This design comes from an exercise in tuning for small area and a short achievable clock period on the open sky130 flow, not from production work. RTL that was checked went through simulation tests only; none was proved equivalent to the original. Not every run is shown, and edits may drop behaviour that the tests do not exercise. Only the layout flow was run in runs 3 and 4; the RTL was not checked for function there.

==> run_1/gate_families.png <==
The bar under the picture is 100 um long.
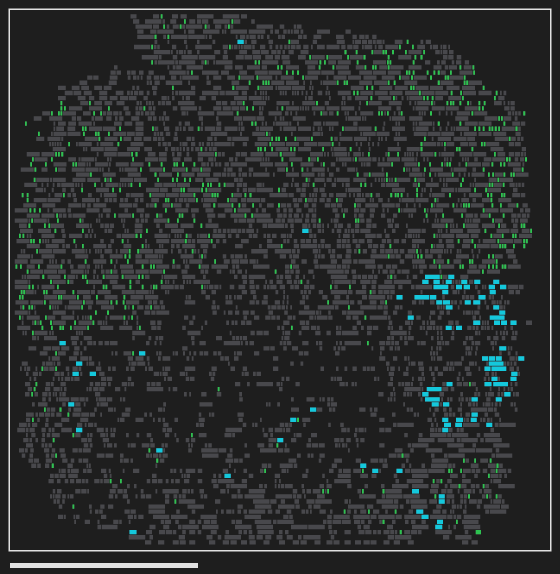
==> run_1/drive_strength.png <==
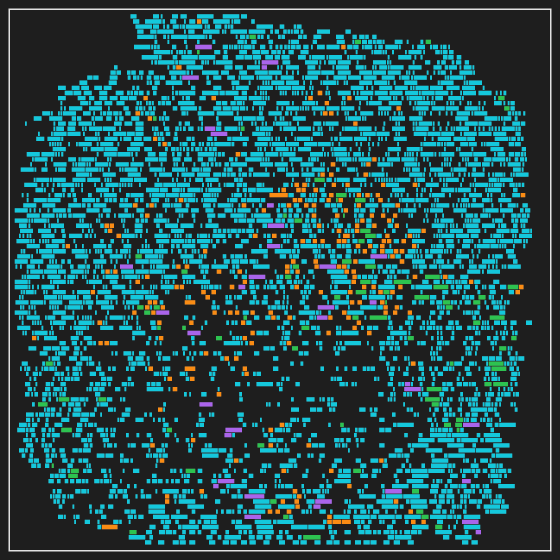
==> run_1/met2.png <==
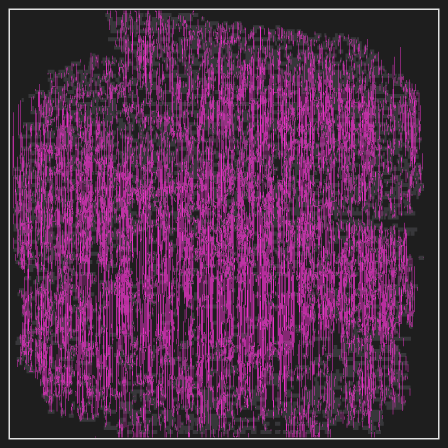
==> run_1/final_clocks.png <==
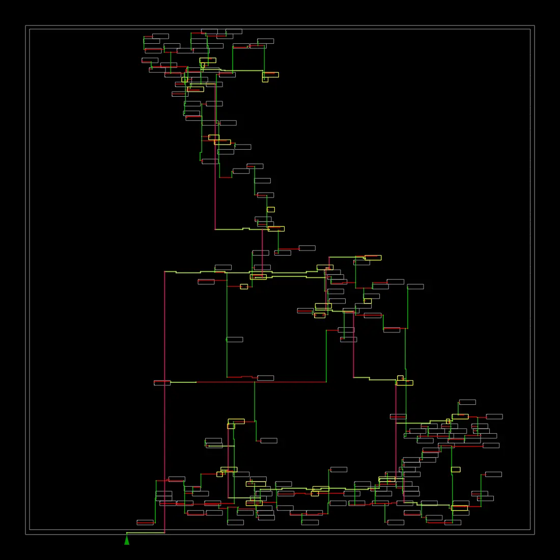
==> design/flow/design.v <==
module alu_design #(parameter OPERAND_WIDTH = 16, parameter CMD_WIDTH = 4)(
	input CLK, RST, MODE, CE, CIN,
	input [CMD_WIDTH-1:0] CMD,
	input [1:0] INP_VALID,
	input [OPERAND_WIDTH-1:0] OPA, OPB,
	output reg ERR, OFLOW, E, G, L,
	output COUT,
	output reg [(2*OPERAND_WIDTH)-1:0] RES
);
	reg [3:0] t_CMD;
	reg [OPERAND_WIDTH-1:0] t_OPA, t_OPB;
	reg t_CIN, temp_ovr_cin;
	reg t_MODE;
	reg TEMP_MODE;
	reg [3:0]TEMP_CMD;
	reg [1:0] t_INP_VALID;
	reg [OPERAND_WIDTH-1:0] shf_MUL;
	reg [(2*OPERAND_WIDTH)-1:0] t_MUL;
	reg [OPERAND_WIDTH-1:0] temp_ovr_a, temp_ovr_b;
	always @ (posedge CLK or posedge RST) begin
		if(RST) begin
			t_OPA <= 0;
			t_OPB <= 0;
			t_CMD <= 0;
			temp_ovr_a <= 0;
			temp_ovr_b <= 0;
			TEMP_MODE <= 0;
			TEMP_CMD <= 0;
			temp_ovr_cin <= 0;
			t_MODE <= 0;
			t_INP_VALID <=0;
			t_CIN <= 0;
		end
		else if(CE) begin
			t_OPA <= OPA;
			t_OPB <= OPB;
			temp_ovr_a <= t_OPA;
			temp_ovr_b <= t_OPB;
			TEMP_MODE <= t_MODE;
			TEMP_CMD <= t_CMD;
			temp_ovr_cin <= t_CIN;
			t_CMD <= CMD;
			t_MODE <= MODE;
			t_INP_VALID <= INP_VALID;
			t_CIN <= CIN;       
		end
		else begin
			t_OPA <= 0;
			t_OPB <= 0;
			t_CMD <= 0;
			temp_ovr_a <= 0;
			temp_ovr_b <= 0;
			t_MODE <= 0;
			t_INP_VALID <= 0;
			t_CIN <= 0;
		end  
	end
	always @ (posedge CLK or posedge RST) begin
		if(RST) begin            
			RES <= 0;
			ERR <= 1'b0;
			t_MUL <= 0;
			E <= 1'b0;
			G <= 1'b0;
			L <= 1'b0;
		end
		else begin
			if(CE) begin
				if(t_MODE) begin                 
					if(t_CMD != 4'd9 && t_CMD != 4'd10)      
						RES <= 0;
					ERR <= 1'b0;
					E <= 1'b0;
					G <= 1'b0;
					L <= 1'b0;
					t_MUL <= 0;
					case(t_INP_VALID)
						2'b00 : begin                    
							RES <= 0;
							ERR <= 1'b1;
							E <= 1'b0;
							G <= 1'b0;
							L <= 1'b0;
						end
						2'b01 : begin                    
							case(t_CMD)     
								4'b0100 : begin
									RES[OPERAND_WIDTH:0] <= t_OPA + 1;       
								end
								4'b0101 : begin
									RES[OPERAND_WIDTH:0] <= t_OPA - 1;       
								end
								default : begin                                      
									RES <= 0;
									ERR <= 1'b1;
									E <= 1'b0;
									G <= 1'b0;
									L <= 1'b0;
								end
							endcase
						end
						2'b10 : begin                    
							case(t_CMD)
								4'b0110 : begin
									RES[OPERAND_WIDTH:0] <= t_OPB + 1;       
								end
								4'b0111 : begin
									RES[OPERAND_WIDTH:0] <= t_OPB - 1;       
								end
								default : begin                                      
									RES <= 0;   
									ERR <= 1'b1;
									E <= 1'b0;
									G <= 1'b0;
									L <= 1'b0;
								end
							endcase
						end
						default : begin                                                      
							case(t_CMD)
								4'b0000 : begin
									RES[OPERAND_WIDTH:0] <= t_OPA + t_OPB;           
								end
								4'b0001 : begin
									RES[OPERAND_WIDTH:0] <= t_OPA - t_OPB;           
								end
								4'b0010 : begin
									RES[OPERAND_WIDTH:0] <= t_OPA + t_OPB + t_CIN;   
								end
								4'b0011 : begin
									RES[OPERAND_WIDTH:0] <= t_OPA - t_OPB - t_CIN;   
								end
								4'b0100 : begin
									RES[OPERAND_WIDTH:0] <= t_OPA + 1;               
								end
								4'b0101 : begin
									RES[OPERAND_WIDTH:0] <= t_OPA - 1;               
								end
								4'b0110 : begin
									RES[OPERAND_WIDTH:0] <= t_OPB + 1;               
								end
								4'b0111 : begin
									RES[OPERAND_WIDTH:0] <= t_OPB - 1;               
								end
								4'b1000 : begin                                              
									RES <= 0;
									if(t_OPA == t_OPB) begin
										E <= 1;
										G <= 0;
										L <= 0;
									end
									else if(t_OPA > t_OPB) begin
										E <= 0;
										G <= 1;
										L <= 0;
									end
									else begin
										E <= 0;
										G <= 0;
										L <= 1;
									end
								end
								4'b1001 : begin
									t_MUL <= (t_OPA + 1) * (t_OPB + 1);              
									RES <= t_MUL;
								end
								4'b1010 : begin
									t_MUL <= (shf_MUL) * (t_OPB);                    
									RES <= t_MUL;
								end
								4'b1011 : begin                                              
									RES[OPERAND_WIDTH:0] <= ($signed(t_OPA)) + ($signed(t_OPB));
									if(t_OPA == t_OPB) begin
										E <= 1;
										G <= 0;
										L <= 0;
									end
									else if(($signed(t_OPA)) > ($signed(t_OPB))) begin
										E <= 0;
										G <= 1;
										L <= 0;
									end
									else begin
										E <= 0;
										G <= 0;
										L <= 1;
									end
								end
								4'b1100 : begin                                              
									RES[OPERAND_WIDTH:0] <= ($signed(t_OPA)) - ($signed(t_OPB));
									if(t_OPA == t_OPB) begin
										E <= 1;
										G <= 0;
										L <= 0;
									end
									else if(($signed(t_OPA)) > ($signed(t_OPB))) begin
										E <= 0;
										G <= 1;
										L <= 0;
									end
									else begin
										E <= 0;
										G <= 0;
										L <= 1;
									end
								end
								default :  begin                                             
									RES <= 0;
									ERR <= 1'b1;
									E <= 1'b0;
									G <= 1'b0;
									L <= 1'b0;
								end
							endcase
						end
					endcase
				end
				else begin                   
					RES <= 0;
					ERR <= 1'b0;
					E <= 1'b0;
					G <= 1'b0;
					L <= 1'b0;
					case(t_INP_VALID)           
						2'b00 : begin                    
							RES <= 0;
							ERR <= 1'b1;
							E <= 1'b0;
							G <= 1'b0;
							L <= 1'b0;
						end
						2'b01 : begin                    
							case(t_CMD)
								4'b0110 : RES[OPERAND_WIDTH:0] <= {1'b0, ~(t_OPA)};          
								4'b1000 : RES[OPERAND_WIDTH:0] <= {1'b0, (t_OPA >> 1)};      
								4'b1001 : RES[OPERAND_WIDTH:0] <= {1'b0, (t_OPA << 1)};      
								default : begin                                              
									RES <= 0;
									ERR <= 1'b1;
									E <= 1'b0;
									G <= 1'b0;
									L <= 1'b0;
								end
							endcase
						end
						2'b10 : begin                    
							case(t_CMD)
								4'b0111 : RES[OPERAND_WIDTH:0] <= {1'b0, ~(t_OPB)};          
								4'b1010 : RES[OPERAND_WIDTH:0] <= {1'b0, (t_OPB >> 1)};      
								4'b1011 : RES[OPERAND_WIDTH:0] <= {1'b0, (t_OPB << 1)};      
								default : begin                                              
									RES <= 0;
									ERR <= 1'b1;
									E <= 1'b0;
									G <= 1'b0;
									L <= 1'b0;
								end
							endcase
						end
						default : begin
							case(t_CMD)
								4'b0000 : RES[OPERAND_WIDTH:0] <= {1'b0, (t_OPA & t_OPB)};   
								4'b0001 : RES[OPERAND_WIDTH:0] <= {1'b0, ~(t_OPA & t_OPB)};  
								4'b0010 : RES[OPERAND_WIDTH:0] <= {1'b0, (t_OPA | t_OPB)};   
								4'b0011 : RES[OPERAND_WIDTH:0] <= {1'b0, ~(t_OPA | t_OPB)};  
								4'b0100 : RES[OPERAND_WIDTH:0] <= {1'b0, (t_OPA ^ t_OPB)};   
								4'b0101 : RES[OPERAND_WIDTH:0] <= {1'b0, ~(t_OPA ^ t_OPB)};  
								4'b0110 : RES[OPERAND_WIDTH:0] <= {1'b0, ~(t_OPA)};          
								4'b0111 : RES[OPERAND_WIDTH:0] <= {1'b0, ~(t_OPB)};          
								4'b1000 : RES[OPERAND_WIDTH:0] <= {1'b0, (t_OPA >> 1)};      
								4'b1001 : RES[OPERAND_WIDTH:0] <= {1'b0, (t_OPA << 1)};      
								4'b1010 : RES[OPERAND_WIDTH:0] <= {1'b0, (t_OPB >> 1)};      
								4'b1011 : RES[OPERAND_WIDTH:0] <= {1'b0, (t_OPB << 1)};      
								4'b1100 :   begin                                            
									RES[OPERAND_WIDTH-1:0] <= (t_OPA << t_OPB[($clog2(OPERAND_WIDTH) - 1):0]) | (t_OPA >> (OPERAND_WIDTH - t_OPB[($clog2(OPERAND_WIDTH) - 1):0]));
									if(|(t_OPB[OPERAND_WIDTH-1 : ($clog2(OPERAND_WIDTH) + 1)]))
										ERR <= 1;
									else
										ERR <= 0;
								end
								4'b1101 :   begin                                            
									RES[OPERAND_WIDTH-1:0] <= (t_OPA >> t_OPB[($clog2(OPERAND_WIDTH) - 1):0]) | (t_OPA << (OPERAND_WIDTH - t_OPB[($clog2(OPERAND_WIDTH) - 1):0]));
									if(|(t_OPB[OPERAND_WIDTH-1 : ($clog2(OPERAND_WIDTH) + 1)]))
										ERR <= 1;
									else
										ERR <= 0;
								end
								default :  begin                                             
									RES <= 0;
									ERR <= 1'b1;
									E <= 1'b0;
									G <= 1'b0;
									L <= 1'b0;
								end
							endcase
						end
					endcase
				end
			end
			else begin    
				RES <= RES;
				ERR <= 1'b0;
				E <= 1'b0;
				G <= 1'b0;
				L <= 1'b0;
			end
		end   
	end
	always @ (*) begin  
		if(t_CMD == 4'hA)
			shf_MUL = t_OPA << 1;
		else
			shf_MUL = 0;
	end
	always @ (*) begin
		if(TEMP_MODE) begin
			case(TEMP_CMD)
				4'd1 : OFLOW = (temp_ovr_a < temp_ovr_b);
				4'd3 : OFLOW = ((temp_ovr_a < temp_ovr_b) || (temp_ovr_a == temp_ovr_b && temp_ovr_cin == 1));
				4'd5 : OFLOW = (temp_ovr_a < 1);
				4'd7 : OFLOW = (temp_ovr_b < 1);
				4'd11 : OFLOW = (temp_ovr_a[OPERAND_WIDTH-1] & temp_ovr_b[OPERAND_WIDTH-1] & (~RES[OPERAND_WIDTH-1])) | ((~temp_ovr_a[OPERAND_WIDTH-1]) & (~temp_ovr_b[OPERAND_WIDTH-1]) & RES[OPERAND_WIDTH-1]);
				4'd12 : OFLOW = ((~temp_ovr_a[OPERAND_WIDTH-1]) & temp_ovr_b[OPERAND_WIDTH-1] & RES[OPERAND_WIDTH-1]) | (temp_ovr_a[OPERAND_WIDTH-1] & (~temp_ovr_b[OPERAND_WIDTH-1]) & (~RES[OPERAND_WIDTH-1]));
				default : OFLOW = 0;
			endcase
		end
		else
			OFLOW = 0;
	end
	assign COUT = ((TEMP_MODE) && (TEMP_CMD == 4'd0 || TEMP_CMD == 4'd2 || TEMP_CMD == 4'd4 || TEMP_CMD == 4'd6 || TEMP_CMD == 4'd11)) ? RES[OPERAND_WIDTH] : 0;
endmodule
==> design/flow/run.sh <==
#!/bin/bash
# synth_recipe.tcl (not shown) runs the flow's synth.tcl, then flattens the netlist and writes it again
# the make line also repeats each setting of config.mk as NAME=value (left out here)
make -C /OpenROAD-flow-scripts/flow DESIGN_CONFIG=/design/flow/config.mk WORK_HOME=/design/flow/orfs CLKGATE_MAP_FILE= SYNTH_SCRIPT=/design/flow/synth_recipe.tcl finish
==> design/flow/config.mk <==
export PLATFORM = sky130hd
export DESIGN_NAME = alu_design
export DESIGN_NICKNAME = alu_design
export VERILOG_FILES = /design/flow/design.v
export SDC_FILE = /design/flow/constraint.sdc
export NUM_CORES = 4
export LEC_CHECK = 0
export CAP_MARGIN = 20
export CORE_MARGIN = 2
export CORE_UTILIZATION = 40
export SLEW_MARGIN = 20
==> design/flow/constraint.sdc <==
create_clock -name core_clock -period 8.0 [get_ports {CLK}]
set_input_delay 1.6000 -clock core_clock [delete_from_list [all_inputs] [get_ports {CLK}]]
set_output_delay 1.6000 -clock core_clock [all_outputs]
set_load 0.01 [all_outputs]
==> flow_metrics.py, run 1 <==
metrics = {
    "timing": {
        "skew_ps": 41.67,
        "slew_headroom_pct": 14.21,
        "rsz0062_at_grt": "no",
        "tightest_slew_ps": 1279,
        "fmax_mhz": 129.1,
        "min_period_ps": 7747,
    },
    "floorplanning": {
        "die_h_um": 287.6,
        "die-area_um2": 82740,
        "ioPinCount": 81,
        "die_w_um": 287.6,
    },
    "layout": {
        "layout-drive-gt1-share_pct": 8.570,
    },
    "placement": {
        "place_congestion": 1.057,
        "dp_cells": 5112,
        "port_buffers": 80,
    },
    "synthesis": {
        "netlist_instances": 3996,
        "synth_area_um2": 32180,
        "synth_compound_area_share_pct": 15.72,
        "synthMuxAreaShare_pct": 3.180,
        "synth.avg_cell_area_um2": 8.053,
        "synth-simple-area-share_pct": 18.32,
        "netlist.top_cell.by_area": "fa_1",
        "yosysWarnings": 1,
        "synth_edf_count": 0,
        "yosys.area.top_type_share_pct": 25.19,
    },
    "detailed_routing": {
        "ant_nets": 0,
        "drtIter0Drc": 3904,
        "first_pass_iters": 10,
    },
    "clocking": {
        "htreeDepth": 4,
        "clockBufferDepth": 2,
        "clock_latency_ps": 520,
        "clk_pin_slew_ps": 70,
        "cts_tree": "done",
    },
    "critical_path": {
        "worst-r2r-setup-slack_ps": 250,
        "critPathKind": "flip-flop to flip-flop",
        "start_kind": "flip-flop",
    },
    "hold_path": {
        "hold_path.class": "flip-flop to flip-flop",
    },
    "outcome": {
        "outcome": "no timing/DRC/antenna violations",
    },
    "grt": {
        "grt_start_max_net_pins": 85,
        "grt_remaining_overflow": 0,
        "first_global_vias": 30980,
    },
}
## Picture notes: gate_families.png
[inverters] green | cells: 622
[multiplexers] cyan | cells: 89
most common cell after layout, fill and taps aside: inv_1
multi-input gate share of the layout cell area: 70.79%
Cell Count, Final, Fillers Out: 5149

## Picture notes: drive_strength.png
[drive 6 and up] purple | cells: 35 | share: 0.86%
[drive 1 or less] cyan | cells: 3734 | share: 91%
[drive 2] green | cells: 87 | share: 2.1%
[drive 3 to 4] orange | cells: 228 | share: 5.6%
setup ws final: 253.1 ps
bufs w/o clock: 304
Syn-to-layout area delta: 11.49%

## Picture notes: met2.png
longest straight run: 93.3 um
nets with wire on the layer: 3965
wire length on this layer: 62.0 mm
main direction: vertical
share of all routed wire: 41%
final WL: 149500 um
routed vias: 31320

## Picture notes: final_clocks.png
clock buffer count: 18
Seq cells: 146

[run 1: critical path: cells and delay by family, from the launching register on]
kind / cells / cell delay (ps)
flops: 1 / 450
fa+ha+maj: 8 / 3550
compound gates: 9 / 1480
xor+xnor: 1 / 620
buf+inv: 2 / 90
simple gates: 5 / 1470
[run 1: final cells by class]
class / count / area (um2) / share of cell area [%]
multi-input cells: 2980 / 25400 / 70.79
repair buffers: 304 / 2542 / 7.086
well taps: 1060 / 1326 / 3.696
flip-flops and latches: 146 / 3657 / 10.19
clock inverters: 14 / 163.9 / 0.4568
inverters: 622 / 2340 / 6.521
clock buffers: 18 / 439.2 / 1.224
diodes: 5 / 12.51 / 0.03487
[run 1: registers in the layout, indices dropped and copies added (netlist names)]
| register | cells |
|---|---|
| RES | 32 |
| t_MUL | 32 |
| t_OPA | 16 |
| t_OPB | 16 |
| temp_ovr_a | 16 |
| temp_ovr_b | 16 |
| TEMP_CMD | 4 |
| t_CMD | 4 |
| t_INP_VALID | 2 |
| E | 1 |
| ERR | 1 |
| G | 1 |
| L | 1 |
| TEMP_MODE | 1 |
| t_CIN | 1 |
| t_MODE | 1 |
| temp_ovr_cin | 1 |
[run 1: per-layer routing]
layer	global-route usage (%)	vias up	wire [um]
met5	0	-	69
met4	19.70	10	9326
met3	8.471	431	15480
met2	53.02	1823	62000
met1	50.35	15580	62660
li1	-	13470	-
[run 1: through the flow]
stage | hold slack [ps] | util [%] | worst slack, ps | instance area, um2
6_report | 486.0 | 44.83 | 253.1 | 35880
2_1_floorplan | 449.7 | - | 361.1 | 32180
4_1_cts | 488.2 | 44.71 | 70.79 | 35780
3_5_place_dp | 476.8 | 43.96 | 53.35 | 35180
3_3_place_gp | 468.6 | 43.96 | 204.6 | 35180
5_1_grt | 521.7 | 44.82 | 3.499 | 35870
[run 1: Yosys cell counts (37+ instances only)]
| master | number |
|---|---|
| a211oi_1 | 37 |
| o22ai_1 | 42 |
| a21oi_1 | 173 |
| xnor2_1 | 137 |
| nor3_1 | 75 |
| nand2_1 | 514 |
| nor4_1 | 93 |
| fa_1 | 405 |
| nor2_1 | 279 |
| dfrtp_1 | 146 |
| xor2_1 | 47 |
| o21ai_0 | 171 |
| and2_1 | 94 |
| inv_1 | 604 |
| clkbuf_1 | 198 |
| ha_1 | 277 |
| mux2i_1 | 64 |
| nand3_1 | 48 |
[run 1: cell families after synthesis]
| logic type | after synthesis |
|---|---|
| muxes | 89 |
| buffers and inverters | 870 |
| and+or+nand+nor | 1265 |
| AOI/OAI and AO/OA | 758 |
| xor gates and xnor gates | 186 |
| DFF | 146 |
| adders and majority gates | 682 |
[run 1: path summary, 6_finish.rpt]
| check | startpoint | end | cells past startpoint |
|---|---|---|---|
| worst max-delay path | t_OPB[0] | t_MUL[29] | 25 |
| worst min-delay path | t_MUL[20] | RES[20] | 2 |
| worst max register to register | t_OPB[0] | t_MUL[29] | 25 |
| worst min register to register | t_MUL[20] | RES[20] | 2 |
| max in group asynchronous | RST | t_MUL[16] | 3 |
| min in group asynchronous | RST | TEMP_CMD[1] | 2 |
[run 1: timing repair]
item                                    CTS  global route
hold buffers                              0             0
gates resized for setup                   0            14
endpoints found under the setup margin    0             9
hold endpoints to repair                  0             0
==> run 2: a larger rewrite; changed files in full <==
==> design/flow/design.v <==
module alu_design #(parameter OPERAND_WIDTH = 16, parameter CMD_WIDTH = 4)(
	input CLK, RST, MODE, CE, CIN,
	input [CMD_WIDTH-1:0] CMD,
	input [1:0] INP_VALID,
	input [OPERAND_WIDTH-1:0] OPA, OPB,
	output reg ERR, OFLOW, E, G, L,
	output reg COUT,
	output reg [(2*OPERAND_WIDTH)-1:0] RES
);
	reg [15:0] a, b;
	reg [3:0] cmd;
	reg cin;
	reg mode;
	reg [1:0] iv;
	always @(posedge CLK) begin
		a <= OPA;
		b <= OPB;
		cmd <= CMD;
		cin <= CIN;
	end
	always @(posedge CLK or posedge RST) begin
		if (RST) begin
			mode <= 1'b0;
			iv <= 2'b00;
		end else begin
			mode <= CE & MODE;
			iv <= CE ? INP_VALID : 2'b00;
		end
	end
	wire v11 = iv == 2'b11;
	wire vA  = iv == 2'b01;
	wire vB  = iv == 2'b10;
	reg xb;           
	reg [1:0] ysel;   
	reg c0, xe_s, ye_s;
	always @(*) begin
		xb = 1'b0; ysel = 2'd0; c0 = 1'b0; xe_s = 1'b0; ye_s = 1'b0;
		case (cmd)
			4'd0: begin ysel = 2'd0; end
			4'd1: begin ysel = 2'd1; c0 = 1'b1; end
			4'd2: begin ysel = 2'd0; c0 = cin; end
			4'd3: begin ysel = 2'd1; c0 = ~cin; end
			4'd4: begin ysel = 2'd2; c0 = 1'b1; end
			4'd5: begin ysel = 2'd3; end
			4'd6: begin xb = 1'b1; ysel = 2'd2; c0 = 1'b1; end
			4'd7: begin xb = 1'b1; ysel = 2'd3; end
			4'd11: begin ysel = 2'd0; xe_s = 1'b1; ye_s = 1'b1; end
			4'd12: begin ysel = 2'd1; c0 = 1'b1; xe_s = 1'b1; ye_s = 1'b1; end
			default: begin ysel = 2'd1; c0 = 1'b1; end
		endcase
	end
	wire [15:0] ax = xb ? b : a;
	wire [15:0] ay = ysel == 2'd0 ? b : ysel == 2'd1 ? ~b : ysel == 2'd2 ? 16'h0000 : 16'hffff;
	wire xe = xe_s & ax[15];
	wire ye = ye_s ? ay[15] : ysel[0];
	wire [16:0] sum = {xe, ax} + {ye, ay} + {16'b0, c0};
	wire eq = a == b;
	wire sgn = cmd != 4'd8;
	wire lt = {a[15] ^ sgn, a[14:0]} < {b[15] ^ sgn, b[14:0]};
	wire [3:0] rs = cmd[0] ? (4'd0 - b[3:0]) : b[3:0];
	wire [31:0] rdbl = {a, a} << rs;
	wire [15:0] rot = rdbl[31:16];
	reg [15:0] lres;
	reg lok;
	always @(*) begin
		lres = 16'h0000;
		lok = 1'b1;
		case (cmd)
			4'd0: lres = a & b;
			4'd1: lres = ~(a & b);
			4'd2: lres = a | b;
			4'd3: lres = ~(a | b);
			4'd4: lres = a ^ b;
			4'd5: lres = ~(a ^ b);
			4'd6: lres = ~a;
			4'd7: lres = ~b;
			4'd8: lres = a >> 1;
			4'd9: lres = a << 1;
			4'd10: lres = b >> 1;
			4'd11: lres = b << 1;
			4'd12: lres = rot;
			4'd13: lres = rot;
			default: lok = 1'b0;
		endcase
		case (iv)
			2'b00: lok = 1'b0;
			2'b01: lok = lok & (cmd == 4'd6 || cmd == 4'd8 || cmd == 4'd9);
			2'b10: lok = lok & (cmd == 4'd7 || cmd == 4'd10 || cmd == 4'd11);
			default: ;
		endcase
	end
	wire rot_err = (cmd == 4'd12 || cmd == 4'd13) && (|b[15:5]);
	wire m9 = cmd[0];
	wire [15:0] mx = m9 ? a : {a[14:0], 1'b0};
	wire [31:0] prod = mx * b + (m9 ? ({16'b0, a} + {16'b0, b} + 32'd1) : 32'd0);
	reg [31:0] P;
	reg pvalid;
	wire is_mul = v11 && (cmd == 4'd9 || cmd == 4'd10);
	wire add_ok = (v11 && (cmd <= 4'd7 || cmd == 4'd11 || cmd == 4'd12)) ||
	              (vA && (cmd == 4'd4 || cmd == 4'd5)) ||
	              (vB && (cmd == 4'd6 || cmd == 4'd7));
	wire is_cmp8 = v11 && cmd == 4'd8;
	wire is_scmp = v11 && (cmd == 4'd11 || cmd == 4'd12);
	reg [31:0] res_n;
	reg err_n, e_n, g_n, l_n;
	always @(*) begin
		res_n = 32'd0;
		err_n = 1'b0; e_n = 1'b0; g_n = 1'b0; l_n = 1'b0;
		if (mode) begin
			if (is_mul)
				res_n = pvalid ? P : 32'd0;
			else if (add_ok)
				res_n[16:0] = sum;
			else if (!is_cmp8)
				err_n = 1'b1;
			if (is_cmp8 || is_scmp) begin
				e_n = eq;
				l_n = !eq && lt;
				g_n = !eq && !lt;
			end
		end else begin
			if (lok)
				res_n[15:0] = lres;
			err_n = !lok || (v11 && rot_err);
		end
	end
	reg oflow_idle;
	wire cmd_sub = cmd == 4'd1 || cmd == 4'd3 || cmd == 4'd5 || cmd == 4'd7;
	wire oflow_n = mode && (cmd_sub ? sum[16] :
	                        cmd == 4'd11 ? ((a[15] & b[15] & ~res_n[15]) | (~a[15] & ~b[15] & res_n[15])) :
	                        cmd == 4'd12 ? ((~a[15] & b[15] & res_n[15]) | (a[15] & ~b[15] & ~res_n[15])) : 1'b0);
	wire oflow_idle_n = mode && ((cmd == 4'd3 && cin) || cmd == 4'd5 || cmd == 4'd7 || (cmd == 4'd11 && res_n[15]));
	wire cout_n = mode && (cmd == 4'd0 || cmd == 4'd2 || cmd == 4'd4 || cmd == 4'd6 || cmd == 4'd11) && res_n[16];
	always @(posedge CLK or posedge RST) begin
		if (RST) begin
			RES <= 32'd0;
			ERR <= 1'b0; E <= 1'b0; G <= 1'b0; L <= 1'b0;
			OFLOW <= 1'b0; oflow_idle <= 1'b0; COUT <= 1'b0;
			pvalid <= 1'b0;
		end else if (CE) begin
			RES <= res_n;
			ERR <= err_n; E <= e_n; G <= g_n; L <= l_n;
			OFLOW <= oflow_n; oflow_idle <= oflow_idle_n; COUT <= cout_n;
			if (mode)
				pvalid <= is_mul;
		end else begin
			ERR <= 1'b0; E <= 1'b0; G <= 1'b0; L <= 1'b0;
			OFLOW <= oflow_idle;
		end
	end
	always @(posedge CLK) begin
		if (CE && mode && is_mul)
			P <= prod;
	end
endmodule
==> run 2 against run 1 <==
Still clean. Cell count decreased by 45%. Register-to-register slack is essentially flat. Flip-flop and latch count decreased by 34. Routed wire length down 55%. Hold slack got worse by 11 ps. Via count is 48% lower.
==> flow_metrics.py, run 2 <==
metrics = {
    "synthesis": {
        "yosys-top-cells-area": "fa_1 (24%), ha_1 (12%), inv_1 (6.7%)",
        "yosysMostFrequentCell": "inv_1",
        "yosys.area.top_type_share_pct": 23.57,
        "synthTopCellsByCount": "inv_1 (326), nand2_1 (282), fa_1 (214), ha_1 (175), nor2_1 (152)",
        "synth_flop_cell": "dfrtp_1",
        "synthMuxAreaShare_pct": 4.302,
        "synth_top_family_by_area": "adder cells",
        "yosys.area_share.adder_pct": 35.61,
        "synth.avg_cell_area_um2": 8.397,
        "synth-xor-area-share_pct": 2.980,
        "synth_edf_count": 32,
        "synth_area_um2": 18180,
        "netlist.top_cell.by_area": "fa_1",
        "synth_seq_cells": 112,
        "ys_types": 80,
        "netlist_instances": 2165,
        "synth-seq-area-share_pct": 15.28,
        "synth_compound_area_share_pct": 16.92,
        "syn_nets": 2597,
        "synth-simple-area-share_pct": 14.99,
        "async_reset_ff_share_pct": 38.39,
        "yosysWarnings": 1,
    },
    "layout": {
        "final_cell_mix": "inv_1 (325), nand2_1 (282), fa_1 (214)",
        "num_antenna_cells": 0,
        "nets": 2636,
        "layout-drive-gt1-share_pct": 6.700,
        "syn2layout_area_growth_pct": 11.00,
        "top_regs": "P x32, RES x32",
        "nFillCells": 4502,
        "layout_commonest_cell": "inv_1",
    },
    "timing": {
        "period_share_pct": 96.73,
        "slew_headroom_pct": 19.45,
        "skew_ps": 21.86,
        "final_hold_viol_count": 0,
        "fmax_mhz": 129.2,
        "maxSlewViolCount": 0,
        "rsz0062_at_grt": "no",
        "tightest_slew_ps": 1200,
        "tns_ps": 0,
        "setup_violations": 0,
        "min_period_ps": 7738,
    },
    "floorplanning": {
        "die-area_um2": 47170,
        "die_w_um": 217.2,
        "ioPinCount": 81,
        "die_h_um": 217.2,
        "rows": 78,
    },
    "clocking": {
        "clk_pin_slew_ps": 100,
        "cts_buffers": 9,
        "cts.sinks": 112,
        "clockBufferDepth": 2,
        "cts_resized": 0,
        "cts_tree": "done",
        "clockRootBuffer": "clkbuf_16",
        "htreeDepth": 3,
        "cts_hold_buf": 0,
        "clock_latency_ps": 420,
        "cts_setup_buffers": 0,
    },
    "critical_path": {
        "critPathMaxFanout": 5,
        "critPathMaxStageDelay_ps": 550,
        "crit_arrival_ps": 7930,
        "start_kind": "flip-flop",
        "critPathKind": "flip-flop to flip-flop",
        "worst-r2r-setup-slack_ps": 260,
        "cp-end-kind": "flip-flop",
        "required_ps": 8190,
        "slowest_stage": "o31ai_1",
    },
    "placement": {
        "port_buffers": 80,
        "place_congestion": 0.9848,
        "place_hpwl_um": 51910,
    },
    "grt": {
        "grt_remaining_overflow": 0,
        "antenna_found_initial": 2,
        "grt_start_max_net_pins": 65,
        "first_global_vias": 16930,
        "grt_first_pass_wirelength_um": 104500,
        "grt_usage_pct": 29.99,
    },
    "outcome": {
        "outcome": "no timing/DRC/antenna violations",
    },
    "detailed_routing": {
        "drc": 0,
        "drtIter0Drc": 1531,
        "first_pass_iters": 6,
        "vias": 16310,
        "ant_nets": 0,
        "wirelength_um": 67820,
        "avgRoutedWirePerCell_um": 24.14,
        "post_drt_via_cell_ratio": 5.807,
    },
    "run": {
        "cap_violations": 0,
    },
    "hold_path": {
        "hold_path.class": "flip-flop to flip-flop",
    },
}
[run 2: area by class of cell]
cell class / count / area [um2] / share of cell area (%)
flip-flops and latches: 112 / 2784 / 13.80
repair buffers: 166 / 1450 / 7.187
inverters: 333 / 1251 / 6.201
clock inverters: 7 / 100.1 / 0.4961
multi-input cells: 1582 / 13620 / 67.48
well taps: 600 / 750.7 / 3.720
clock buffers: 9 / 225.2 / 1.116
[run 2: cells by family (layout without fill, tap and decap cells)]
family          Yosys count  after routing
fa+ha+maj               389            389
mux                      51             51
flops                   112            112
buf+inv                 471            515
compound gates          465            465
simple gates            616            616
xor+xnor                 61             61
[run 2: routing by layer]
layer	share of wire, %	global-route usage (%)	vias up	routed length [um]
li1	-	-	7245	-
met2	46	48.81	728	31520
met4	8.3	21.60	2	5662
met1	38	35.99	8110	26000
met3	6.8	5.031	228	4629
met5	0.018	0	-	12
[run 2: path summary, 6_finish.rpt]
kind,startpoint,endpoint,depth (start not counted)
min reg2reg,P[25],RES[25],1
max,b[1],P[30],28
min in group asynchronous,RST,RES[9],2
max in group asynchronous,RST,RES[10],2
max reg2reg,b[1],P[30],28
min,P[25],RES[25],1
[run 2: stage by stage]
stage               util, %  hold WS [ps]  setup slack (ps)  cell area, um2  instances
global placement      43.99         447.7             364.0           19830       2792
global route          44.75         486.6             5.498           20180       2809
CTS                   44.75         476.3             244.9           20180       2809
finish                44.75         474.8             261.7           20180       2809
floorplan                 -         439.2             700.2           18180       2165
detailed placement    44.03         457.3             298.9           19850       2793
[run 2: critical path, delay by kind of cell (launching register included)]
| family | cells | cell delay [ps] |
|---|---|---|
| AOI/OAI and AO/OA | 13 | 3510 |
| adders and majority gates | 6 | 2790 |
| DFF | 1 | 420 |
| and+or+nand+nor | 3 | 330 |
| buffers and inverters | 4 | 240 |
| xor gates and xnor gates | 2 | 220 |
==> run_2/gate_families.png <==
The bar under the picture is 50 um long.
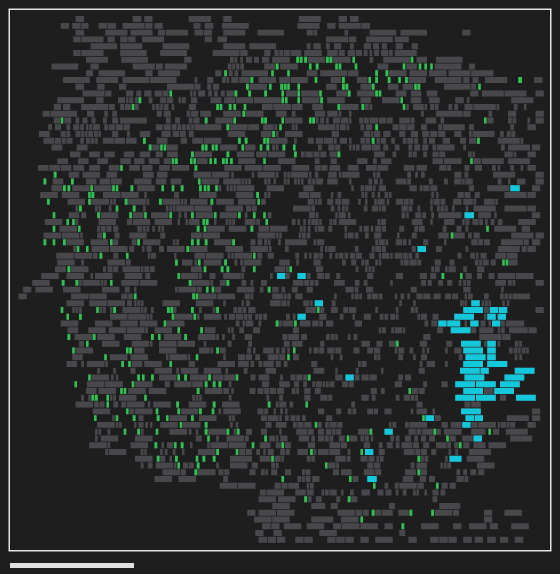
[inverters] green | cells: 333
[multiplexers] cyan | cells: 51
Cell Count, Final, Fillers Out: 2809
multi-input gate share of the layout cell area: 67.48%

==> run_2/density.png <==
The die is cut into 22 by 22 equal tiles; black is low, pale yellow is high, 0 to 100% covered.
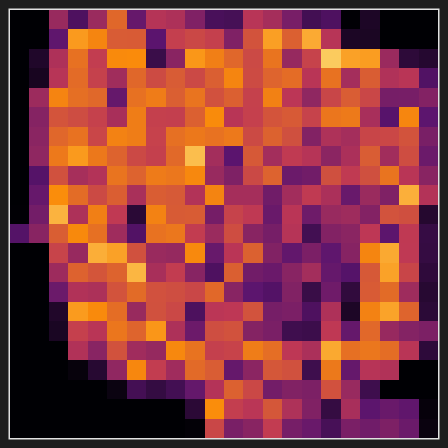
mean over tiles: 41%
emptiest ninth of the die: lower left
tiles over 75% full: 4.5%
core area: 45090 um2
fin util: 44.75%
Initial Util: 40.32%

==> run_2/drive_strength.png <==
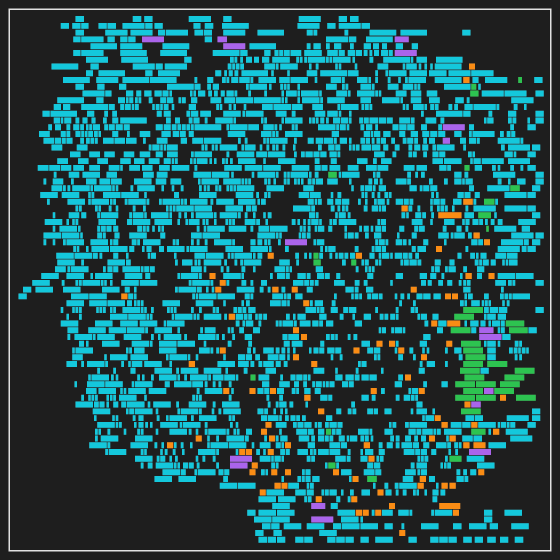
[drive 1 or less] cyan | cells: 2061 | share: 93%
[drive 2] green | cells: 41 | share: 1.9%
[drive 3 to 4] orange | cells: 90 | share: 4.1%
[drive 6 and up] purple | cells: 17 | share: 0.77%
bufs w/o clock: 166
fin area: 20180 um2

==> run 3: a larger rewrite; changed files in full <==
==> design/flow/design.v <==
module alu_design #(parameter OPERAND_WIDTH = 16, parameter CMD_WIDTH = 4)(
	input CLK, RST, MODE, CE, CIN,
	input [CMD_WIDTH-1:0] CMD,
	input [1:0] INP_VALID,
	input [OPERAND_WIDTH-1:0] OPA, OPB,
	output reg ERR, OFLOW, E, G, L,
	output reg COUT,
	output reg [(2*OPERAND_WIDTH)-1:0] RES
);
	reg [15:0] a, b;
	reg [3:0] cmd;
	reg cin;
	reg mode;
	reg [1:0] iv;
	always @(posedge CLK) begin
		a <= OPA;
		b <= OPB;
		cmd <= CMD;
		cin <= CIN;
	end
	always @(posedge CLK or posedge RST) begin
		if (RST) begin
			mode <= 1'b0;
			iv <= 2'b00;
		end else begin
			mode <= CE & MODE;
			iv <= CE ? INP_VALID : 2'b00;
		end
	end
	wire v11 = iv == 2'b11;
	wire vA  = iv == 2'b01;
	wire vB  = iv == 2'b10;
	reg xb;           
	reg [1:0] ysel;   
	reg c0, xe_s, ye_s;
	always @(*) begin
		xb = 1'b0; ysel = 2'd0; c0 = 1'b0; xe_s = 1'b0; ye_s = 1'b0;
		case (cmd)
			4'd0: begin ysel = 2'd0; end
			4'd1: begin ysel = 2'd1; c0 = 1'b1; end
			4'd2: begin ysel = 2'd0; c0 = cin; end
			4'd3: begin ysel = 2'd1; c0 = ~cin; end
			4'd4: begin ysel = 2'd2; c0 = 1'b1; end
			4'd5: begin ysel = 2'd3; end
			4'd6: begin xb = 1'b1; ysel = 2'd2; c0 = 1'b1; end
			4'd7: begin xb = 1'b1; ysel = 2'd3; end
			4'd11: begin ysel = 2'd0; xe_s = 1'b1; ye_s = 1'b1; end
			4'd12: begin ysel = 2'd1; c0 = 1'b1; xe_s = 1'b1; ye_s = 1'b1; end
			default: begin ysel = 2'd1; c0 = 1'b1; end
		endcase
	end
	wire [15:0] ax = xb ? b : a;
	wire [15:0] ay = ysel == 2'd0 ? b : ysel == 2'd1 ? ~b : ysel == 2'd2 ? 16'h0000 : 16'hffff;
	wire xe = xe_s & ax[15];
	wire ye = ye_s ? ay[15] : ysel[0];
	wire [16:0] sum = {xe, ax} + {ye, ay} + {16'b0, c0};
	wire eq = a == b;
	wire sgn = cmd != 4'd8;
	wire lt = {a[15] ^ sgn, a[14:0]} < {b[15] ^ sgn, b[14:0]};
	wire [3:0] rs = cmd[0] ? (4'd0 - b[3:0]) : b[3:0];
	wire [31:0] rdbl = {a, a} << rs;
	wire [15:0] rot = rdbl[31:16];
	reg [15:0] lres;
	reg lok;
	always @(*) begin
		lres = 16'h0000;
		lok = 1'b1;
		case (cmd)
			4'd0: lres = a & b;
			4'd1: lres = ~(a & b);
			4'd2: lres = a | b;
			4'd3: lres = ~(a | b);
			4'd4: lres = a ^ b;
			4'd5: lres = ~(a ^ b);
			4'd6: lres = ~a;
			4'd7: lres = ~b;
			4'd8: lres = a >> 1;
			4'd9: lres = a << 1;
			4'd10: lres = b >> 1;
			4'd11: lres = b << 1;
			4'd12: lres = rot;
			4'd13: lres = rot;
			default: lok = 1'b0;
		endcase
		case (iv)
			2'b00: lok = 1'b0;
			2'b01: lok = lok & (cmd == 4'd6 || cmd == 4'd8 || cmd == 4'd9);
			2'b10: lok = lok & (cmd == 4'd7 || cmd == 4'd10 || cmd == 4'd11);
			default: ;
		endcase
	end
	wire rot_err = (cmd == 4'd12 || cmd == 4'd13) && (|b[15:5]);
	wire m9 = cmd[0];
	wire [31:0] ts, tc;
	wire [15:0] nmx, nb, pp [0:15];
	wire nm9;
	wire [15:0] a9, b9;
	mt_inv u_nm9 (.a(m9), .y(nm9));
	genvar gi, gj;
	generate for (gi = 0; gi < 16; gi = gi + 1) begin : g_in
		if (gi == 0) begin : g0
			mt_nand u_mx (.a(m9), .b(a[0]), .y(nmx[gi]));
		end else begin : gn
			mt_muxi u_mx (.s(m9), .d1(a[gi]), .d0(a[gi-1]), .y(nmx[gi]));
		end
		mt_inv u_nb (.a(b[gi]), .y(nb[gi]));
		mt_and u_a9 (.a(a[gi]), .b(m9), .y(a9[gi]));
		mt_and u_b9 (.a(b[gi]), .b(m9), .y(b9[gi]));
		for (gj = 0; gj < 16; gj = gj + 1) begin : g_pp
			mt_nor u_pp (.a(nmx[gi]), .b(nb[gj]), .y(pp[gi][gj]));
		end
	end endgenerate
	wire [225:0] fs, fc;
	wire [30:0] hs, hc;
	mt_ha u_ha0 (.a(a9[11]), .b(b9[11]), .s(hs[0]), .co(hc[0]));
	mt_fa u_fa0 (.a(a9[12]), .b(b9[12]), .c(pp[0][12]), .s(fs[0]), .co(fc[0]));
	mt_ha u_ha1 (.a(pp[10][2]), .b(pp[11][1]), .s(hs[1]), .co(hc[1]));
	mt_fa u_fa1 (.a(a9[13]), .b(b9[13]), .c(pp[0][13]), .s(fs[1]), .co(fc[1]));
	mt_fa u_fa2 (.a(pp[10][3]), .b(pp[11][2]), .c(pp[12][1]), .s(fs[2]), .co(fc[2]));
	mt_ha u_ha2 (.a(pp[13][0]), .b(pp[1][12]), .s(hs[2]), .co(hc[2]));
	mt_fa u_fa3 (.a(a9[14]), .b(b9[14]), .c(pp[0][14]), .s(fs[3]), .co(fc[3]));
	mt_fa u_fa4 (.a(pp[10][4]), .b(pp[11][3]), .c(pp[12][2]), .s(fs[4]), .co(fc[4]));
	mt_fa u_fa5 (.a(pp[13][1]), .b(pp[14][0]), .c(pp[1][13]), .s(fs[5]), .co(fc[5]));
	mt_ha u_ha3 (.a(pp[2][12]), .b(pp[3][11]), .s(hs[3]), .co(hc[3]));
	mt_fa u_fa6 (.a(a9[15]), .b(b9[15]), .c(pp[0][15]), .s(fs[6]), .co(fc[6]));
	mt_fa u_fa7 (.a(pp[10][5]), .b(pp[11][4]), .c(pp[12][3]), .s(fs[7]), .co(fc[7]));
	mt_fa u_fa8 (.a(pp[13][2]), .b(pp[14][1]), .c(pp[15][0]), .s(fs[8]), .co(fc[8]));
	mt_fa u_fa9 (.a(pp[1][14]), .b(pp[2][13]), .c(pp[3][12]), .s(fs[9]), .co(fc[9]));
	mt_ha u_ha4 (.a(pp[4][11]), .b(pp[5][10]), .s(hs[4]), .co(hc[4]));
	mt_fa u_fa10 (.a(pp[10][6]), .b(pp[11][5]), .c(pp[12][4]), .s(fs[10]), .co(fc[10]));
	mt_fa u_fa11 (.a(pp[13][3]), .b(pp[14][2]), .c(pp[15][1]), .s(fs[11]), .co(fc[11]));
	mt_fa u_fa12 (.a(pp[1][15]), .b(pp[2][14]), .c(pp[3][13]), .s(fs[12]), .co(fc[12]));
	mt_ha u_ha5 (.a(pp[4][12]), .b(pp[5][11]), .s(hs[5]), .co(hc[5]));
	mt_fa u_fa13 (.a(pp[10][7]), .b(pp[11][6]), .c(pp[12][5]), .s(fs[13]), .co(fc[13]));
	mt_fa u_fa14 (.a(pp[13][4]), .b(pp[14][3]), .c(pp[15][2]), .s(fs[14]), .co(fc[14]));
	mt_ha u_ha6 (.a(pp[2][15]), .b(pp[3][14]), .s(hs[6]), .co(hc[6]));
	mt_fa u_fa15 (.a(pp[10][8]), .b(pp[11][7]), .c(pp[12][6]), .s(fs[15]), .co(fc[15]));
	mt_ha u_ha7 (.a(pp[13][5]), .b(pp[14][4]), .s(hs[7]), .co(hc[7]));
	mt_ha u_ha8 (.a(pp[10][9]), .b(pp[11][8]), .s(hs[8]), .co(hc[8]));
	mt_ha u_ha9 (.a(a9[7]), .b(b9[7]), .s(hs[9]), .co(hc[9]));
	mt_fa u_fa16 (.a(a9[8]), .b(b9[8]), .c(pp[0][8]), .s(fs[16]), .co(fc[16]));
	mt_ha u_ha10 (.a(pp[1][7]), .b(pp[2][6]), .s(hs[10]), .co(hc[10]));
	mt_fa u_fa17 (.a(a9[9]), .b(b9[9]), .c(pp[0][9]), .s(fs[17]), .co(fc[17]));
	mt_fa u_fa18 (.a(pp[1][8]), .b(pp[2][7]), .c(pp[3][6]), .s(fs[18]), .co(fc[18]));
	mt_ha u_ha11 (.a(pp[4][5]), .b(pp[5][4]), .s(hs[11]), .co(hc[11]));
	mt_fa u_fa19 (.a(a9[10]), .b(b9[10]), .c(pp[0][10]), .s(fs[19]), .co(fc[19]));
	mt_fa u_fa20 (.a(pp[10][0]), .b(pp[1][9]), .c(pp[2][8]), .s(fs[20]), .co(fc[20]));
	mt_fa u_fa21 (.a(pp[3][7]), .b(pp[4][6]), .c(pp[5][5]), .s(fs[21]), .co(fc[21]));
	mt_ha u_ha12 (.a(pp[6][4]), .b(pp[7][3]), .s(hs[12]), .co(hc[12]));
	mt_fa u_fa22 (.a(pp[0][11]), .b(pp[10][1]), .c(pp[11][0]), .s(fs[22]), .co(fc[22]));
	mt_fa u_fa23 (.a(pp[1][10]), .b(pp[2][9]), .c(pp[3][8]), .s(fs[23]), .co(fc[23]));
	mt_fa u_fa24 (.a(pp[4][7]), .b(pp[5][6]), .c(pp[6][5]), .s(fs[24]), .co(fc[24]));
	mt_fa u_fa25 (.a(pp[7][4]), .b(pp[8][3]), .c(pp[9][2]), .s(fs[25]), .co(fc[25]));
	mt_fa u_fa26 (.a(pp[12][0]), .b(pp[1][11]), .c(pp[2][10]), .s(fs[26]), .co(fc[26]));
	mt_fa u_fa27 (.a(pp[3][9]), .b(pp[4][8]), .c(pp[5][7]), .s(fs[27]), .co(fc[27]));
	mt_fa u_fa28 (.a(pp[6][6]), .b(pp[7][5]), .c(pp[8][4]), .s(fs[28]), .co(fc[28]));
	mt_fa u_fa29 (.a(pp[9][3]), .b(hc[0]), .c(hs[1]), .s(fs[29]), .co(fc[29]));
	mt_fa u_fa30 (.a(pp[2][11]), .b(pp[3][10]), .c(pp[4][9]), .s(fs[30]), .co(fc[30]));
	mt_fa u_fa31 (.a(pp[5][8]), .b(pp[6][7]), .c(pp[7][6]), .s(fs[31]), .co(fc[31]));
	mt_fa u_fa32 (.a(pp[8][5]), .b(pp[9][4]), .c(hc[1]), .s(fs[32]), .co(fc[32]));
	mt_fa u_fa33 (.a(hs[2]), .b(fc[0]), .c(fs[1]), .s(fs[33]), .co(fc[33]));
	mt_fa u_fa34 (.a(pp[4][10]), .b(pp[5][9]), .c(pp[6][8]), .s(fs[34]), .co(fc[34]));
	mt_fa u_fa35 (.a(pp[7][7]), .b(pp[8][6]), .c(pp[9][5]), .s(fs[35]), .co(fc[35]));
	mt_fa u_fa36 (.a(hc[2]), .b(hs[3]), .c(fc[1]), .s(fs[36]), .co(fc[36]));
	mt_fa u_fa37 (.a(fc[2]), .b(fs[3]), .c(fs[4]), .s(fs[37]), .co(fc[37]));
	mt_fa u_fa38 (.a(pp[6][9]), .b(pp[7][8]), .c(pp[8][7]), .s(fs[38]), .co(fc[38]));
	mt_fa u_fa39 (.a(pp[9][6]), .b(hc[3]), .c(hs[4]), .s(fs[39]), .co(fc[39]));
	mt_fa u_fa40 (.a(fc[3]), .b(fc[4]), .c(fc[5]), .s(fs[40]), .co(fc[40]));
	mt_fa u_fa41 (.a(fs[6]), .b(fs[7]), .c(fs[8]), .s(fs[41]), .co(fc[41]));
	mt_fa u_fa42 (.a(pp[6][10]), .b(pp[7][9]), .c(pp[8][8]), .s(fs[42]), .co(fc[42]));
	mt_fa u_fa43 (.a(pp[9][7]), .b(hc[4]), .c(hs[5]), .s(fs[43]), .co(fc[43]));
	mt_fa u_fa44 (.a(fc[6]), .b(fc[7]), .c(fc[8]), .s(fs[44]), .co(fc[44]));
	mt_fa u_fa45 (.a(fc[9]), .b(fs[10]), .c(fs[11]), .s(fs[45]), .co(fc[45]));
	mt_fa u_fa46 (.a(pp[4][13]), .b(pp[5][12]), .c(pp[6][11]), .s(fs[46]), .co(fc[46]));
	mt_fa u_fa47 (.a(pp[7][10]), .b(pp[8][9]), .c(pp[9][8]), .s(fs[47]), .co(fc[47]));
	mt_fa u_fa48 (.a(hc[5]), .b(hs[6]), .c(fc[10]), .s(fs[48]), .co(fc[48]));
	mt_fa u_fa49 (.a(fc[11]), .b(fc[12]), .c(fs[13]), .s(fs[49]), .co(fc[49]));
	mt_fa u_fa50 (.a(pp[15][3]), .b(pp[3][15]), .c(pp[4][14]), .s(fs[50]), .co(fc[50]));
	mt_fa u_fa51 (.a(pp[5][13]), .b(pp[6][12]), .c(pp[7][11]), .s(fs[51]), .co(fc[51]));
	mt_fa u_fa52 (.a(pp[8][10]), .b(pp[9][9]), .c(hc[6]), .s(fs[52]), .co(fc[52]));
	mt_fa u_fa53 (.a(hs[7]), .b(fc[13]), .c(fc[14]), .s(fs[53]), .co(fc[53]));
	mt_fa u_fa54 (.a(pp[12][7]), .b(pp[13][6]), .c(pp[14][5]), .s(fs[54]), .co(fc[54]));
	mt_fa u_fa55 (.a(pp[15][4]), .b(pp[4][15]), .c(pp[5][14]), .s(fs[55]), .co(fc[55]));
	mt_fa u_fa56 (.a(pp[6][13]), .b(pp[7][12]), .c(pp[8][11]), .s(fs[56]), .co(fc[56]));
	mt_fa u_fa57 (.a(pp[9][10]), .b(hc[7]), .c(hs[8]), .s(fs[57]), .co(fc[57]));
	mt_fa u_fa58 (.a(pp[10][10]), .b(pp[11][9]), .c(pp[12][8]), .s(fs[58]), .co(fc[58]));
	mt_fa u_fa59 (.a(pp[13][7]), .b(pp[14][6]), .c(pp[15][5]), .s(fs[59]), .co(fc[59]));
	mt_fa u_fa60 (.a(pp[5][15]), .b(pp[6][14]), .c(pp[7][13]), .s(fs[60]), .co(fc[60]));
	mt_ha u_ha13 (.a(pp[8][12]), .b(pp[9][11]), .s(hs[13]), .co(hc[13]));
	mt_fa u_fa61 (.a(pp[10][11]), .b(pp[11][10]), .c(pp[12][9]), .s(fs[61]), .co(fc[61]));
	mt_fa u_fa62 (.a(pp[13][8]), .b(pp[14][7]), .c(pp[15][6]), .s(fs[62]), .co(fc[62]));
	mt_ha u_ha14 (.a(pp[6][15]), .b(pp[7][14]), .s(hs[14]), .co(hc[14]));
	mt_fa u_fa63 (.a(pp[10][12]), .b(pp[11][11]), .c(pp[12][10]), .s(fs[63]), .co(fc[63]));
	mt_ha u_ha15 (.a(pp[13][9]), .b(pp[14][8]), .s(hs[15]), .co(hc[15]));
	mt_ha u_ha16 (.a(pp[10][13]), .b(pp[11][12]), .s(hs[16]), .co(hc[16]));
	mt_ha u_ha17 (.a(a9[4]), .b(b9[4]), .s(hs[17]), .co(hc[17]));
	mt_fa u_fa64 (.a(a9[5]), .b(b9[5]), .c(pp[0][5]), .s(fs[64]), .co(fc[64]));
	mt_ha u_ha18 (.a(pp[1][4]), .b(pp[2][3]), .s(hs[18]), .co(hc[18]));
	mt_fa u_fa65 (.a(a9[6]), .b(b9[6]), .c(pp[0][6]), .s(fs[65]), .co(fc[65]));
	mt_fa u_fa66 (.a(pp[1][5]), .b(pp[2][4]), .c(pp[3][3]), .s(fs[66]), .co(fc[66]));
	mt_ha u_ha19 (.a(pp[4][2]), .b(pp[5][1]), .s(hs[19]), .co(hc[19]));
	mt_fa u_fa67 (.a(pp[0][7]), .b(pp[1][6]), .c(pp[2][5]), .s(fs[67]), .co(fc[67]));
	mt_fa u_fa68 (.a(pp[3][4]), .b(pp[4][3]), .c(pp[5][2]), .s(fs[68]), .co(fc[68]));
	mt_fa u_fa69 (.a(pp[6][1]), .b(pp[7][0]), .c(hs[9]), .s(fs[69]), .co(fc[69]));
	mt_fa u_fa70 (.a(pp[3][5]), .b(pp[4][4]), .c(pp[5][3]), .s(fs[70]), .co(fc[70]));
	mt_fa u_fa71 (.a(pp[6][2]), .b(pp[7][1]), .c(pp[8][0]), .s(fs[71]), .co(fc[71]));
	mt_fa u_fa72 (.a(hc[9]), .b(hs[10]), .c(fs[16]), .s(fs[72]), .co(fc[72]));
	mt_fa u_fa73 (.a(pp[6][3]), .b(pp[7][2]), .c(pp[8][1]), .s(fs[73]), .co(fc[73]));
	mt_fa u_fa74 (.a(pp[9][0]), .b(hc[10]), .c(hs[11]), .s(fs[74]), .co(fc[74]));
	mt_fa u_fa75 (.a(fc[16]), .b(fs[17]), .c(fs[18]), .s(fs[75]), .co(fc[75]));
	mt_fa u_fa76 (.a(pp[8][2]), .b(pp[9][1]), .c(hc[11]), .s(fs[76]), .co(fc[76]));
	mt_fa u_fa77 (.a(hs[12]), .b(fc[17]), .c(fc[18]), .s(fs[77]), .co(fc[77]));
	mt_fa u_fa78 (.a(fs[19]), .b(fs[20]), .c(fs[21]), .s(fs[78]), .co(fc[78]));
	mt_fa u_fa79 (.a(hs[0]), .b(hc[12]), .c(fc[19]), .s(fs[79]), .co(fc[79]));
	mt_fa u_fa80 (.a(fc[20]), .b(fc[21]), .c(fs[22]), .s(fs[80]), .co(fc[80]));
	mt_fa u_fa81 (.a(fs[23]), .b(fs[24]), .c(fs[25]), .s(fs[81]), .co(fc[81]));
	mt_fa u_fa82 (.a(fc[22]), .b(fc[23]), .c(fc[24]), .s(fs[82]), .co(fc[82]));
	mt_fa u_fa83 (.a(fc[25]), .b(fs[0]), .c(fs[26]), .s(fs[83]), .co(fc[83]));
	mt_fa u_fa84 (.a(fs[27]), .b(fs[28]), .c(fs[29]), .s(fs[84]), .co(fc[84]));
	mt_fa u_fa85 (.a(fc[26]), .b(fc[27]), .c(fc[28]), .s(fs[85]), .co(fc[85]));
	mt_fa u_fa86 (.a(fs[2]), .b(fs[30]), .c(fs[31]), .s(fs[86]), .co(fc[86]));
	mt_fa u_fa87 (.a(fc[29]), .b(fs[32]), .c(fs[33]), .s(fs[87]), .co(fc[87]));
	mt_fa u_fa88 (.a(fc[30]), .b(fc[31]), .c(fs[34]), .s(fs[88]), .co(fc[88]));
	mt_fa u_fa89 (.a(fs[35]), .b(fs[5]), .c(fc[32]), .s(fs[89]), .co(fc[89]));
	mt_fa u_fa90 (.a(fc[33]), .b(fs[36]), .c(fs[37]), .s(fs[90]), .co(fc[90]));
	mt_fa u_fa91 (.a(fc[34]), .b(fc[35]), .c(fs[38]), .s(fs[91]), .co(fc[91]));
	mt_fa u_fa92 (.a(fs[9]), .b(fc[36]), .c(fs[39]), .s(fs[92]), .co(fc[92]));
	mt_fa u_fa93 (.a(fc[37]), .b(fs[40]), .c(fs[41]), .s(fs[93]), .co(fc[93]));
	mt_fa u_fa94 (.a(fc[38]), .b(fs[12]), .c(fs[42]), .s(fs[94]), .co(fc[94]));
	mt_fa u_fa95 (.a(fc[39]), .b(fc[40]), .c(fs[43]), .s(fs[95]), .co(fc[95]));
	mt_fa u_fa96 (.a(fc[41]), .b(fs[44]), .c(fs[45]), .s(fs[96]), .co(fc[96]));
	mt_fa u_fa97 (.a(fc[42]), .b(fs[14]), .c(fs[46]), .s(fs[97]), .co(fc[97]));
	mt_fa u_fa98 (.a(fs[47]), .b(fc[43]), .c(fc[44]), .s(fs[98]), .co(fc[98]));
	mt_fa u_fa99 (.a(fc[45]), .b(fs[48]), .c(fs[49]), .s(fs[99]), .co(fc[99]));
	mt_fa u_fa100 (.a(fc[46]), .b(fc[47]), .c(fs[15]), .s(fs[100]), .co(fc[100]));
	mt_fa u_fa101 (.a(fs[50]), .b(fs[51]), .c(fs[52]), .s(fs[101]), .co(fc[101]));
	mt_fa u_fa102 (.a(fc[48]), .b(fc[49]), .c(fs[53]), .s(fs[102]), .co(fc[102]));
	mt_fa u_fa103 (.a(fc[15]), .b(fc[50]), .c(fc[51]), .s(fs[103]), .co(fc[103]));
	mt_fa u_fa104 (.a(fs[54]), .b(fs[55]), .c(fs[56]), .s(fs[104]), .co(fc[104]));
	mt_fa u_fa105 (.a(fc[52]), .b(fc[53]), .c(fs[57]), .s(fs[105]), .co(fc[105]));
	mt_fa u_fa106 (.a(hc[8]), .b(hs[13]), .c(fc[54]), .s(fs[106]), .co(fc[106]));
	mt_fa u_fa107 (.a(fc[55]), .b(fc[56]), .c(fs[58]), .s(fs[107]), .co(fc[107]));
	mt_fa u_fa108 (.a(fs[59]), .b(fs[60]), .c(fc[57]), .s(fs[108]), .co(fc[108]));
	mt_fa u_fa109 (.a(pp[8][13]), .b(pp[9][12]), .c(hc[13]), .s(fs[109]), .co(fc[109]));
	mt_fa u_fa110 (.a(hs[14]), .b(fc[58]), .c(fc[59]), .s(fs[110]), .co(fc[110]));
	mt_fa u_fa111 (.a(fc[60]), .b(fs[61]), .c(fs[62]), .s(fs[111]), .co(fc[111]));
	mt_fa u_fa112 (.a(pp[15][7]), .b(pp[7][15]), .c(pp[8][14]), .s(fs[112]), .co(fc[112]));
	mt_fa u_fa113 (.a(pp[9][13]), .b(hc[14]), .c(hs[15]), .s(fs[113]), .co(fc[113]));
	mt_fa u_fa114 (.a(fc[61]), .b(fc[62]), .c(fs[63]), .s(fs[114]), .co(fc[114]));
	mt_fa u_fa115 (.a(pp[12][11]), .b(pp[13][10]), .c(pp[14][9]), .s(fs[115]), .co(fc[115]));
	mt_fa u_fa116 (.a(pp[15][8]), .b(pp[8][15]), .c(pp[9][14]), .s(fs[116]), .co(fc[116]));
	mt_fa u_fa117 (.a(hc[15]), .b(hs[16]), .c(fc[63]), .s(fs[117]), .co(fc[117]));
	mt_fa u_fa118 (.a(pp[10][14]), .b(pp[11][13]), .c(pp[12][12]), .s(fs[118]), .co(fc[118]));
	mt_fa u_fa119 (.a(pp[13][11]), .b(pp[14][10]), .c(pp[15][9]), .s(fs[119]), .co(fc[119]));
	mt_ha u_ha20 (.a(pp[9][15]), .b(hc[16]), .s(hs[20]), .co(hc[20]));
	mt_fa u_fa120 (.a(pp[10][15]), .b(pp[11][14]), .c(pp[12][13]), .s(fs[120]), .co(fc[120]));
	mt_ha u_ha21 (.a(pp[13][12]), .b(pp[14][11]), .s(hs[21]), .co(hc[21]));
	mt_ha u_ha22 (.a(pp[11][15]), .b(pp[12][14]), .s(hs[22]), .co(hc[22]));
	mt_ha u_ha23 (.a(a9[2]), .b(b9[2]), .s(hs[23]), .co(hc[23]));
	mt_fa u_fa121 (.a(a9[3]), .b(b9[3]), .c(pp[0][3]), .s(fs[121]), .co(fc[121]));
	mt_ha u_ha24 (.a(pp[1][2]), .b(pp[2][1]), .s(hs[24]), .co(hc[24]));
	mt_fa u_fa122 (.a(pp[0][4]), .b(pp[1][3]), .c(pp[2][2]), .s(fs[122]), .co(fc[122]));
	mt_fa u_fa123 (.a(pp[3][1]), .b(pp[4][0]), .c(hs[17]), .s(fs[123]), .co(fc[123]));
	mt_fa u_fa124 (.a(pp[3][2]), .b(pp[4][1]), .c(pp[5][0]), .s(fs[124]), .co(fc[124]));
	mt_fa u_fa125 (.a(hc[17]), .b(hs[18]), .c(fs[64]), .s(fs[125]), .co(fc[125]));
	mt_fa u_fa126 (.a(pp[6][0]), .b(hc[18]), .c(hs[19]), .s(fs[126]), .co(fc[126]));
	mt_fa u_fa127 (.a(fc[64]), .b(fs[65]), .c(fs[66]), .s(fs[127]), .co(fc[127]));
	mt_fa u_fa128 (.a(hc[19]), .b(fc[65]), .c(fc[66]), .s(fs[128]), .co(fc[128]));
	mt_fa u_fa129 (.a(fs[67]), .b(fs[68]), .c(fs[69]), .s(fs[129]), .co(fc[129]));
	mt_fa u_fa130 (.a(fc[67]), .b(fc[68]), .c(fs[70]), .s(fs[130]), .co(fc[130]));
	mt_fa u_fa131 (.a(fs[71]), .b(fc[69]), .c(fs[72]), .s(fs[131]), .co(fc[131]));
	mt_fa u_fa132 (.a(fc[70]), .b(fc[71]), .c(fs[73]), .s(fs[132]), .co(fc[132]));
	mt_fa u_fa133 (.a(fs[74]), .b(fc[72]), .c(fs[75]), .s(fs[133]), .co(fc[133]));
	mt_fa u_fa134 (.a(fc[73]), .b(fc[74]), .c(fs[76]), .s(fs[134]), .co(fc[134]));
	mt_fa u_fa135 (.a(fc[75]), .b(fs[77]), .c(fs[78]), .s(fs[135]), .co(fc[135]));
	mt_fa u_fa136 (.a(fc[76]), .b(fc[77]), .c(fc[78]), .s(fs[136]), .co(fc[136]));
	mt_fa u_fa137 (.a(fs[79]), .b(fs[80]), .c(fs[81]), .s(fs[137]), .co(fc[137]));
	mt_fa u_fa138 (.a(fc[79]), .b(fc[80]), .c(fc[81]), .s(fs[138]), .co(fc[138]));
	mt_fa u_fa139 (.a(fs[82]), .b(fs[83]), .c(fs[84]), .s(fs[139]), .co(fc[139]));
	mt_fa u_fa140 (.a(fc[82]), .b(fc[83]), .c(fs[85]), .s(fs[140]), .co(fc[140]));
	mt_fa u_fa141 (.a(fs[86]), .b(fc[84]), .c(fs[87]), .s(fs[141]), .co(fc[141]));
	mt_fa u_fa142 (.a(fc[85]), .b(fc[86]), .c(fs[88]), .s(fs[142]), .co(fc[142]));
	mt_fa u_fa143 (.a(fs[89]), .b(fc[87]), .c(fs[90]), .s(fs[143]), .co(fc[143]));
	mt_fa u_fa144 (.a(fc[88]), .b(fc[89]), .c(fs[91]), .s(fs[144]), .co(fc[144]));
	mt_fa u_fa145 (.a(fs[92]), .b(fc[90]), .c(fs[93]), .s(fs[145]), .co(fc[145]));
	mt_fa u_fa146 (.a(fc[91]), .b(fs[94]), .c(fc[92]), .s(fs[146]), .co(fc[146]));
	mt_fa u_fa147 (.a(fs[95]), .b(fc[93]), .c(fs[96]), .s(fs[147]), .co(fc[147]));
	mt_fa u_fa148 (.a(fc[94]), .b(fs[97]), .c(fc[95]), .s(fs[148]), .co(fc[148]));
	mt_fa u_fa149 (.a(fs[98]), .b(fc[96]), .c(fs[99]), .s(fs[149]), .co(fc[149]));
	mt_fa u_fa150 (.a(fc[97]), .b(fs[100]), .c(fc[98]), .s(fs[150]), .co(fc[150]));
	mt_fa u_fa151 (.a(fs[101]), .b(fs[102]), .c(fc[99]), .s(fs[151]), .co(fc[151]));
	mt_fa u_fa152 (.a(fc[100]), .b(fs[103]), .c(fs[104]), .s(fs[152]), .co(fc[152]));
	mt_fa u_fa153 (.a(fc[101]), .b(fc[102]), .c(fs[105]), .s(fs[153]), .co(fc[153]));
	mt_fa u_fa154 (.a(fc[103]), .b(fc[104]), .c(fs[106]), .s(fs[154]), .co(fc[154]));
	mt_fa u_fa155 (.a(fs[107]), .b(fc[105]), .c(fs[108]), .s(fs[155]), .co(fc[155]));
	mt_fa u_fa156 (.a(fs[109]), .b(fc[106]), .c(fc[107]), .s(fs[156]), .co(fc[156]));
	mt_fa u_fa157 (.a(fs[110]), .b(fs[111]), .c(fc[108]), .s(fs[157]), .co(fc[157]));
	mt_fa u_fa158 (.a(fs[112]), .b(fc[109]), .c(fc[110]), .s(fs[158]), .co(fc[158]));
	mt_fa u_fa159 (.a(fs[113]), .b(fc[111]), .c(fs[114]), .s(fs[159]), .co(fc[159]));
	mt_fa u_fa160 (.a(fc[112]), .b(fs[115]), .c(fs[116]), .s(fs[160]), .co(fc[160]));
	mt_fa u_fa161 (.a(fc[113]), .b(fc[114]), .c(fs[117]), .s(fs[161]), .co(fc[161]));
	mt_fa u_fa162 (.a(fc[115]), .b(fc[116]), .c(fs[118]), .s(fs[162]), .co(fc[162]));
	mt_fa u_fa163 (.a(fs[119]), .b(hs[20]), .c(fc[117]), .s(fs[163]), .co(fc[163]));
	mt_fa u_fa164 (.a(pp[15][10]), .b(hs[21]), .c(fc[118]), .s(fs[164]), .co(fc[164]));
	mt_fa u_fa165 (.a(fc[119]), .b(hc[20]), .c(fs[120]), .s(fs[165]), .co(fc[165]));
	mt_fa u_fa166 (.a(pp[13][13]), .b(pp[14][12]), .c(pp[15][11]), .s(fs[166]), .co(fc[166]));
	mt_fa u_fa167 (.a(hc[21]), .b(hs[22]), .c(fc[120]), .s(fs[167]), .co(fc[167]));
	mt_fa u_fa168 (.a(pp[12][15]), .b(pp[13][14]), .c(pp[14][13]), .s(fs[168]), .co(fc[168]));
	mt_ha u_ha25 (.a(pp[15][12]), .b(hc[22]), .s(hs[25]), .co(hc[25]));
	mt_ha u_ha26 (.a(pp[13][15]), .b(pp[14][14]), .s(hs[26]), .co(hc[26]));
	mt_ha u_ha27 (.a(a9[0]), .b(b9[0]), .s(hs[27]), .co(hc[27]));
	mt_fa u_fa169 (.a(a9[1]), .b(b9[1]), .c(pp[0][1]), .s(fs[169]), .co(fc[169]));
	mt_fa u_fa170 (.a(pp[0][2]), .b(pp[1][1]), .c(pp[2][0]), .s(fs[170]), .co(fc[170]));
	mt_fa u_fa171 (.a(pp[3][0]), .b(hc[23]), .c(hs[24]), .s(fs[171]), .co(fc[171]));
	mt_fa u_fa172 (.a(hc[24]), .b(fc[121]), .c(fs[122]), .s(fs[172]), .co(fc[172]));
	mt_fa u_fa173 (.a(fc[122]), .b(fs[124]), .c(fc[123]), .s(fs[173]), .co(fc[173]));
	mt_fa u_fa174 (.a(fc[124]), .b(fs[126]), .c(fc[125]), .s(fs[174]), .co(fc[174]));
	mt_fa u_fa175 (.a(fc[126]), .b(fc[127]), .c(fs[128]), .s(fs[175]), .co(fc[175]));
	mt_fa u_fa176 (.a(fc[128]), .b(fs[130]), .c(fc[129]), .s(fs[176]), .co(fc[176]));
	mt_fa u_fa177 (.a(fc[130]), .b(fs[132]), .c(fc[131]), .s(fs[177]), .co(fc[177]));
	mt_fa u_fa178 (.a(fc[132]), .b(fs[134]), .c(fc[133]), .s(fs[178]), .co(fc[178]));
	mt_fa u_fa179 (.a(fc[134]), .b(fs[136]), .c(fc[135]), .s(fs[179]), .co(fc[179]));
	mt_fa u_fa180 (.a(fc[136]), .b(fs[138]), .c(fc[137]), .s(fs[180]), .co(fc[180]));
	mt_fa u_fa181 (.a(fc[138]), .b(fs[140]), .c(fc[139]), .s(fs[181]), .co(fc[181]));
	mt_fa u_fa182 (.a(fc[140]), .b(fs[142]), .c(fc[141]), .s(fs[182]), .co(fc[182]));
	mt_fa u_fa183 (.a(fc[142]), .b(fs[144]), .c(fc[143]), .s(fs[183]), .co(fc[183]));
	mt_fa u_fa184 (.a(fc[144]), .b(fs[146]), .c(fc[145]), .s(fs[184]), .co(fc[184]));
	mt_fa u_fa185 (.a(fc[146]), .b(fs[148]), .c(fc[147]), .s(fs[185]), .co(fc[185]));
	mt_fa u_fa186 (.a(fc[148]), .b(fs[150]), .c(fc[149]), .s(fs[186]), .co(fc[186]));
	mt_fa u_fa187 (.a(fs[152]), .b(fc[150]), .c(fc[151]), .s(fs[187]), .co(fc[187]));
	mt_fa u_fa188 (.a(fs[154]), .b(fc[152]), .c(fc[153]), .s(fs[188]), .co(fc[188]));
	mt_fa u_fa189 (.a(fc[154]), .b(fs[156]), .c(fc[155]), .s(fs[189]), .co(fc[189]));
	mt_fa u_fa190 (.a(fs[158]), .b(fc[156]), .c(fs[159]), .s(fs[190]), .co(fc[190]));
	mt_fa u_fa191 (.a(fs[160]), .b(fc[158]), .c(fs[161]), .s(fs[191]), .co(fc[191]));
	mt_fa u_fa192 (.a(fc[160]), .b(fs[162]), .c(fs[163]), .s(fs[192]), .co(fc[192]));
	mt_fa u_fa193 (.a(fc[162]), .b(fs[164]), .c(fs[165]), .s(fs[193]), .co(fc[193]));
	mt_fa u_fa194 (.a(fs[166]), .b(fc[164]), .c(fc[165]), .s(fs[194]), .co(fc[194]));
	mt_fa u_fa195 (.a(fc[166]), .b(fs[168]), .c(hs[25]), .s(fs[195]), .co(fc[195]));
	mt_fa u_fa196 (.a(pp[15][13]), .b(hs[26]), .c(fc[168]), .s(fs[196]), .co(fc[196]));
	mt_ha u_ha28 (.a(pp[14][15]), .b(pp[15][14]), .s(hs[28]), .co(hc[28]));
	mt_ha u_ha29 (.a(m9), .b(pp[0][0]), .s(hs[29]), .co(hc[29]));
	mt_fa u_fa197 (.a(pp[1][0]), .b(hc[27]), .c(fs[169]), .s(fs[197]), .co(fc[197]));
	mt_fa u_fa198 (.a(hs[23]), .b(fc[169]), .c(fs[170]), .s(fs[198]), .co(fc[198]));
	mt_fa u_fa199 (.a(fc[170]), .b(fs[121]), .c(fs[171]), .s(fs[199]), .co(fc[199]));
	mt_fa u_fa200 (.a(fs[123]), .b(fc[171]), .c(fs[172]), .s(fs[200]), .co(fc[200]));
	mt_fa u_fa201 (.a(fc[172]), .b(fs[125]), .c(fs[173]), .s(fs[201]), .co(fc[201]));
	mt_fa u_fa202 (.a(fc[173]), .b(fs[127]), .c(fs[174]), .s(fs[202]), .co(fc[202]));
	mt_fa u_fa203 (.a(fs[129]), .b(fc[174]), .c(fs[175]), .s(fs[203]), .co(fc[203]));
	mt_fa u_fa204 (.a(fc[175]), .b(fs[131]), .c(fs[176]), .s(fs[204]), .co(fc[204]));
	mt_fa u_fa205 (.a(fc[176]), .b(fs[133]), .c(fs[177]), .s(fs[205]), .co(fc[205]));
	mt_fa u_fa206 (.a(fs[135]), .b(fc[177]), .c(fs[178]), .s(fs[206]), .co(fc[206]));
	mt_fa u_fa207 (.a(fs[137]), .b(fc[178]), .c(fs[179]), .s(fs[207]), .co(fc[207]));
	mt_fa u_fa208 (.a(fc[179]), .b(fs[139]), .c(fs[180]), .s(fs[208]), .co(fc[208]));
	mt_fa u_fa209 (.a(fc[180]), .b(fs[141]), .c(fs[181]), .s(fs[209]), .co(fc[209]));
	mt_fa u_fa210 (.a(fs[143]), .b(fc[181]), .c(fs[182]), .s(fs[210]), .co(fc[210]));
	mt_fa u_fa211 (.a(fs[145]), .b(fc[182]), .c(fs[183]), .s(fs[211]), .co(fc[211]));
	mt_fa u_fa212 (.a(fs[147]), .b(fc[183]), .c(fs[184]), .s(fs[212]), .co(fc[212]));
	mt_fa u_fa213 (.a(fs[149]), .b(fc[184]), .c(fs[185]), .s(fs[213]), .co(fc[213]));
	mt_fa u_fa214 (.a(fs[151]), .b(fc[185]), .c(fs[186]), .s(fs[214]), .co(fc[214]));
	mt_fa u_fa215 (.a(fs[153]), .b(fc[186]), .c(fs[187]), .s(fs[215]), .co(fc[215]));
	mt_fa u_fa216 (.a(fs[155]), .b(fc[187]), .c(fs[188]), .s(fs[216]), .co(fc[216]));
	mt_fa u_fa217 (.a(fs[157]), .b(fc[188]), .c(fs[189]), .s(fs[217]), .co(fc[217]));
	mt_fa u_fa218 (.a(fc[157]), .b(fc[189]), .c(fs[190]), .s(fs[218]), .co(fc[218]));
	mt_fa u_fa219 (.a(fc[159]), .b(fc[190]), .c(fs[191]), .s(fs[219]), .co(fc[219]));
	mt_fa u_fa220 (.a(fc[161]), .b(fc[191]), .c(fs[192]), .s(fs[220]), .co(fc[220]));
	mt_fa u_fa221 (.a(fc[163]), .b(fs[193]), .c(fc[192]), .s(fs[221]), .co(fc[221]));
	mt_fa u_fa222 (.a(fs[167]), .b(fs[194]), .c(fc[193]), .s(fs[222]), .co(fc[222]));
	mt_fa u_fa223 (.a(fc[167]), .b(fs[195]), .c(fc[194]), .s(fs[223]), .co(fc[223]));
	mt_fa u_fa224 (.a(hc[25]), .b(fs[196]), .c(fc[195]), .s(fs[224]), .co(fc[224]));
	mt_fa u_fa225 (.a(hc[26]), .b(hs[28]), .c(fc[196]), .s(fs[225]), .co(fc[225]));
	mt_ha u_ha30 (.a(pp[15][15]), .b(hc[28]), .s(hs[30]), .co(hc[30]));
	assign ts[0] = hs[27];
	assign tc[0] = hs[29];
	assign ts[1] = hc[29];
	assign tc[1] = fs[197];
	assign ts[2] = fc[197];
	assign tc[2] = fs[198];
	assign ts[3] = fc[198];
	assign tc[3] = fs[199];
	assign ts[4] = fc[199];
	assign tc[4] = fs[200];
	assign ts[5] = fc[200];
	assign tc[5] = fs[201];
	assign ts[6] = fc[201];
	assign tc[6] = fs[202];
	assign ts[7] = fc[202];
	assign tc[7] = fs[203];
	assign ts[8] = fc[203];
	assign tc[8] = fs[204];
	assign ts[9] = fc[204];
	assign tc[9] = fs[205];
	assign ts[10] = fc[205];
	assign tc[10] = fs[206];
	assign ts[11] = fc[206];
	assign tc[11] = fs[207];
	assign ts[12] = fc[207];
	assign tc[12] = fs[208];
	assign ts[13] = fc[208];
	assign tc[13] = fs[209];
	assign ts[14] = fc[209];
	assign tc[14] = fs[210];
	assign ts[15] = fc[210];
	assign tc[15] = fs[211];
	assign ts[16] = fc[211];
	assign tc[16] = fs[212];
	assign ts[17] = fc[212];
	assign tc[17] = fs[213];
	assign ts[18] = fc[213];
	assign tc[18] = fs[214];
	assign ts[19] = fc[214];
	assign tc[19] = fs[215];
	assign ts[20] = fc[215];
	assign tc[20] = fs[216];
	assign ts[21] = fc[216];
	assign tc[21] = fs[217];
	assign ts[22] = fc[217];
	assign tc[22] = fs[218];
	assign ts[23] = fc[218];
	assign tc[23] = fs[219];
	assign ts[24] = fc[219];
	assign tc[24] = fs[220];
	assign ts[25] = fc[220];
	assign tc[25] = fs[221];
	assign ts[26] = fs[222];
	assign tc[26] = fc[221];
	assign ts[27] = fc[222];
	assign tc[27] = fs[223];
	assign ts[28] = fs[224];
	assign tc[28] = fc[223];
	assign ts[29] = fs[225];
	assign tc[29] = fc[224];
	assign ts[30] = hs[30];
	assign tc[30] = fc[225];
	assign ts[31] = hc[30];
	assign tc[31] = 1'b0;
	reg [31:0] PS, PC;
	wire [31:0] P = PS + PC;
	reg pvalid;
	wire is_mul = v11 && (cmd == 4'd9 || cmd == 4'd10);
	wire add_ok = (v11 && (cmd <= 4'd7 || cmd == 4'd11 || cmd == 4'd12)) ||
	              (vA && (cmd == 4'd4 || cmd == 4'd5)) ||
	              (vB && (cmd == 4'd6 || cmd == 4'd7));
	wire is_cmp8 = v11 && cmd == 4'd8;
	wire is_scmp = v11 && (cmd == 4'd11 || cmd == 4'd12);
	reg [31:0] res_n;
	reg err_n, e_n, g_n, l_n;
	always @(*) begin
		res_n = 32'd0;
		err_n = 1'b0; e_n = 1'b0; g_n = 1'b0; l_n = 1'b0;
		if (mode) begin
			if (is_mul)
				res_n = pvalid ? P : 32'd0;
			else if (add_ok)
				res_n[16:0] = sum;
			else if (!is_cmp8)
				err_n = 1'b1;
			if (is_cmp8 || is_scmp) begin
				e_n = eq;
				l_n = !eq && lt;
				g_n = !eq && !lt;
			end
		end else begin
			if (lok)
				res_n[15:0] = lres;
			err_n = !lok || (v11 && rot_err);
		end
	end
	reg oflow_idle;
	wire cmd_sub = cmd == 4'd1 || cmd == 4'd3 || cmd == 4'd5 || cmd == 4'd7;
	wire ovf_s = (a[15] ^ ay[15] ^ 1'b1) & (sum[15] ^ a[15]);
	wire oflow_n = mode && (cmd_sub ? sum[16] :
	                        cmd == 4'd11 ? (v11 ? ovf_s : (a[15] & b[15])) :
	                        cmd == 4'd12 ? (v11 ? ovf_s : (a[15] & ~b[15])) : 1'b0);
	wire oflow_idle_n = mode && ((cmd == 4'd3 && cin) || cmd == 4'd5 || cmd == 4'd7 || (cmd == 4'd11 && v11 && sum[15]));
	wire cout_n = mode && add_ok && (cmd == 4'd0 || cmd == 4'd2 || cmd == 4'd4 || cmd == 4'd6 || cmd == 4'd11) && sum[16];
	always @(posedge CLK or posedge RST) begin
		if (RST) begin
			RES <= 32'd0;
			ERR <= 1'b0; E <= 1'b0; G <= 1'b0; L <= 1'b0;
			OFLOW <= 1'b0; oflow_idle <= 1'b0; COUT <= 1'b0;
			pvalid <= 1'b0;
		end else if (CE) begin
			RES <= res_n;
			ERR <= err_n; E <= e_n; G <= g_n; L <= l_n;
			OFLOW <= oflow_n; oflow_idle <= oflow_idle_n; COUT <= cout_n;
			if (mode)
				pvalid <= is_mul;
		end else begin
			ERR <= 1'b0; E <= 1'b0; G <= 1'b0; L <= 1'b0;
			OFLOW <= oflow_idle;
		end
	end
	always @(posedge CLK) begin
		if (CE && mode && is_mul)
		begin
			PS <= ts;
			PC <= tc;
		end
	end
endmodule
module mt_fa(input a, input b, input c, output s, output co);
	assign s = a ^ b ^ c;
	assign co = (a & b) | (a & c) | (b & c);
endmodule
module mt_ha(input a, input b, output s, output co);
	assign s = a ^ b;
	assign co = a & b;
endmodule
module mt_inv(input a, output y);
	assign y = ~a;
endmodule
module mt_nand(input a, input b, output y);
	assign y = ~(a & b);
endmodule
module mt_and(input a, input b, output y);
	assign y = a & b;
endmodule
module mt_nor(input a, input b, output y);
	assign y = ~(a | b);
endmodule
module mt_muxi(input s, input d1, input d0, output y);
	assign y = ~(s ? d1 : d0);
endmodule
==> design/flow/config.mk <==
export PLATFORM = sky130hd
export DESIGN_NAME = alu_design
export DESIGN_NICKNAME = alu_design
export VERILOG_FILES = /design/flow/design.v
export SDC_FILE = /design/flow/constraint.sdc
export NUM_CORES = 4
export LEC_CHECK = 0
export CAP_MARGIN = 20
export CORE_MARGIN = 2
export CORE_UTILIZATION = 40
export SETUP_SLACK_MARGIN = 4.0
export SLEW_MARGIN = 20
export SYNTH_HIERARCHICAL = 1
==> run_3/gate_families.png <==
The bar under the picture is 50 um long.
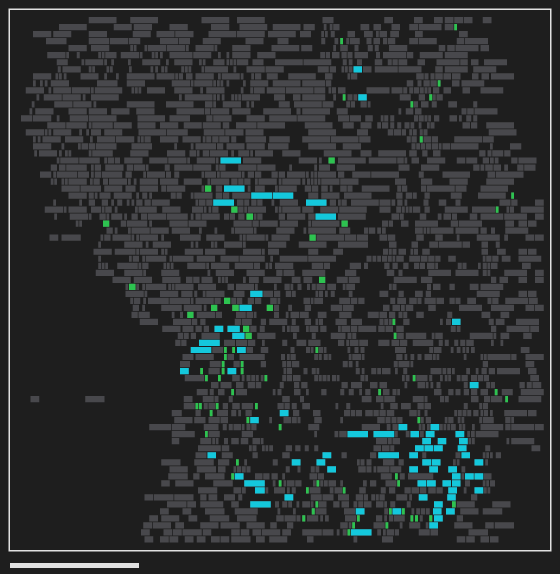
[inverters] green | cells: 74
[multiplexers] cyan | cells: 75
most common cell after layout, fill and taps aside: nor2_1
multi-input gate share of the layout cell area: 63.97%
Cell Count, Final, Fillers Out: 2455

==> run_3/final_worst_path.png <==
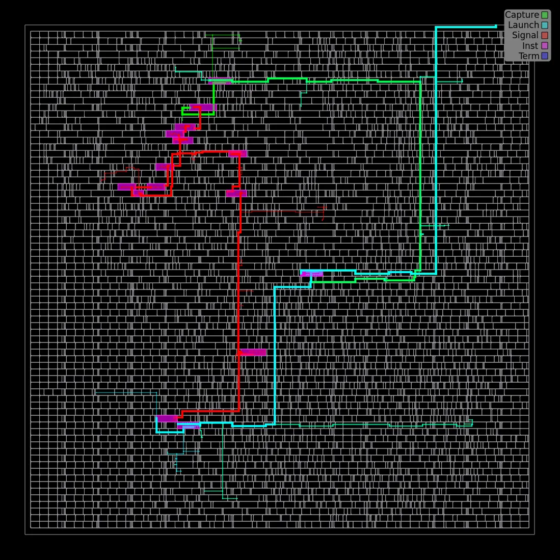
setup ws final: 3880 ps
Setup TNS: 0 ps
fin util: 48.65%
fin crit period: 4120 ps

==> run 3 against run 2 <==
Critical endpoint is now PC[17]. Critical path type unchanged. Largest cell class unchanged. Cell area grew 0.68%. Count of clock-buffer cells in the layout grew 8. Cell count shrank 13%. Register-to-register slack gained 3600 ps. Utilization grew 3.9 points.
==> flow_metrics.py, run 3 <==
metrics = {
    "layout": {
        "layout-drive-gt1-share_pct": 15.55,
        "num_antenna_cells": 0,
        "final_cell_area_um2": 20310,
        "final_cell_mix": "nor2_1 (323), fa_1 (193), ha_1 (130)",
        "nets": 2305,
        "syn2layout_area_growth_pct": 20.51,
        "top_regs": "PS x32, RES x32, PC x31",
    },
    "synthesis": {
        "syn_nets": 2141,
        "ys_types": 73,
        "synth.avg_cell_area_um2": 9.694,
        "yosysMostFrequentCell": "nor2_1",
        "synth-seq-area-share_pct": 22.00,
        "async_reset_ff_share_pct": 30.07,
        "synth_flop_cell": "edfxtp_1",
        "synth_area_um2": 16860,
        "netlist.top_cell.by_area": "fa_1",
        "synthTopCellsByCount": "nor2_1 (342), fa_1 (229), ha_1 (130), nand2_1 (110), a21oi_1 (96)",
        "netlist_instances": 1739,
        "yosysWarnings": 7,
        "yosys-top-cells-area": "fa_1 (27%), edfxtp_1 (11%), ha_1 (9.6%)",
        "synth_edf_count": 63,
        "synth_seq_cells": 143,
        "yosys.area.top_type_share_pct": 27.20,
    },
    "timing": {
        "final_hold_viol_count": 0,
        "skew_ps": 22.91,
        "fmax_mhz": 242.7,
        "rsz0062_at_grt": "yes",
        "slew_headroom_pct": 37.79,
        "tightest_slew_ps": 931.8,
        "maxSlewViolCount": 0,
        "period_share_pct": 51.50,
        "setup_violations": 0,
    },
    "detailed_routing": {
        "vias": 14260,
        "post_drt_via_cell_ratio": 5.809,
        "wirelength_um": 59560,
        "first_pass_iters": 8,
        "drtIter0Drc": 1743,
        "avgRoutedWirePerCell_um": 24.26,
        "ant_nets": 0,
        "drc": 0,
    },
    "critical_path": {
        "crit_arrival_ps": 4320,
        "required_ps": 8200,
        "slowest_stage": "fa_1",
        "cp-startpoint": "cmd[0]",
        "timing.rr.end": "PC[17]",
        "endpoint": "PC[17]",
        "cp_common_cell": "fa_1",
        "reg2regPathDepth": 10,
        "critPathMaxStageDelay_ps": 540,
        "critPathKind": "flip-flop to flip-flop",
        "cp_top_family": "adder cells",
        "start_kind": "flip-flop",
        "rr_startpoint": "cmd[0]",
        "crit_path_cell_trace": "buf_16 -> mux2i_4 -> buf_12 -> nor2_4 -> fa_1 -> fa_1 -> fa_1 -> fa_2 -> fa_1 -> fa_2",
        "critPathMaxFanout": 8,
        "cp_num_buf_inv": 2,
        "cp-end-kind": "flip-flop",
        "crit_cells": 10,
        "worst-r2r-setup-slack_ps": 3880,
    },
    "floorplanning": {
        "die-area_um2": 43800,
        "core_um2": 41760,
        "die_h_um": 209.3,
        "initial_core_util_pct": 40.37,
        "die_w_um": 209.3,
        "rows": 75,
        "ioPinCount": 81,
    },
    "placement": {
        "dp_slack_ps": 2601,
        "port_buffers": 80,
        "place_hpwl_um": 42260,
        "postPlaceCellArea_um2": 18480,
        "place_congestion": 0.9209,
    },
    "outcome": {
        "outcome": "no timing/DRC/antenna violations",
    },
    "clocking": {
        "cts_tree": "done",
        "clk_pin_slew_ps": 60,
        "clockBufferDepth": 2,
        "clockRootBuffer": "clkbuf_16",
        "htreeDepth": 4,
        "clock_latency_ps": 480,
    },
    "hold_path": {
        "hold_path.class": "flip-flop to flip-flop",
    },
    "grt": {
        "grt_first_pass_wirelength_um": 91490,
        "grt_usage_pct": 28.15,
        "grt_remaining_overflow": 0,
        "grt_start_max_net_pins": 82,
        "antenna_found_initial": 0,
        "first_global_vias": 14680,
    },
    "run": {
        "cap_violations": 0,
    },
}
==> run_3/final_clocks.png <==
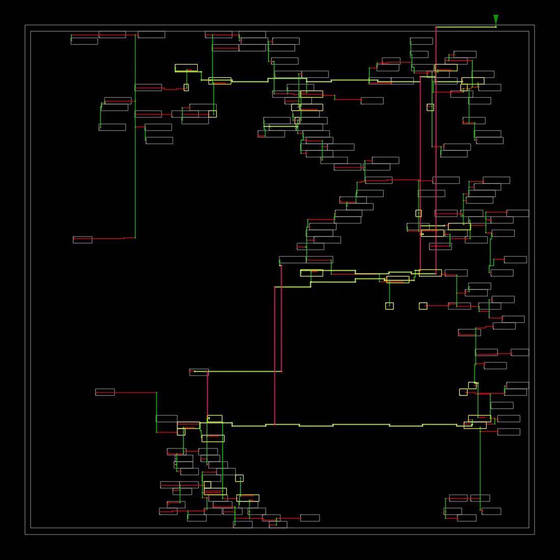
cts bufs inserted: 17
Seq cells: 143
Sink Count: 143
clock buffer count: 17

-- run 3: cell types whose count changed after synthesis, sizes merged, moves of 43 or more --
cell,change
mux2i,+43
nor2,+190
inv,-255
clkbuf,-64
ha,-45
nand2,-172
-- run 3: per-stage QoR --
step | cells | utilization, % | hold slack (ps)
2_1_floorplan | 1739 | - | 458.5
3_3_place_gp | 2320 | 44.25 | 474.5
3_5_place_dp | 2320 | 44.25 | 483.6
4_1_cts | 2448 | 48.21 | 503.9
5_1_grt | 2455 | 48.65 | 514.2
6_report | 2455 | 48.65 | 496.8
-- run 3: Yosys stat by module, one instance, submodules excluded --
module | cell area (um2) | flip-flops and latches | cells
mt_nand | 3.754 | 0 | 1
mt_nor | 3.754 | 0 | 1
alu_design | 10570 | 143 | 1162
mt_ha | 12.51 | 0 | 1
mt_and | 6.256 | 0 | 1
mt_inv | 3.754 | 0 | 1
mt_muxi | 10.01 | 0 | 1
mt_fa | 20.02 | 0 | 1
-- run 3: cell type report --
type / count / area (um2)
multi-input cells: 1460 / 13000
well taps: 539 / 674.4
repair buffers: 207 / 2013
inverters: 74 / 339.1
clock inverters: 15 / 125.1
flip-flops and latches: 143 / 3741
clock buffers: 17 / 425.4
fillers: 3820 / 21440
-- run 3: what timing repair did --
item	CTS	global route
resized for setup	73	33
setup endpoints to repair	64	38
hold buffers	0	0
buffers inserted	93	7
cloned	3	0
pin swaps	7	10
-- run 3: routing by layer --
| metal | vias up | GRT usage, % | routed length, um |
|---|---|---|---|
| li1 | 6358 | - | - |
| met1 | 7051 | 38.25 | 25790 |
| met2 | 728 | 42.46 | 25970 |
| met3 | 125 | 8.589 | 5697 |
| met4 | 0 | 10.39 | 2106 |
| met5 | - | 0 | 0 |
-- run 3: logic make-up after synthesis --
family                     count (synthesis)  synth area share, %
adders and majority gates                359                36.84
DFF                                      143                22.00
and+or+nand+nor                          581                14.67
buffers and inverters                    137                3.251
muxes                                     74                4.772
xor gates and xnor gates                  81                4.253
AOI/OAI and AO/OA                        364                14.21
-- run 3: worst min path at each step --
stage,to,start,depth (start not counted)
floorplan,oflow_idle,oflow_idle,2
global placement,RES[26],RES[26],1
detailed placement,RES[26],RES[26],1
CTS,RES[29],RES[29],1
global route,RES[29],RES[29],1
finish,oflow_idle,oflow_idle,2
-- run 3: worst reg2reg max path, delay by kind of cell, from the launching register on --
family / cells / cell delay (ps)
mux: 1 / 290
flops: 1 / 440
simple gates: 1 / 40
fa+ha+maj: 6 / 2740
buf+inv: 2 / 340
--- run 4 (diff from run 3) ---
--- a/design/flow/design.v
+++ b/design/flow/design.v
@@ -7,64 +7,74 @@
 	output reg COUT,
 	output reg [(2*OPERAND_WIDTH)-1:0] RES
 );
+	wire in_v11 = INP_VALID == 2'b11;
+	wire in_vA  = INP_VALID == 2'b01;
+	wire in_vB  = INP_VALID == 2'b10;
+	wire in_add_ok = (in_v11 && (CMD <= 4'd7 || CMD == 4'd11 || CMD == 4'd12)) ||
+	                 (in_vA && (CMD == 4'd4 || CMD == 4'd5)) ||
+	                 (in_vB && (CMD == 4'd6 || CMD == 4'd7));
+	wire in_mul = in_v11 && (CMD == 4'd9 || CMD == 4'd10);
+	wire in_cmp = in_v11 && (CMD == 4'd8 || CMD == 4'd11 || CMD == 4'd12);
+	wire in_lok = (in_v11 && CMD <= 4'd13) ||
+	              (in_vA && (CMD == 4'd6 || CMD == 4'd8 || CMD == 4'd9)) ||
+	              (in_vB && (CMD == 4'd7 || CMD == 4'd10 || CMD == 4'd11));
+	wire in_rot_err = in_v11 && (CMD == 4'd12 || CMD == 4'd13) && (|OPB[15:5]);
+	wire in_err = MODE ? !(in_add_ok || in_mul || in_cmp) : (!in_lok || in_rot_err);
 	reg [15:0] a, b;
 	reg [3:0] cmd;
-	reg cin;
-	reg mode;
-	reg [1:0] iv;
+	reg xb, yb, yi, c0, xs;
+	reg sgn;     
 	always @(posedge CLK) begin
-		a <= OPA;
+		a <= (CMD == 4'd10) ? {OPA[14:0], 1'b0} : OPA;
 		b <= OPB;
 		cmd <= CMD;
-		cin <= CIN;
+		xb <= CMD == 4'd6 || CMD == 4'd7;
+		yb <= CMD <= 4'd3 || CMD == 4'd11 || CMD == 4'd12;
+		yi <= CMD == 4'd12 || (CMD <= 4'd7 && CMD[0]);
+		c0 <= CMD == 4'd12 || CMD == 4'd1 || CMD == 4'd4 || CMD == 4'd6 ||
+		      (CMD == 4'd2 && CIN) || (CMD == 4'd3 && !CIN);
+		xs <= CMD == 4'd11 || CMD == 4'd12;
+		sgn <= CMD != 4'd8;
 	end
+	reg c_add, c_mul, c_arith, c_log, c_nerr, c_cmp;
+	reg c_ofsub, c_of11v, c_of11n, c_of12v, c_of12n, c_ofidle, c_cout;
 	always @(posedge CLK or posedge RST) begin
 		if (RST) begin
-			mode <= 1'b0;
-			iv <= 2'b00;
+			c_add <= 1'b0; c_mul <= 1'b0; c_arith <= 1'b0; c_log <= 1'b0;
+			c_nerr <= 1'b0; c_cmp <= 1'b0;
+			c_ofsub <= 1'b0; c_of11v <= 1'b0; c_of11n <= 1'b0;
+			c_of12v <= 1'b0; c_of12n <= 1'b0; c_ofidle <= 1'b0; c_cout <= 1'b0;
 		end else begin
-			mode <= CE & MODE;
-			iv <= CE ? INP_VALID : 2'b00;
+			c_add   <= CE && MODE && in_add_ok;
+			c_mul   <= CE && MODE && in_mul;
+			c_arith <= CE && MODE;
+			c_log   <= CE && !MODE && in_lok;
+			c_nerr  <= CE && !in_err;
+			c_cmp   <= CE && MODE && in_cmp;
+			c_ofsub <= CE && MODE && (CMD == 4'd1 || CMD == 4'd3 || CMD == 4'd5 || CMD == 4'd7);
+			c_of11v <= CE && MODE && CMD == 4'd11 && in_v11;
+			c_of11n <= CE && MODE && CMD == 4'd11 && !in_v11;
+			c_of12v <= CE && MODE && CMD == 4'd12 && in_v11;
+			c_of12n <= CE && MODE && CMD == 4'd12 && !in_v11;
+			c_ofidle <= CE && MODE && ((CMD == 4'd3 && CIN) || CMD == 4'd5 || CMD == 4'd7);
+			c_cout  <= CE && MODE && in_add_ok &&
+			           (CMD == 4'd0 || CMD == 4'd2 || CMD == 4'd4 || CMD == 4'd6 || CMD == 4'd11);
 		end
 	end
-	wire v11 = iv == 2'b11;
-	wire vA  = iv == 2'b01;
-	wire vB  = iv == 2'b10;
-	reg xb;           
-	reg [1:0] ysel;   
-	reg c0, xe_s, ye_s;
-	always @(*) begin
-		xb = 1'b0; ysel = 2'd0; c0 = 1'b0; xe_s = 1'b0; ye_s = 1'b0;
-		case (cmd)
-			4'd0: begin ysel = 2'd0; end
-			4'd1: begin ysel = 2'd1; c0 = 1'b1; end
-			4'd2: begin ysel = 2'd0; c0 = cin; end
-			4'd3: begin ysel = 2'd1; c0 = ~cin; end
-			4'd4: begin ysel = 2'd2; c0 = 1'b1; end
-			4'd5: begin ysel = 2'd3; end
-			4'd6: begin xb = 1'b1; ysel = 2'd2; c0 = 1'b1; end
-			4'd7: begin xb = 1'b1; ysel = 2'd3; end
-			4'd11: begin ysel = 2'd0; xe_s = 1'b1; ye_s = 1'b1; end
-			4'd12: begin ysel = 2'd1; c0 = 1'b1; xe_s = 1'b1; ye_s = 1'b1; end
-			default: begin ysel = 2'd1; c0 = 1'b1; end
-		endcase
-	end
 	wire [15:0] ax = xb ? b : a;
-	wire [15:0] ay = ysel == 2'd0 ? b : ysel == 2'd1 ? ~b : ysel == 2'd2 ? 16'h0000 : 16'hffff;
-	wire xe = xe_s & ax[15];
-	wire ye = ye_s ? ay[15] : ysel[0];
+	wire [15:0] ay = (b & {16{yb}}) ^ {16{yi}};
+	wire xe = xs & ax[15];
+	wire ye = xs ? ay[15] : yi;
 	wire [16:0] sum = {xe, ax} + {ye, ay} + {16'b0, c0};
 	wire eq = a == b;
-	wire sgn = cmd != 4'd8;
 	wire lt = {a[15] ^ sgn, a[14:0]} < {b[15] ^ sgn, b[14:0]};
 	wire [3:0] rs = cmd[0] ? (4'd0 - b[3:0]) : b[3:0];
-	wire [31:0] rdbl = {a, a} << rs;
-	wire [15:0] rot = rdbl[31:16];
+	wire [15:0] r1 = rs[0] ? {a[14:0], a[15]} : a;
+	wire [15:0] r2 = rs[1] ? {r1[13:0], r1[15:14]} : r1;
+	wire [15:0] r3 = rs[2] ? {r2[11:0], r2[15:12]} : r2;
+	wire [15:0] rot = rs[3] ? {r3[7:0], r3[15:8]} : r3;
 	reg [15:0] lres;
-	reg lok;
 	always @(*) begin
-		lres = 16'h0000;
-		lok = 1'b1;
 		case (cmd)
 			4'd0: lres = a & b;
 			4'd1: lres = ~(a & b);
@@ -78,36 +88,21 @@
 			4'd9: lres = a << 1;
 			4'd10: lres = b >> 1;
 			4'd11: lres = b << 1;
-			4'd12: lres = rot;
-			4'd13: lres = rot;
-			default: lok = 1'b0;
-		endcase
-		case (iv)
-			2'b00: lok = 1'b0;
-			2'b01: lok = lok & (cmd == 4'd6 || cmd == 4'd8 || cmd == 4'd9);
-			2'b10: lok = lok & (cmd == 4'd7 || cmd == 4'd10 || cmd == 4'd11);
-			default: ;
+			default: lres = rot;
 		endcase
 	end
-	wire rot_err = (cmd == 4'd12 || cmd == 4'd13) && (|b[15:5]);
 	wire m9 = cmd[0];
 	wire [31:0] ts, tc;
-	wire [15:0] nmx, nb, pp [0:15];
-	wire nm9;
+	wire [15:0] na, nb, pp [0:15];
 	wire [15:0] a9, b9;
-	mt_inv u_nm9 (.a(m9), .y(nm9));
 	genvar gi, gj;
 	generate for (gi = 0; gi < 16; gi = gi + 1) begin : g_in
-		if (gi == 0) begin : g0
-			mt_nand u_mx (.a(m9), .b(a[0]), .y(nmx[gi]));
-		end else begin : gn
-			mt_muxi u_mx (.s(m9), .d1(a[gi]), .d0(a[gi-1]), .y(nmx[gi]));
-		end
+		mt_inv u_na (.a(a[gi]), .y(na[gi]));
 		mt_inv u_nb (.a(b[gi]), .y(nb[gi]));
 		mt_and u_a9 (.a(a[gi]), .b(m9), .y(a9[gi]));
 		mt_and u_b9 (.a(b[gi]), .b(m9), .y(b9[gi]));
 		for (gj = 0; gj < 16; gj = gj + 1) begin : g_pp
-			mt_nor u_pp (.a(nmx[gi]), .b(nb[gj]), .y(pp[gi][gj]));
+			mt_nor u_pp (.a(na[gi]), .b(nb[gj]), .y(pp[gi][gj]));
 		end
 	end endgenerate
 	wire [225:0] fs, fc;
@@ -434,45 +429,18 @@
 	assign ts[31] = hc[30];
 	assign tc[31] = 1'b0;
 	reg [31:0] PS, PC;
-	wire [31:0] P = PS + PC;
 	reg pvalid;
-	wire is_mul = v11 && (cmd == 4'd9 || cmd == 4'd10);
-	wire add_ok = (v11 && (cmd <= 4'd7 || cmd == 4'd11 || cmd == 4'd12)) ||
-	              (vA && (cmd == 4'd4 || cmd == 4'd5)) ||
-	              (vB && (cmd == 4'd6 || cmd == 4'd7));
-	wire is_cmp8 = v11 && cmd == 4'd8;
-	wire is_scmp = v11 && (cmd == 4'd11 || cmd == 4'd12);
-	reg [31:0] res_n;
-	reg err_n, e_n, g_n, l_n;
-	always @(*) begin
-		res_n = 32'd0;
-		err_n = 1'b0; e_n = 1'b0; g_n = 1'b0; l_n = 1'b0;
-		if (mode) begin
-			if (is_mul)
-				res_n = pvalid ? P : 32'd0;
-			else if (add_ok)
-				res_n[16:0] = sum;
-			else if (!is_cmp8)
-				err_n = 1'b1;
-			if (is_cmp8 || is_scmp) begin
-				e_n = eq;
-				l_n = !eq && lt;
-				g_n = !eq && !lt;
-			end
-		end else begin
-			if (lok)
-				res_n[15:0] = lres;
-			err_n = !lok || (v11 && rot_err);
-		end
-	end
+	wire [31:0] P = PS + PC;
+	wire pv = c_mul & pvalid;
+	wire [31:0] res_n = {{15{pv}} & P[31:17],
+	                     (c_add & sum[16]) | (pv & P[16]),
+	                     ({16{c_add}} & sum[15:0]) | ({16{c_log}} & lres) | ({16{pv}} & P[15:0])};
+	wire ovf_s = (ax[15] ~^ ay[15]) & (sum[15] ^ ax[15]);
+	wire oflow_n = (c_ofsub & sum[16]) | ((c_of11v | c_of12v) & ovf_s) |
+	               (c_of11n & a[15] & b[15]) | (c_of12n & a[15] & ~b[15]);
+	wire oflow_idle_n = c_ofidle | (c_of11v & sum[15]);
+	wire cout_n = c_cout & sum[16];
 	reg oflow_idle;
-	wire cmd_sub = cmd == 4'd1 || cmd == 4'd3 || cmd == 4'd5 || cmd == 4'd7;
-	wire ovf_s = (a[15] ^ ay[15] ^ 1'b1) & (sum[15] ^ a[15]);
-	wire oflow_n = mode && (cmd_sub ? sum[16] :
-	                        cmd == 4'd11 ? (v11 ? ovf_s : (a[15] & b[15])) :
-	                        cmd == 4'd12 ? (v11 ? ovf_s : (a[15] & ~b[15])) : 1'b0);
-	wire oflow_idle_n = mode && ((cmd == 4'd3 && cin) || cmd == 4'd5 || cmd == 4'd7 || (cmd == 4'd11 && v11 && sum[15]));
-	wire cout_n = mode && add_ok && (cmd == 4'd0 || cmd == 4'd2 || cmd == 4'd4 || cmd == 4'd6 || cmd == 4'd11) && sum[16];
 	always @(posedge CLK or posedge RST) begin
 		if (RST) begin
 			RES <= 32'd0;
@@ -481,18 +449,20 @@
 			pvalid <= 1'b0;
 		end else if (CE) begin
 			RES <= res_n;
-			ERR <= err_n; E <= e_n; G <= g_n; L <= l_n;
+			ERR <= !c_nerr;
+			E <= c_cmp & eq;
+			G <= c_cmp & !eq & !lt;
+			L <= c_cmp & !eq & lt;
 			OFLOW <= oflow_n; oflow_idle <= oflow_idle_n; COUT <= cout_n;
-			if (mode)
-				pvalid <= is_mul;
+			if (c_arith)
+				pvalid <= c_mul;
 		end else begin
 			ERR <= 1'b0; E <= 1'b0; G <= 1'b0; L <= 1'b0;
 			OFLOW <= oflow_idle;
 		end
 	end
 	always @(posedge CLK) begin
-		if (CE && mode && is_mul)
-		begin
+		if (CE && c_mul) begin
 			PS <= ts;
 			PC <= tc;
 		end
--- a/design/flow/config.mk
+++ b/design/flow/config.mk
@@ -8,6 +8,6 @@
 export CAP_MARGIN = 20
 export CORE_MARGIN = 2
 export CORE_UTILIZATION = 40
-export SETUP_SLACK_MARGIN = 4.0
+export SETUP_SLACK_MARGIN = 4.8
 export SLEW_MARGIN = 20
 export SYNTH_HIERARCHICAL = 1
==> run_4/drive_strength.png <==
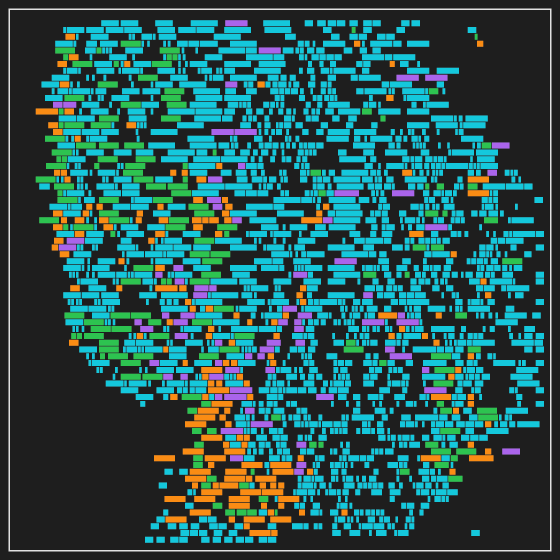
[drive 3 to 4] orange | cells: 175 | share: 8.7%
[drive 2] green | cells: 155 | share: 7.7%
[drive 1 or less] cyan | cells: 1599 | share: 80%
[drive 6 and up] purple | cells: 74 | share: 3.7%
Syn-to-layout area delta: 20.89%
fin area: 21750 um2
setup ws final: 4367 ps
bufs w/o clock: 189

==> run_4/final_clocks.png <==
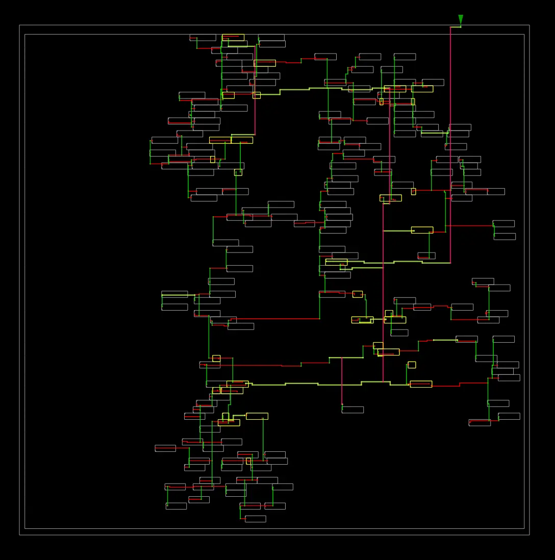
Clock Latency Late Sink: 460 ps
clock buffer count: 18

==> run 4 against run 3 <==
Synthesized area rose by 6.8%. First-iteration DRC count increased by 2.6%. Hold slack lost 96 ps. Global-route usage is 0.089 points lower. Via count is 11% higher. Critical path depth is 2 lower. Non-clock buffer count down 18. Routed wire length rose by 9.2%. Synthesized cell count rose by 6.4%. Worst setup slack better by 490 ps. Count of clock-buffer cells in the layout grew 1. Highest routed layer is now met5.
==> flow_metrics.py, run 4 <==
metrics = {
    "outcome": {
        "outcome": "no timing/DRC/antenna violations",
    },
    "grt": {
        "grt_usage_pct": 28.06,
        "antenna_found_initial": 1,
        "first_global_vias": 15920,
    },
    "synthesis": {
        "syn_nets": 2248,
        "ys_types": 86,
        "yosysWarnings": 7,
        "yosysMostFrequentCell": "nor2_1",
        "async_reset_ff_share_pct": 33.54,
        "synth_flop_cell": "edfxtp_1",
        "synth_edf_count": 63,
        "synth-seq-area-share_pct": 22.55,
    },
    "clocking": {
        "cts.sinks": 158,
        "htreeDepth": 4,
        "clk_pin_slew_ps": 70,
        "cts_tree": "done",
    },
    "layout": {
        "layout-drive-gt1-share_pct": 20.17,
        "nFillCells": 4091,
        "top_regs": "PS x32, RES x32, PC x31",
        "nets": 2387,
        "layout_commonest_cell": "nor2_1",
        "num_antenna_cells": 0,
    },
    "detailed_routing": {
        "wirelength_um": 65050,
        "drtIter0Drc": 1789,
        "drc": 0,
        "ant_nets": 0,
    },
    "critical_path": {
        "critPathMaxFanout": 7,
        "crit_arrival_ps": 3820,
        "critPathMaxStageDelay_ps": 550,
        "slowest_stage": "fa_1",
        "critPathKind": "flip-flop to flip-flop",
        "cp-end-kind": "flip-flop",
        "cp_common_cell": "fa_1",
        "cp_num_buf_inv": 1,
    },
    "timing": {
        "final_hold_viol_count": 0,
        "skew_ps": 16.95,
        "slew_headroom_pct": 37.58,
        "tightest_slew_ps": 934.3,
        "min_period_ps": 3633,
    },
    "floorplanning": {
        "core_um2": 44320,
        "rows": 77,
        "die_h_um": 216.1,
        "die-area_um2": 46700,
    },
    "placement": {
        "port_buffers": 80,
    },
}
==> run_4/gate_families.png <==
The bar under the picture is 50 um long.
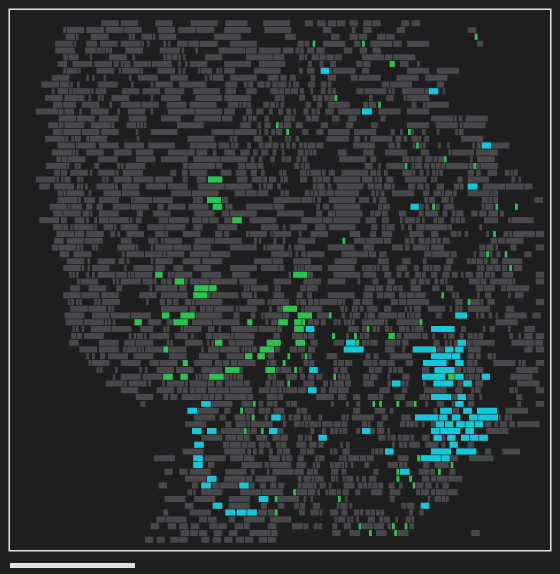
[multiplexers] cyan | cells: 79
[inverters] green | cells: 96
multi-input gate share of the layout cell area: 63.78%
Cell Count, Final, Fillers Out: 2595

run 4: cell types whose count changed after synthesis, moves of 13 or more:
cell	change
mux2i_1	-27
mux2_2	+21
inv_1	+20
xnor2_1	-17
a221o_1	-16
o22ai_1	-14
nor3_1	+13
run 4: repair_timing:
action                                  CTS  global route
pin swaps                                23            32
hold buffers                              0             0
setup buffers                            76            25
cloned                                    2             0
resized for setup                       160            64
endpoints found under the setup margin   74            73
run 4: modules after synthesis (local to each module, per instance):
module      cells  flops+latches  times used
mt_ha           1              0          31
mt_inv          1              0          32
mt_and          1              0          32
mt_nor          1              0         256
mt_fa           1              0         226
alu_design   1274            158           1
run 4: layout make-up:
cell class,instances,area (um2),area share (%)
clock buffer,18,439.2,2.019
clock inverter,14,105.1,0.4831
timing repair inverter,1,8.758,0.04026
tap,592,740.7,3.405
timing repair buffer,189,1758,8.081
sequential,158,4190,19.26
inverter,95,636.9,2.927
multi-input combinational,1528,13880,63.78
run 4: worst paths after layout:
check | slack (ps) | endpoint | start | depth (start not counted)
worst max-delay path | 4370 | PC[17] | b[5] | 8
max in group asynchronous | 5820 | RES[3] | RST | 3
worst min-delay path | 400 | ERR | c_nerr | 1
worst max register to register | 4370 | PC[17] | b[5] | 8
min in group asynchronous | 1670 | ERR | RST | 3
worst min register to register | 400 | ERR | c_nerr | 1
run 4: kinds of logic (layout without fill, tap and decap cells):
family,Yosys count,after routing,synth area share (%)
compound gates,401,401,15.25
xor+xnor,56,56,2.830
buf+inv,166,317,3.733
mux,78,79,5.639
fa+ha+maj,354,354,34.17
flops,158,158,22.55
simple gates,638,638,15.83
run 4: stage by stage:
step	hold WS, ps	setup WS (ps)
2_1_floorplan	373.0	4505
3_3_place_gp	390.6	3946
3_5_place_dp	394.2	3864
4_1_cts	405.1	4383
5_1_grt	426.7	4308
6_report	400.5	4367
run 4: metal layers:
layer	GRT usage, %	wire [um]	vias up	part of all wire (%)
met5	0	13	-	0.020
met4	13.65	3330	2	5.1
met3	3.888	5071	191	7.8
met2	44.25	29970	880	46
met1	38.13	26660	7902	41
li1	-	-	6829	-
--- run 5 (diff from run 4) ---
--- a/design/flow/design.v
+++ b/design/flow/design.v
@@ -92,7 +92,7 @@
 		endcase
 	end
 	wire m9 = cmd[0];
-	wire [31:0] ts, tc;
+	wire [31:0] ts, tc, td;
 	wire [15:0] na, nb, pp [0:15];
 	wire [15:0] a9, b9;
 	genvar gi, gj;
@@ -105,8 +105,8 @@
 			mt_nor u_pp (.a(na[gi]), .b(nb[gj]), .y(pp[gi][gj]));
 		end
 	end endgenerate
-	wire [225:0] fs, fc;
-	wire [30:0] hs, hc;
+	wire [196:0] fs, fc;
+	wire [28:0] hs, hc;
 	mt_ha u_ha0 (.a(a9[11]), .b(b9[11]), .s(hs[0]), .co(hc[0]));
 	mt_fa u_fa0 (.a(a9[12]), .b(b9[12]), .c(pp[0][12]), .s(fs[0]), .co(fc[0]));
 	mt_ha u_ha1 (.a(pp[10][2]), .b(pp[11][1]), .s(hs[1]), .co(hc[1]));
@@ -333,104 +333,107 @@
 	mt_fa u_fa195 (.a(fc[166]), .b(fs[168]), .c(hs[25]), .s(fs[195]), .co(fc[195]));
 	mt_fa u_fa196 (.a(pp[15][13]), .b(hs[26]), .c(fc[168]), .s(fs[196]), .co(fc[196]));
 	mt_ha u_ha28 (.a(pp[14][15]), .b(pp[15][14]), .s(hs[28]), .co(hc[28]));
-	mt_ha u_ha29 (.a(m9), .b(pp[0][0]), .s(hs[29]), .co(hc[29]));
-	mt_fa u_fa197 (.a(pp[1][0]), .b(hc[27]), .c(fs[169]), .s(fs[197]), .co(fc[197]));
-	mt_fa u_fa198 (.a(hs[23]), .b(fc[169]), .c(fs[170]), .s(fs[198]), .co(fc[198]));
-	mt_fa u_fa199 (.a(fc[170]), .b(fs[121]), .c(fs[171]), .s(fs[199]), .co(fc[199]));
-	mt_fa u_fa200 (.a(fs[123]), .b(fc[171]), .c(fs[172]), .s(fs[200]), .co(fc[200]));
-	mt_fa u_fa201 (.a(fc[172]), .b(fs[125]), .c(fs[173]), .s(fs[201]), .co(fc[201]));
-	mt_fa u_fa202 (.a(fc[173]), .b(fs[127]), .c(fs[174]), .s(fs[202]), .co(fc[202]));
-	mt_fa u_fa203 (.a(fs[129]), .b(fc[174]), .c(fs[175]), .s(fs[203]), .co(fc[203]));
-	mt_fa u_fa204 (.a(fc[175]), .b(fs[131]), .c(fs[176]), .s(fs[204]), .co(fc[204]));
-	mt_fa u_fa205 (.a(fc[176]), .b(fs[133]), .c(fs[177]), .s(fs[205]), .co(fc[205]));
-	mt_fa u_fa206 (.a(fs[135]), .b(fc[177]), .c(fs[178]), .s(fs[206]), .co(fc[206]));
-	mt_fa u_fa207 (.a(fs[137]), .b(fc[178]), .c(fs[179]), .s(fs[207]), .co(fc[207]));
-	mt_fa u_fa208 (.a(fc[179]), .b(fs[139]), .c(fs[180]), .s(fs[208]), .co(fc[208]));
-	mt_fa u_fa209 (.a(fc[180]), .b(fs[141]), .c(fs[181]), .s(fs[209]), .co(fc[209]));
-	mt_fa u_fa210 (.a(fs[143]), .b(fc[181]), .c(fs[182]), .s(fs[210]), .co(fc[210]));
-	mt_fa u_fa211 (.a(fs[145]), .b(fc[182]), .c(fs[183]), .s(fs[211]), .co(fc[211]));
-	mt_fa u_fa212 (.a(fs[147]), .b(fc[183]), .c(fs[184]), .s(fs[212]), .co(fc[212]));
-	mt_fa u_fa213 (.a(fs[149]), .b(fc[184]), .c(fs[185]), .s(fs[213]), .co(fc[213]));
-	mt_fa u_fa214 (.a(fs[151]), .b(fc[185]), .c(fs[186]), .s(fs[214]), .co(fc[214]));
-	mt_fa u_fa215 (.a(fs[153]), .b(fc[186]), .c(fs[187]), .s(fs[215]), .co(fc[215]));
-	mt_fa u_fa216 (.a(fs[155]), .b(fc[187]), .c(fs[188]), .s(fs[216]), .co(fc[216]));
-	mt_fa u_fa217 (.a(fs[157]), .b(fc[188]), .c(fs[189]), .s(fs[217]), .co(fc[217]));
-	mt_fa u_fa218 (.a(fc[157]), .b(fc[189]), .c(fs[190]), .s(fs[218]), .co(fc[218]));
-	mt_fa u_fa219 (.a(fc[159]), .b(fc[190]), .c(fs[191]), .s(fs[219]), .co(fc[219]));
-	mt_fa u_fa220 (.a(fc[161]), .b(fc[191]), .c(fs[192]), .s(fs[220]), .co(fc[220]));
-	mt_fa u_fa221 (.a(fc[163]), .b(fs[193]), .c(fc[192]), .s(fs[221]), .co(fc[221]));
-	mt_fa u_fa222 (.a(fs[167]), .b(fs[194]), .c(fc[193]), .s(fs[222]), .co(fc[222]));
-	mt_fa u_fa223 (.a(fc[167]), .b(fs[195]), .c(fc[194]), .s(fs[223]), .co(fc[223]));
-	mt_fa u_fa224 (.a(hc[25]), .b(fs[196]), .c(fc[195]), .s(fs[224]), .co(fc[224]));
-	mt_fa u_fa225 (.a(hc[26]), .b(hs[28]), .c(fc[196]), .s(fs[225]), .co(fc[225]));
-	mt_ha u_ha30 (.a(pp[15][15]), .b(hc[28]), .s(hs[30]), .co(hc[30]));
-	assign ts[0] = hs[27];
-	assign tc[0] = hs[29];
-	assign ts[1] = hc[29];
-	assign tc[1] = fs[197];
-	assign ts[2] = fc[197];
-	assign tc[2] = fs[198];
-	assign ts[3] = fc[198];
-	assign tc[3] = fs[199];
-	assign ts[4] = fc[199];
-	assign tc[4] = fs[200];
-	assign ts[5] = fc[200];
-	assign tc[5] = fs[201];
-	assign ts[6] = fc[201];
-	assign tc[6] = fs[202];
-	assign ts[7] = fc[202];
-	assign tc[7] = fs[203];
-	assign ts[8] = fc[203];
-	assign tc[8] = fs[204];
-	assign ts[9] = fc[204];
-	assign tc[9] = fs[205];
-	assign ts[10] = fc[205];
-	assign tc[10] = fs[206];
-	assign ts[11] = fc[206];
-	assign tc[11] = fs[207];
-	assign ts[12] = fc[207];
-	assign tc[12] = fs[208];
-	assign ts[13] = fc[208];
-	assign tc[13] = fs[209];
-	assign ts[14] = fc[209];
-	assign tc[14] = fs[210];
-	assign ts[15] = fc[210];
-	assign tc[15] = fs[211];
-	assign ts[16] = fc[211];
-	assign tc[16] = fs[212];
-	assign ts[17] = fc[212];
-	assign tc[17] = fs[213];
-	assign ts[18] = fc[213];
-	assign tc[18] = fs[214];
-	assign ts[19] = fc[214];
-	assign tc[19] = fs[215];
-	assign ts[20] = fc[215];
-	assign tc[20] = fs[216];
-	assign ts[21] = fc[216];
-	assign tc[21] = fs[217];
-	assign ts[22] = fc[217];
-	assign tc[22] = fs[218];
-	assign ts[23] = fc[218];
-	assign tc[23] = fs[219];
-	assign ts[24] = fc[219];
-	assign tc[24] = fs[220];
-	assign ts[25] = fc[220];
-	assign tc[25] = fs[221];
-	assign ts[26] = fs[222];
-	assign tc[26] = fc[221];
-	assign ts[27] = fc[222];
-	assign tc[27] = fs[223];
-	assign ts[28] = fs[224];
-	assign tc[28] = fc[223];
-	assign ts[29] = fs[225];
-	assign tc[29] = fc[224];
-	assign ts[30] = hs[30];
-	assign tc[30] = fc[225];
-	assign ts[31] = hc[30];
+	assign ts[0] = m9;
+	assign tc[0] = pp[0][0];
+	assign td[0] = hs[27];
+	assign ts[1] = pp[1][0];
+	assign tc[1] = hc[27];
+	assign td[1] = fs[169];
+	assign ts[2] = hs[23];
+	assign tc[2] = fc[169];
+	assign td[2] = fs[170];
+	assign ts[3] = fc[170];
+	assign tc[3] = fs[121];
+	assign td[3] = fs[171];
+	assign ts[4] = fs[123];
+	assign tc[4] = fc[171];
+	assign td[4] = fs[172];
+	assign ts[5] = fc[172];
+	assign tc[5] = fs[125];
+	assign td[5] = fs[173];
+	assign ts[6] = fc[173];
+	assign tc[6] = fs[127];
+	assign td[6] = fs[174];
+	assign ts[7] = fs[129];
+	assign tc[7] = fc[174];
+	assign td[7] = fs[175];
+	assign ts[8] = fc[175];
+	assign tc[8] = fs[131];
+	assign td[8] = fs[176];
+	assign ts[9] = fc[176];
+	assign tc[9] = fs[133];
+	assign td[9] = fs[177];
+	assign ts[10] = fs[135];
+	assign tc[10] = fc[177];
+	assign td[10] = fs[178];
+	assign ts[11] = fs[137];
+	assign tc[11] = fc[178];
+	assign td[11] = fs[179];
+	assign ts[12] = fc[179];
+	assign tc[12] = fs[139];
+	assign td[12] = fs[180];
+	assign ts[13] = fc[180];
+	assign tc[13] = fs[141];
+	assign td[13] = fs[181];
+	assign ts[14] = fs[143];
+	assign tc[14] = fc[181];
+	assign td[14] = fs[182];
+	assign ts[15] = fs[145];
+	assign tc[15] = fc[182];
+	assign td[15] = fs[183];
+	assign ts[16] = fs[147];
+	assign tc[16] = fc[183];
+	assign td[16] = fs[184];
+	assign ts[17] = fs[149];
+	assign tc[17] = fc[184];
+	assign td[17] = fs[185];
+	assign ts[18] = fs[151];
+	assign tc[18] = fc[185];
+	assign td[18] = fs[186];
+	assign ts[19] = fs[153];
+	assign tc[19] = fc[186];
+	assign td[19] = fs[187];
+	assign ts[20] = fs[155];
+	assign tc[20] = fc[187];
+	assign td[20] = fs[188];
+	assign ts[21] = fs[157];
+	assign tc[21] = fc[188];
+	assign td[21] = fs[189];
+	assign ts[22] = fc[157];
+	assign tc[22] = fc[189];
+	assign td[22] = fs[190];
+	assign ts[23] = fc[159];
+	assign tc[23] = fc[190];
+	assign td[23] = fs[191];
+	assign ts[24] = fc[161];
+	assign tc[24] = fc[191];
+	assign td[24] = fs[192];
+	assign ts[25] = fc[163];
+	assign tc[25] = fs[193];
+	assign td[25] = fc[192];
+	assign ts[26] = fs[167];
+	assign tc[26] = fs[194];
+	assign td[26] = fc[193];
+	assign ts[27] = fc[167];
+	assign tc[27] = fs[195];
+	assign td[27] = fc[194];
+	assign ts[28] = hc[25];
+	assign tc[28] = fs[196];
+	assign td[28] = fc[195];
+	assign ts[29] = hc[26];
+	assign tc[29] = hs[28];
+	assign td[29] = fc[196];
+	assign ts[30] = pp[15][15];
+	assign tc[30] = hc[28];
+	assign td[30] = 1'b0;
+	assign ts[31] = 1'b0;
 	assign tc[31] = 1'b0;
-	reg [31:0] PS, PC;
+	assign td[31] = 1'b0;
+	reg [31:0] PS, PC, PD;
 	reg pvalid;
-	wire [31:0] P = PS + PC;
+	wire [31:0] p2s = PS ^ PC ^ PD;
+	wire [31:0] p2c = (PS & PC) | (PS & PD) | (PC & PD);
+	wire [31:0] P = p2s + {p2c[30:0], 1'b0};
 	wire pv = c_mul & pvalid;
 	wire [31:0] res_n = {{15{pv}} & P[31:17],
 	                     (c_add & sum[16]) | (pv & P[16]),
@@ -465,6 +468,7 @@
 		if (CE && c_mul) begin
 			PS <= ts;
 			PC <= tc;
+			PD <= td;
 		end
 	end
 endmodule
==> run_5/final_clocks.png <==
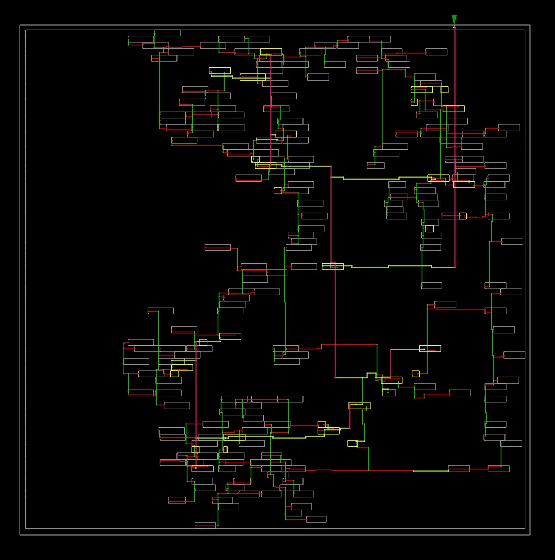
clock buffer count: 17
Sink Count: 187

==> run_5/gate_families.png <==
The bar under the picture is 50 um long.
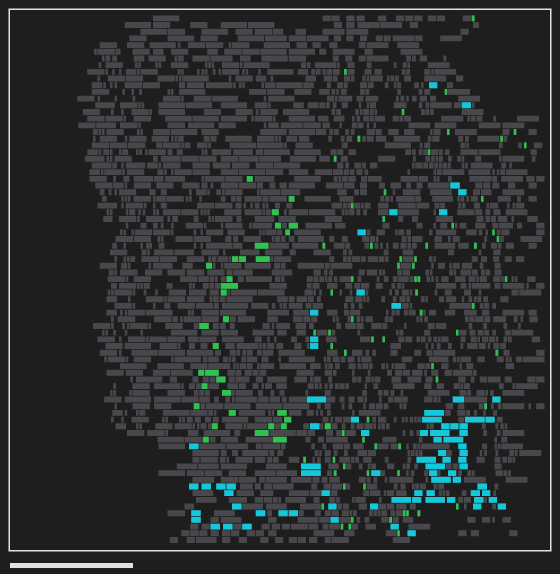
[inverters] green | cells: 102
[multiplexers] cyan | cells: 79
Cell Count, Final, Fillers Out: 2666
multi-input gate share of the layout cell area: 59.95%

==> run 5 against run 4 <==
Largest cell class unchanged. Global-route usage fell by 1.0 points. Critical path type unchanged. Die area up 3.3%. Worst setup slack better by 400 ps. Critical endpoint is now PD[17]. First-iteration DRC count grew 22%. Critical path depth stayed put. Flip-flop and latch count grew 29. Cell area rose by 3.3%. Via count is 0.21% lower. Maximum frequency increased by 12%.
==> flow_metrics.py, run 5 <==
metrics = {
    "detailed_routing": {
        "drc": 0,
        "ant_nets": 0,
    },
    "synthesis": {
        "synth-xor-area-share_pct": 2.725,
        "async_reset_ff_share_pct": 28.34,
        "syn_nets": 2274,
        "yosys.area_share.adder_pct": 33.03,
        "synth-simple-area-share_pct": 15.24,
        "ys_types": 84,
    },
    "layout": {
        "layout_commonest_cell": "nor2_1",
    },
    "timing": {
        "min_period_ps": 3236,
        "final_hold_viol_count": 0,
        "layout_setup_ws_ps": 4764,
        "tightest_slew_ps": 933.3,
        "skew_ps": 17.14,
    },
    "critical_path": {
        "slowest_stage": "fa_1",
        "critPathKind": "flip-flop to flip-flop",
    },
    "grt": {
        "first_global_vias": 15940,
        "grt_usage_pct": 27.02,
    },
    "clocking": {
        "clock_latency_ps": 480,
    },
    "outcome": {
        "outcome": "no timing/DRC/antenna violations",
    },
}
==> run_5/met2.png <==
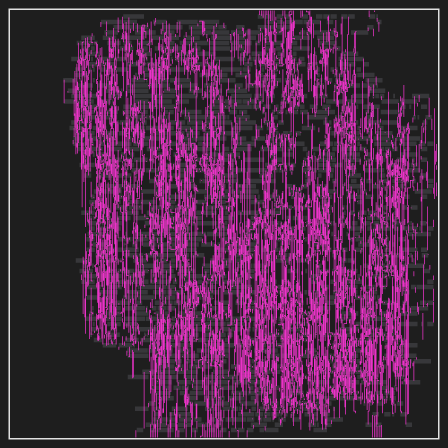
share of all routed wire: 45%
main direction: vertical
nets with wire on the layer: 2062
longest straight run: 69.4 um
wire length on this layer: 28.7 mm
routed vias: 15770
final WL: 63330 um
routing usage on met2: 42.05%

run 5: cell types whose count changed in the layout (fill, tap and decap cells not counted), moves of 9 or more:
cell	change
nor2_4	-24
nor2_1	+40
and3_1	-11
fa_1	+46
clkinvlp_4	+15
buf_4	+28
edfxtp_1	+29
a31oi_1	-14
fa_2	-45
nand2_1	+10
inv_12	-9
run 5: final cells by class:
type	count	share of cell area, %
Clock buffer	17	1.893
Clock inverter	15	0.6958
Inverter	102	2.605
Multi-Input combinational cell	1518	59.95
Sequential cell	187	22.39
Tap cell	607	3.379
Timing Repair Buffer	220	9.084
run 5: worst paths after layout:
kind | startpoint | end
setup / recovery | a[15] | PD[17]
hold reg to reg | c_nerr | ERR
min in group asynchronous | RST | ERR
max in group asynchronous | RST | RES[14]
setup reg to reg | a[15] | PD[17]
hold / removal | c_nerr | ERR
run 5: routing by layer:
layer	share of wire (%)	global-route usage, %	up-vias	wire (um)
met1	41	35.84	7839	25680
met3	9.0	5.093	179	5693
li1	-	-	6896	-
met5	0.021	0	-	13
met4	5.1	14.30	2	3252
met2	45	42.05	855	28690
run 5: modules after synthesis, one instance, submodules excluded:
module / flip-flops and latches / times used / area (um2)
alu_design: 187 / 1 / 13010
mt_and: 0 / 32 / 6.256
mt_fa: 0 / 197 / 20.02
mt_ha: 0 / 29 / 12.51
mt_inv: 0 / 32 / 3.754
mt_nor: 0 / 256 / 3.754

==> notes/layouts.md <==
Pictures saved along the way, in no particular order.

Cell density map.
Plate I
The die is cut into 22 by 22 equal tiles; black is low, pale yellow is high, 0 to 100% covered.
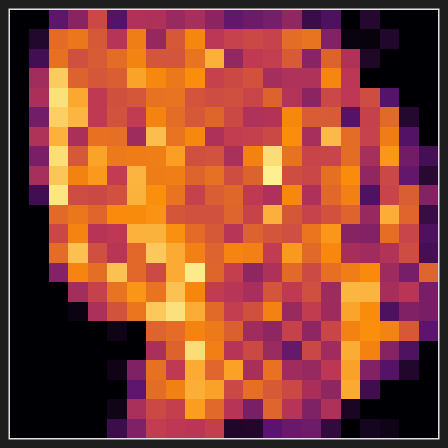
Plate II
The die is cut into 29 by 29 equal tiles; black is low, pale yellow is high, 0 to 100% covered.
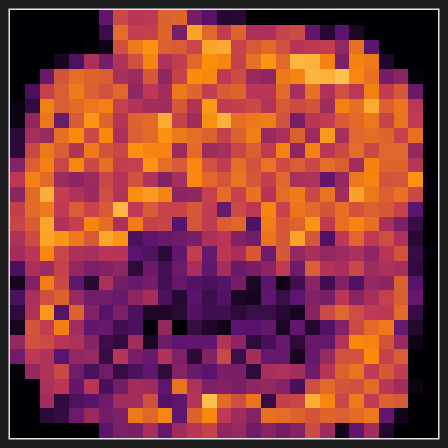
Plate III
The die is cut into 21 by 21 equal tiles; black is low, pale yellow is high, 0 to 100% covered.
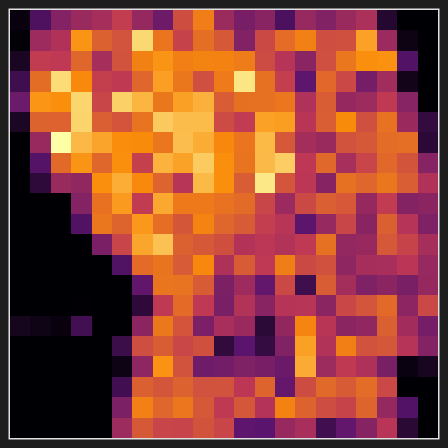
| from | picture |
|---|---|
| run 1 | Plate II |
| run 3 | Plate III |
| run 4 | Plate I |

Key to Plate II:
fullest tile: 86%
nearly empty tiles: 11%
mean over tiles: 42%
tiles over 75% full: 4.4%


==> notes/layouts.md <==
Pictures saved along the way, in no particular order.

Worst path highlighted.
shot_01.png
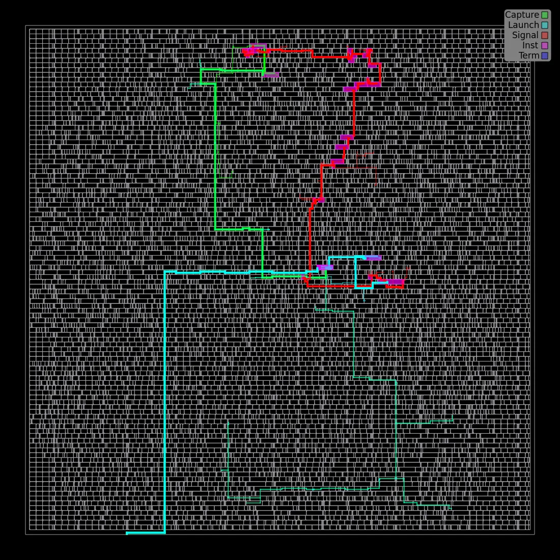
shot_02.png
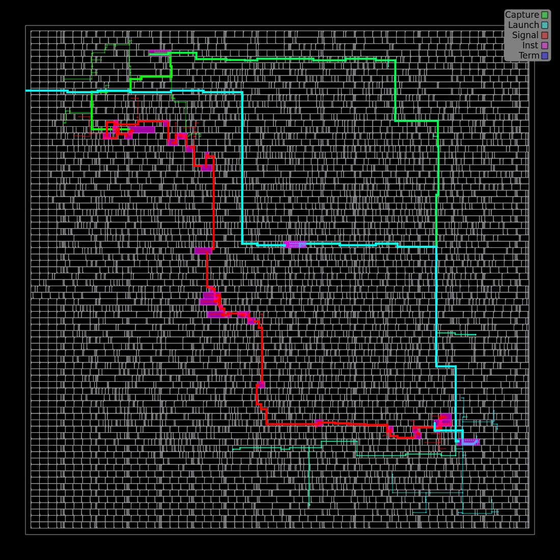
shot_03.png
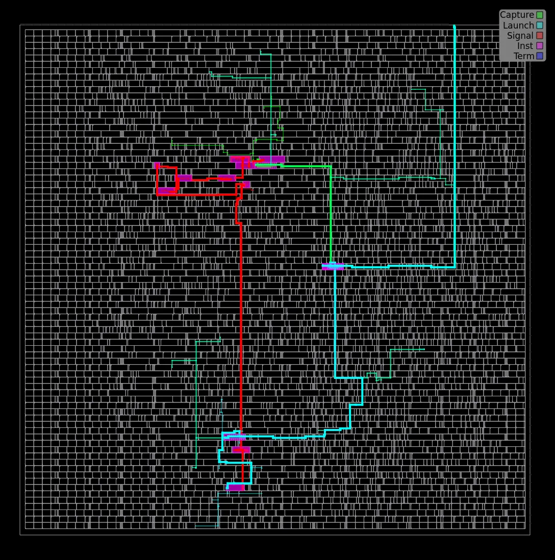
- shot_03.png = run 5
- shot_01.png = run 1
- shot_02.png = run 2
The one with the most cells is shot_01.png.

## static timing again, ports no longer ideal
The flow's constraints put no driver on any port. The routed layouts listed below were extracted and timed again, unchanged, in two steps.
Step 1 sets driving cells, clkbuf_16 on the clock port and buf_2 on the other inputs (assumed; they add their load-dependent delay and slew).
Step 2 moves the port delays by t, midway between the first and last clock arrival at a register: inputs arrive t later, outputs are due t later. That takes back most of the time a late clock gives input paths.
Three values: ideal, step 1, step 2; two values: the first two.
| run | shift t [ns] | setup slack, ns | worst hold slack (ns) | clock arrival spread, ns | worst register clock-pin slew, ns |
|---|---|---|---|---|---|
| run 1 | 0.573 | 0.253 / 0.253 / 0.253 | 0.486 / 0.486 / 0.486 | 0.042 / 0.042 | 0.10 / 0.10 |
| run 2 | 0.464 | 0.262 / 0.262 / 0.262 | 0.475 / 0.475 / 0.475 | 0.022 / 0.022 | 0.10 / 0.10 |
| run 3 | 0.518 | 3.880 / 3.880 / 3.776 | 0.497 / 0.497 / 0.497 | 0.024 / 0.023 | 0.08 / 0.08 |
| run 4 | 0.502 | 4.367 / 4.367 / 4.367 | 0.401 / 0.401 / 0.401 | 0.017 / 0.017 | 0.08 / 0.08 |
| run 5 | 0.522 | 4.764 / 4.764 / 4.470 | 0.395 / 0.395 / 0.395 | 0.018 / 0.017 | 0.08 / 0.08 |
After both steps every run listed still meets setup and hold. For run 5, which loses most, drivers alone change the setup slack by 0.000 ns; drivers and shift together by -0.294 ns.
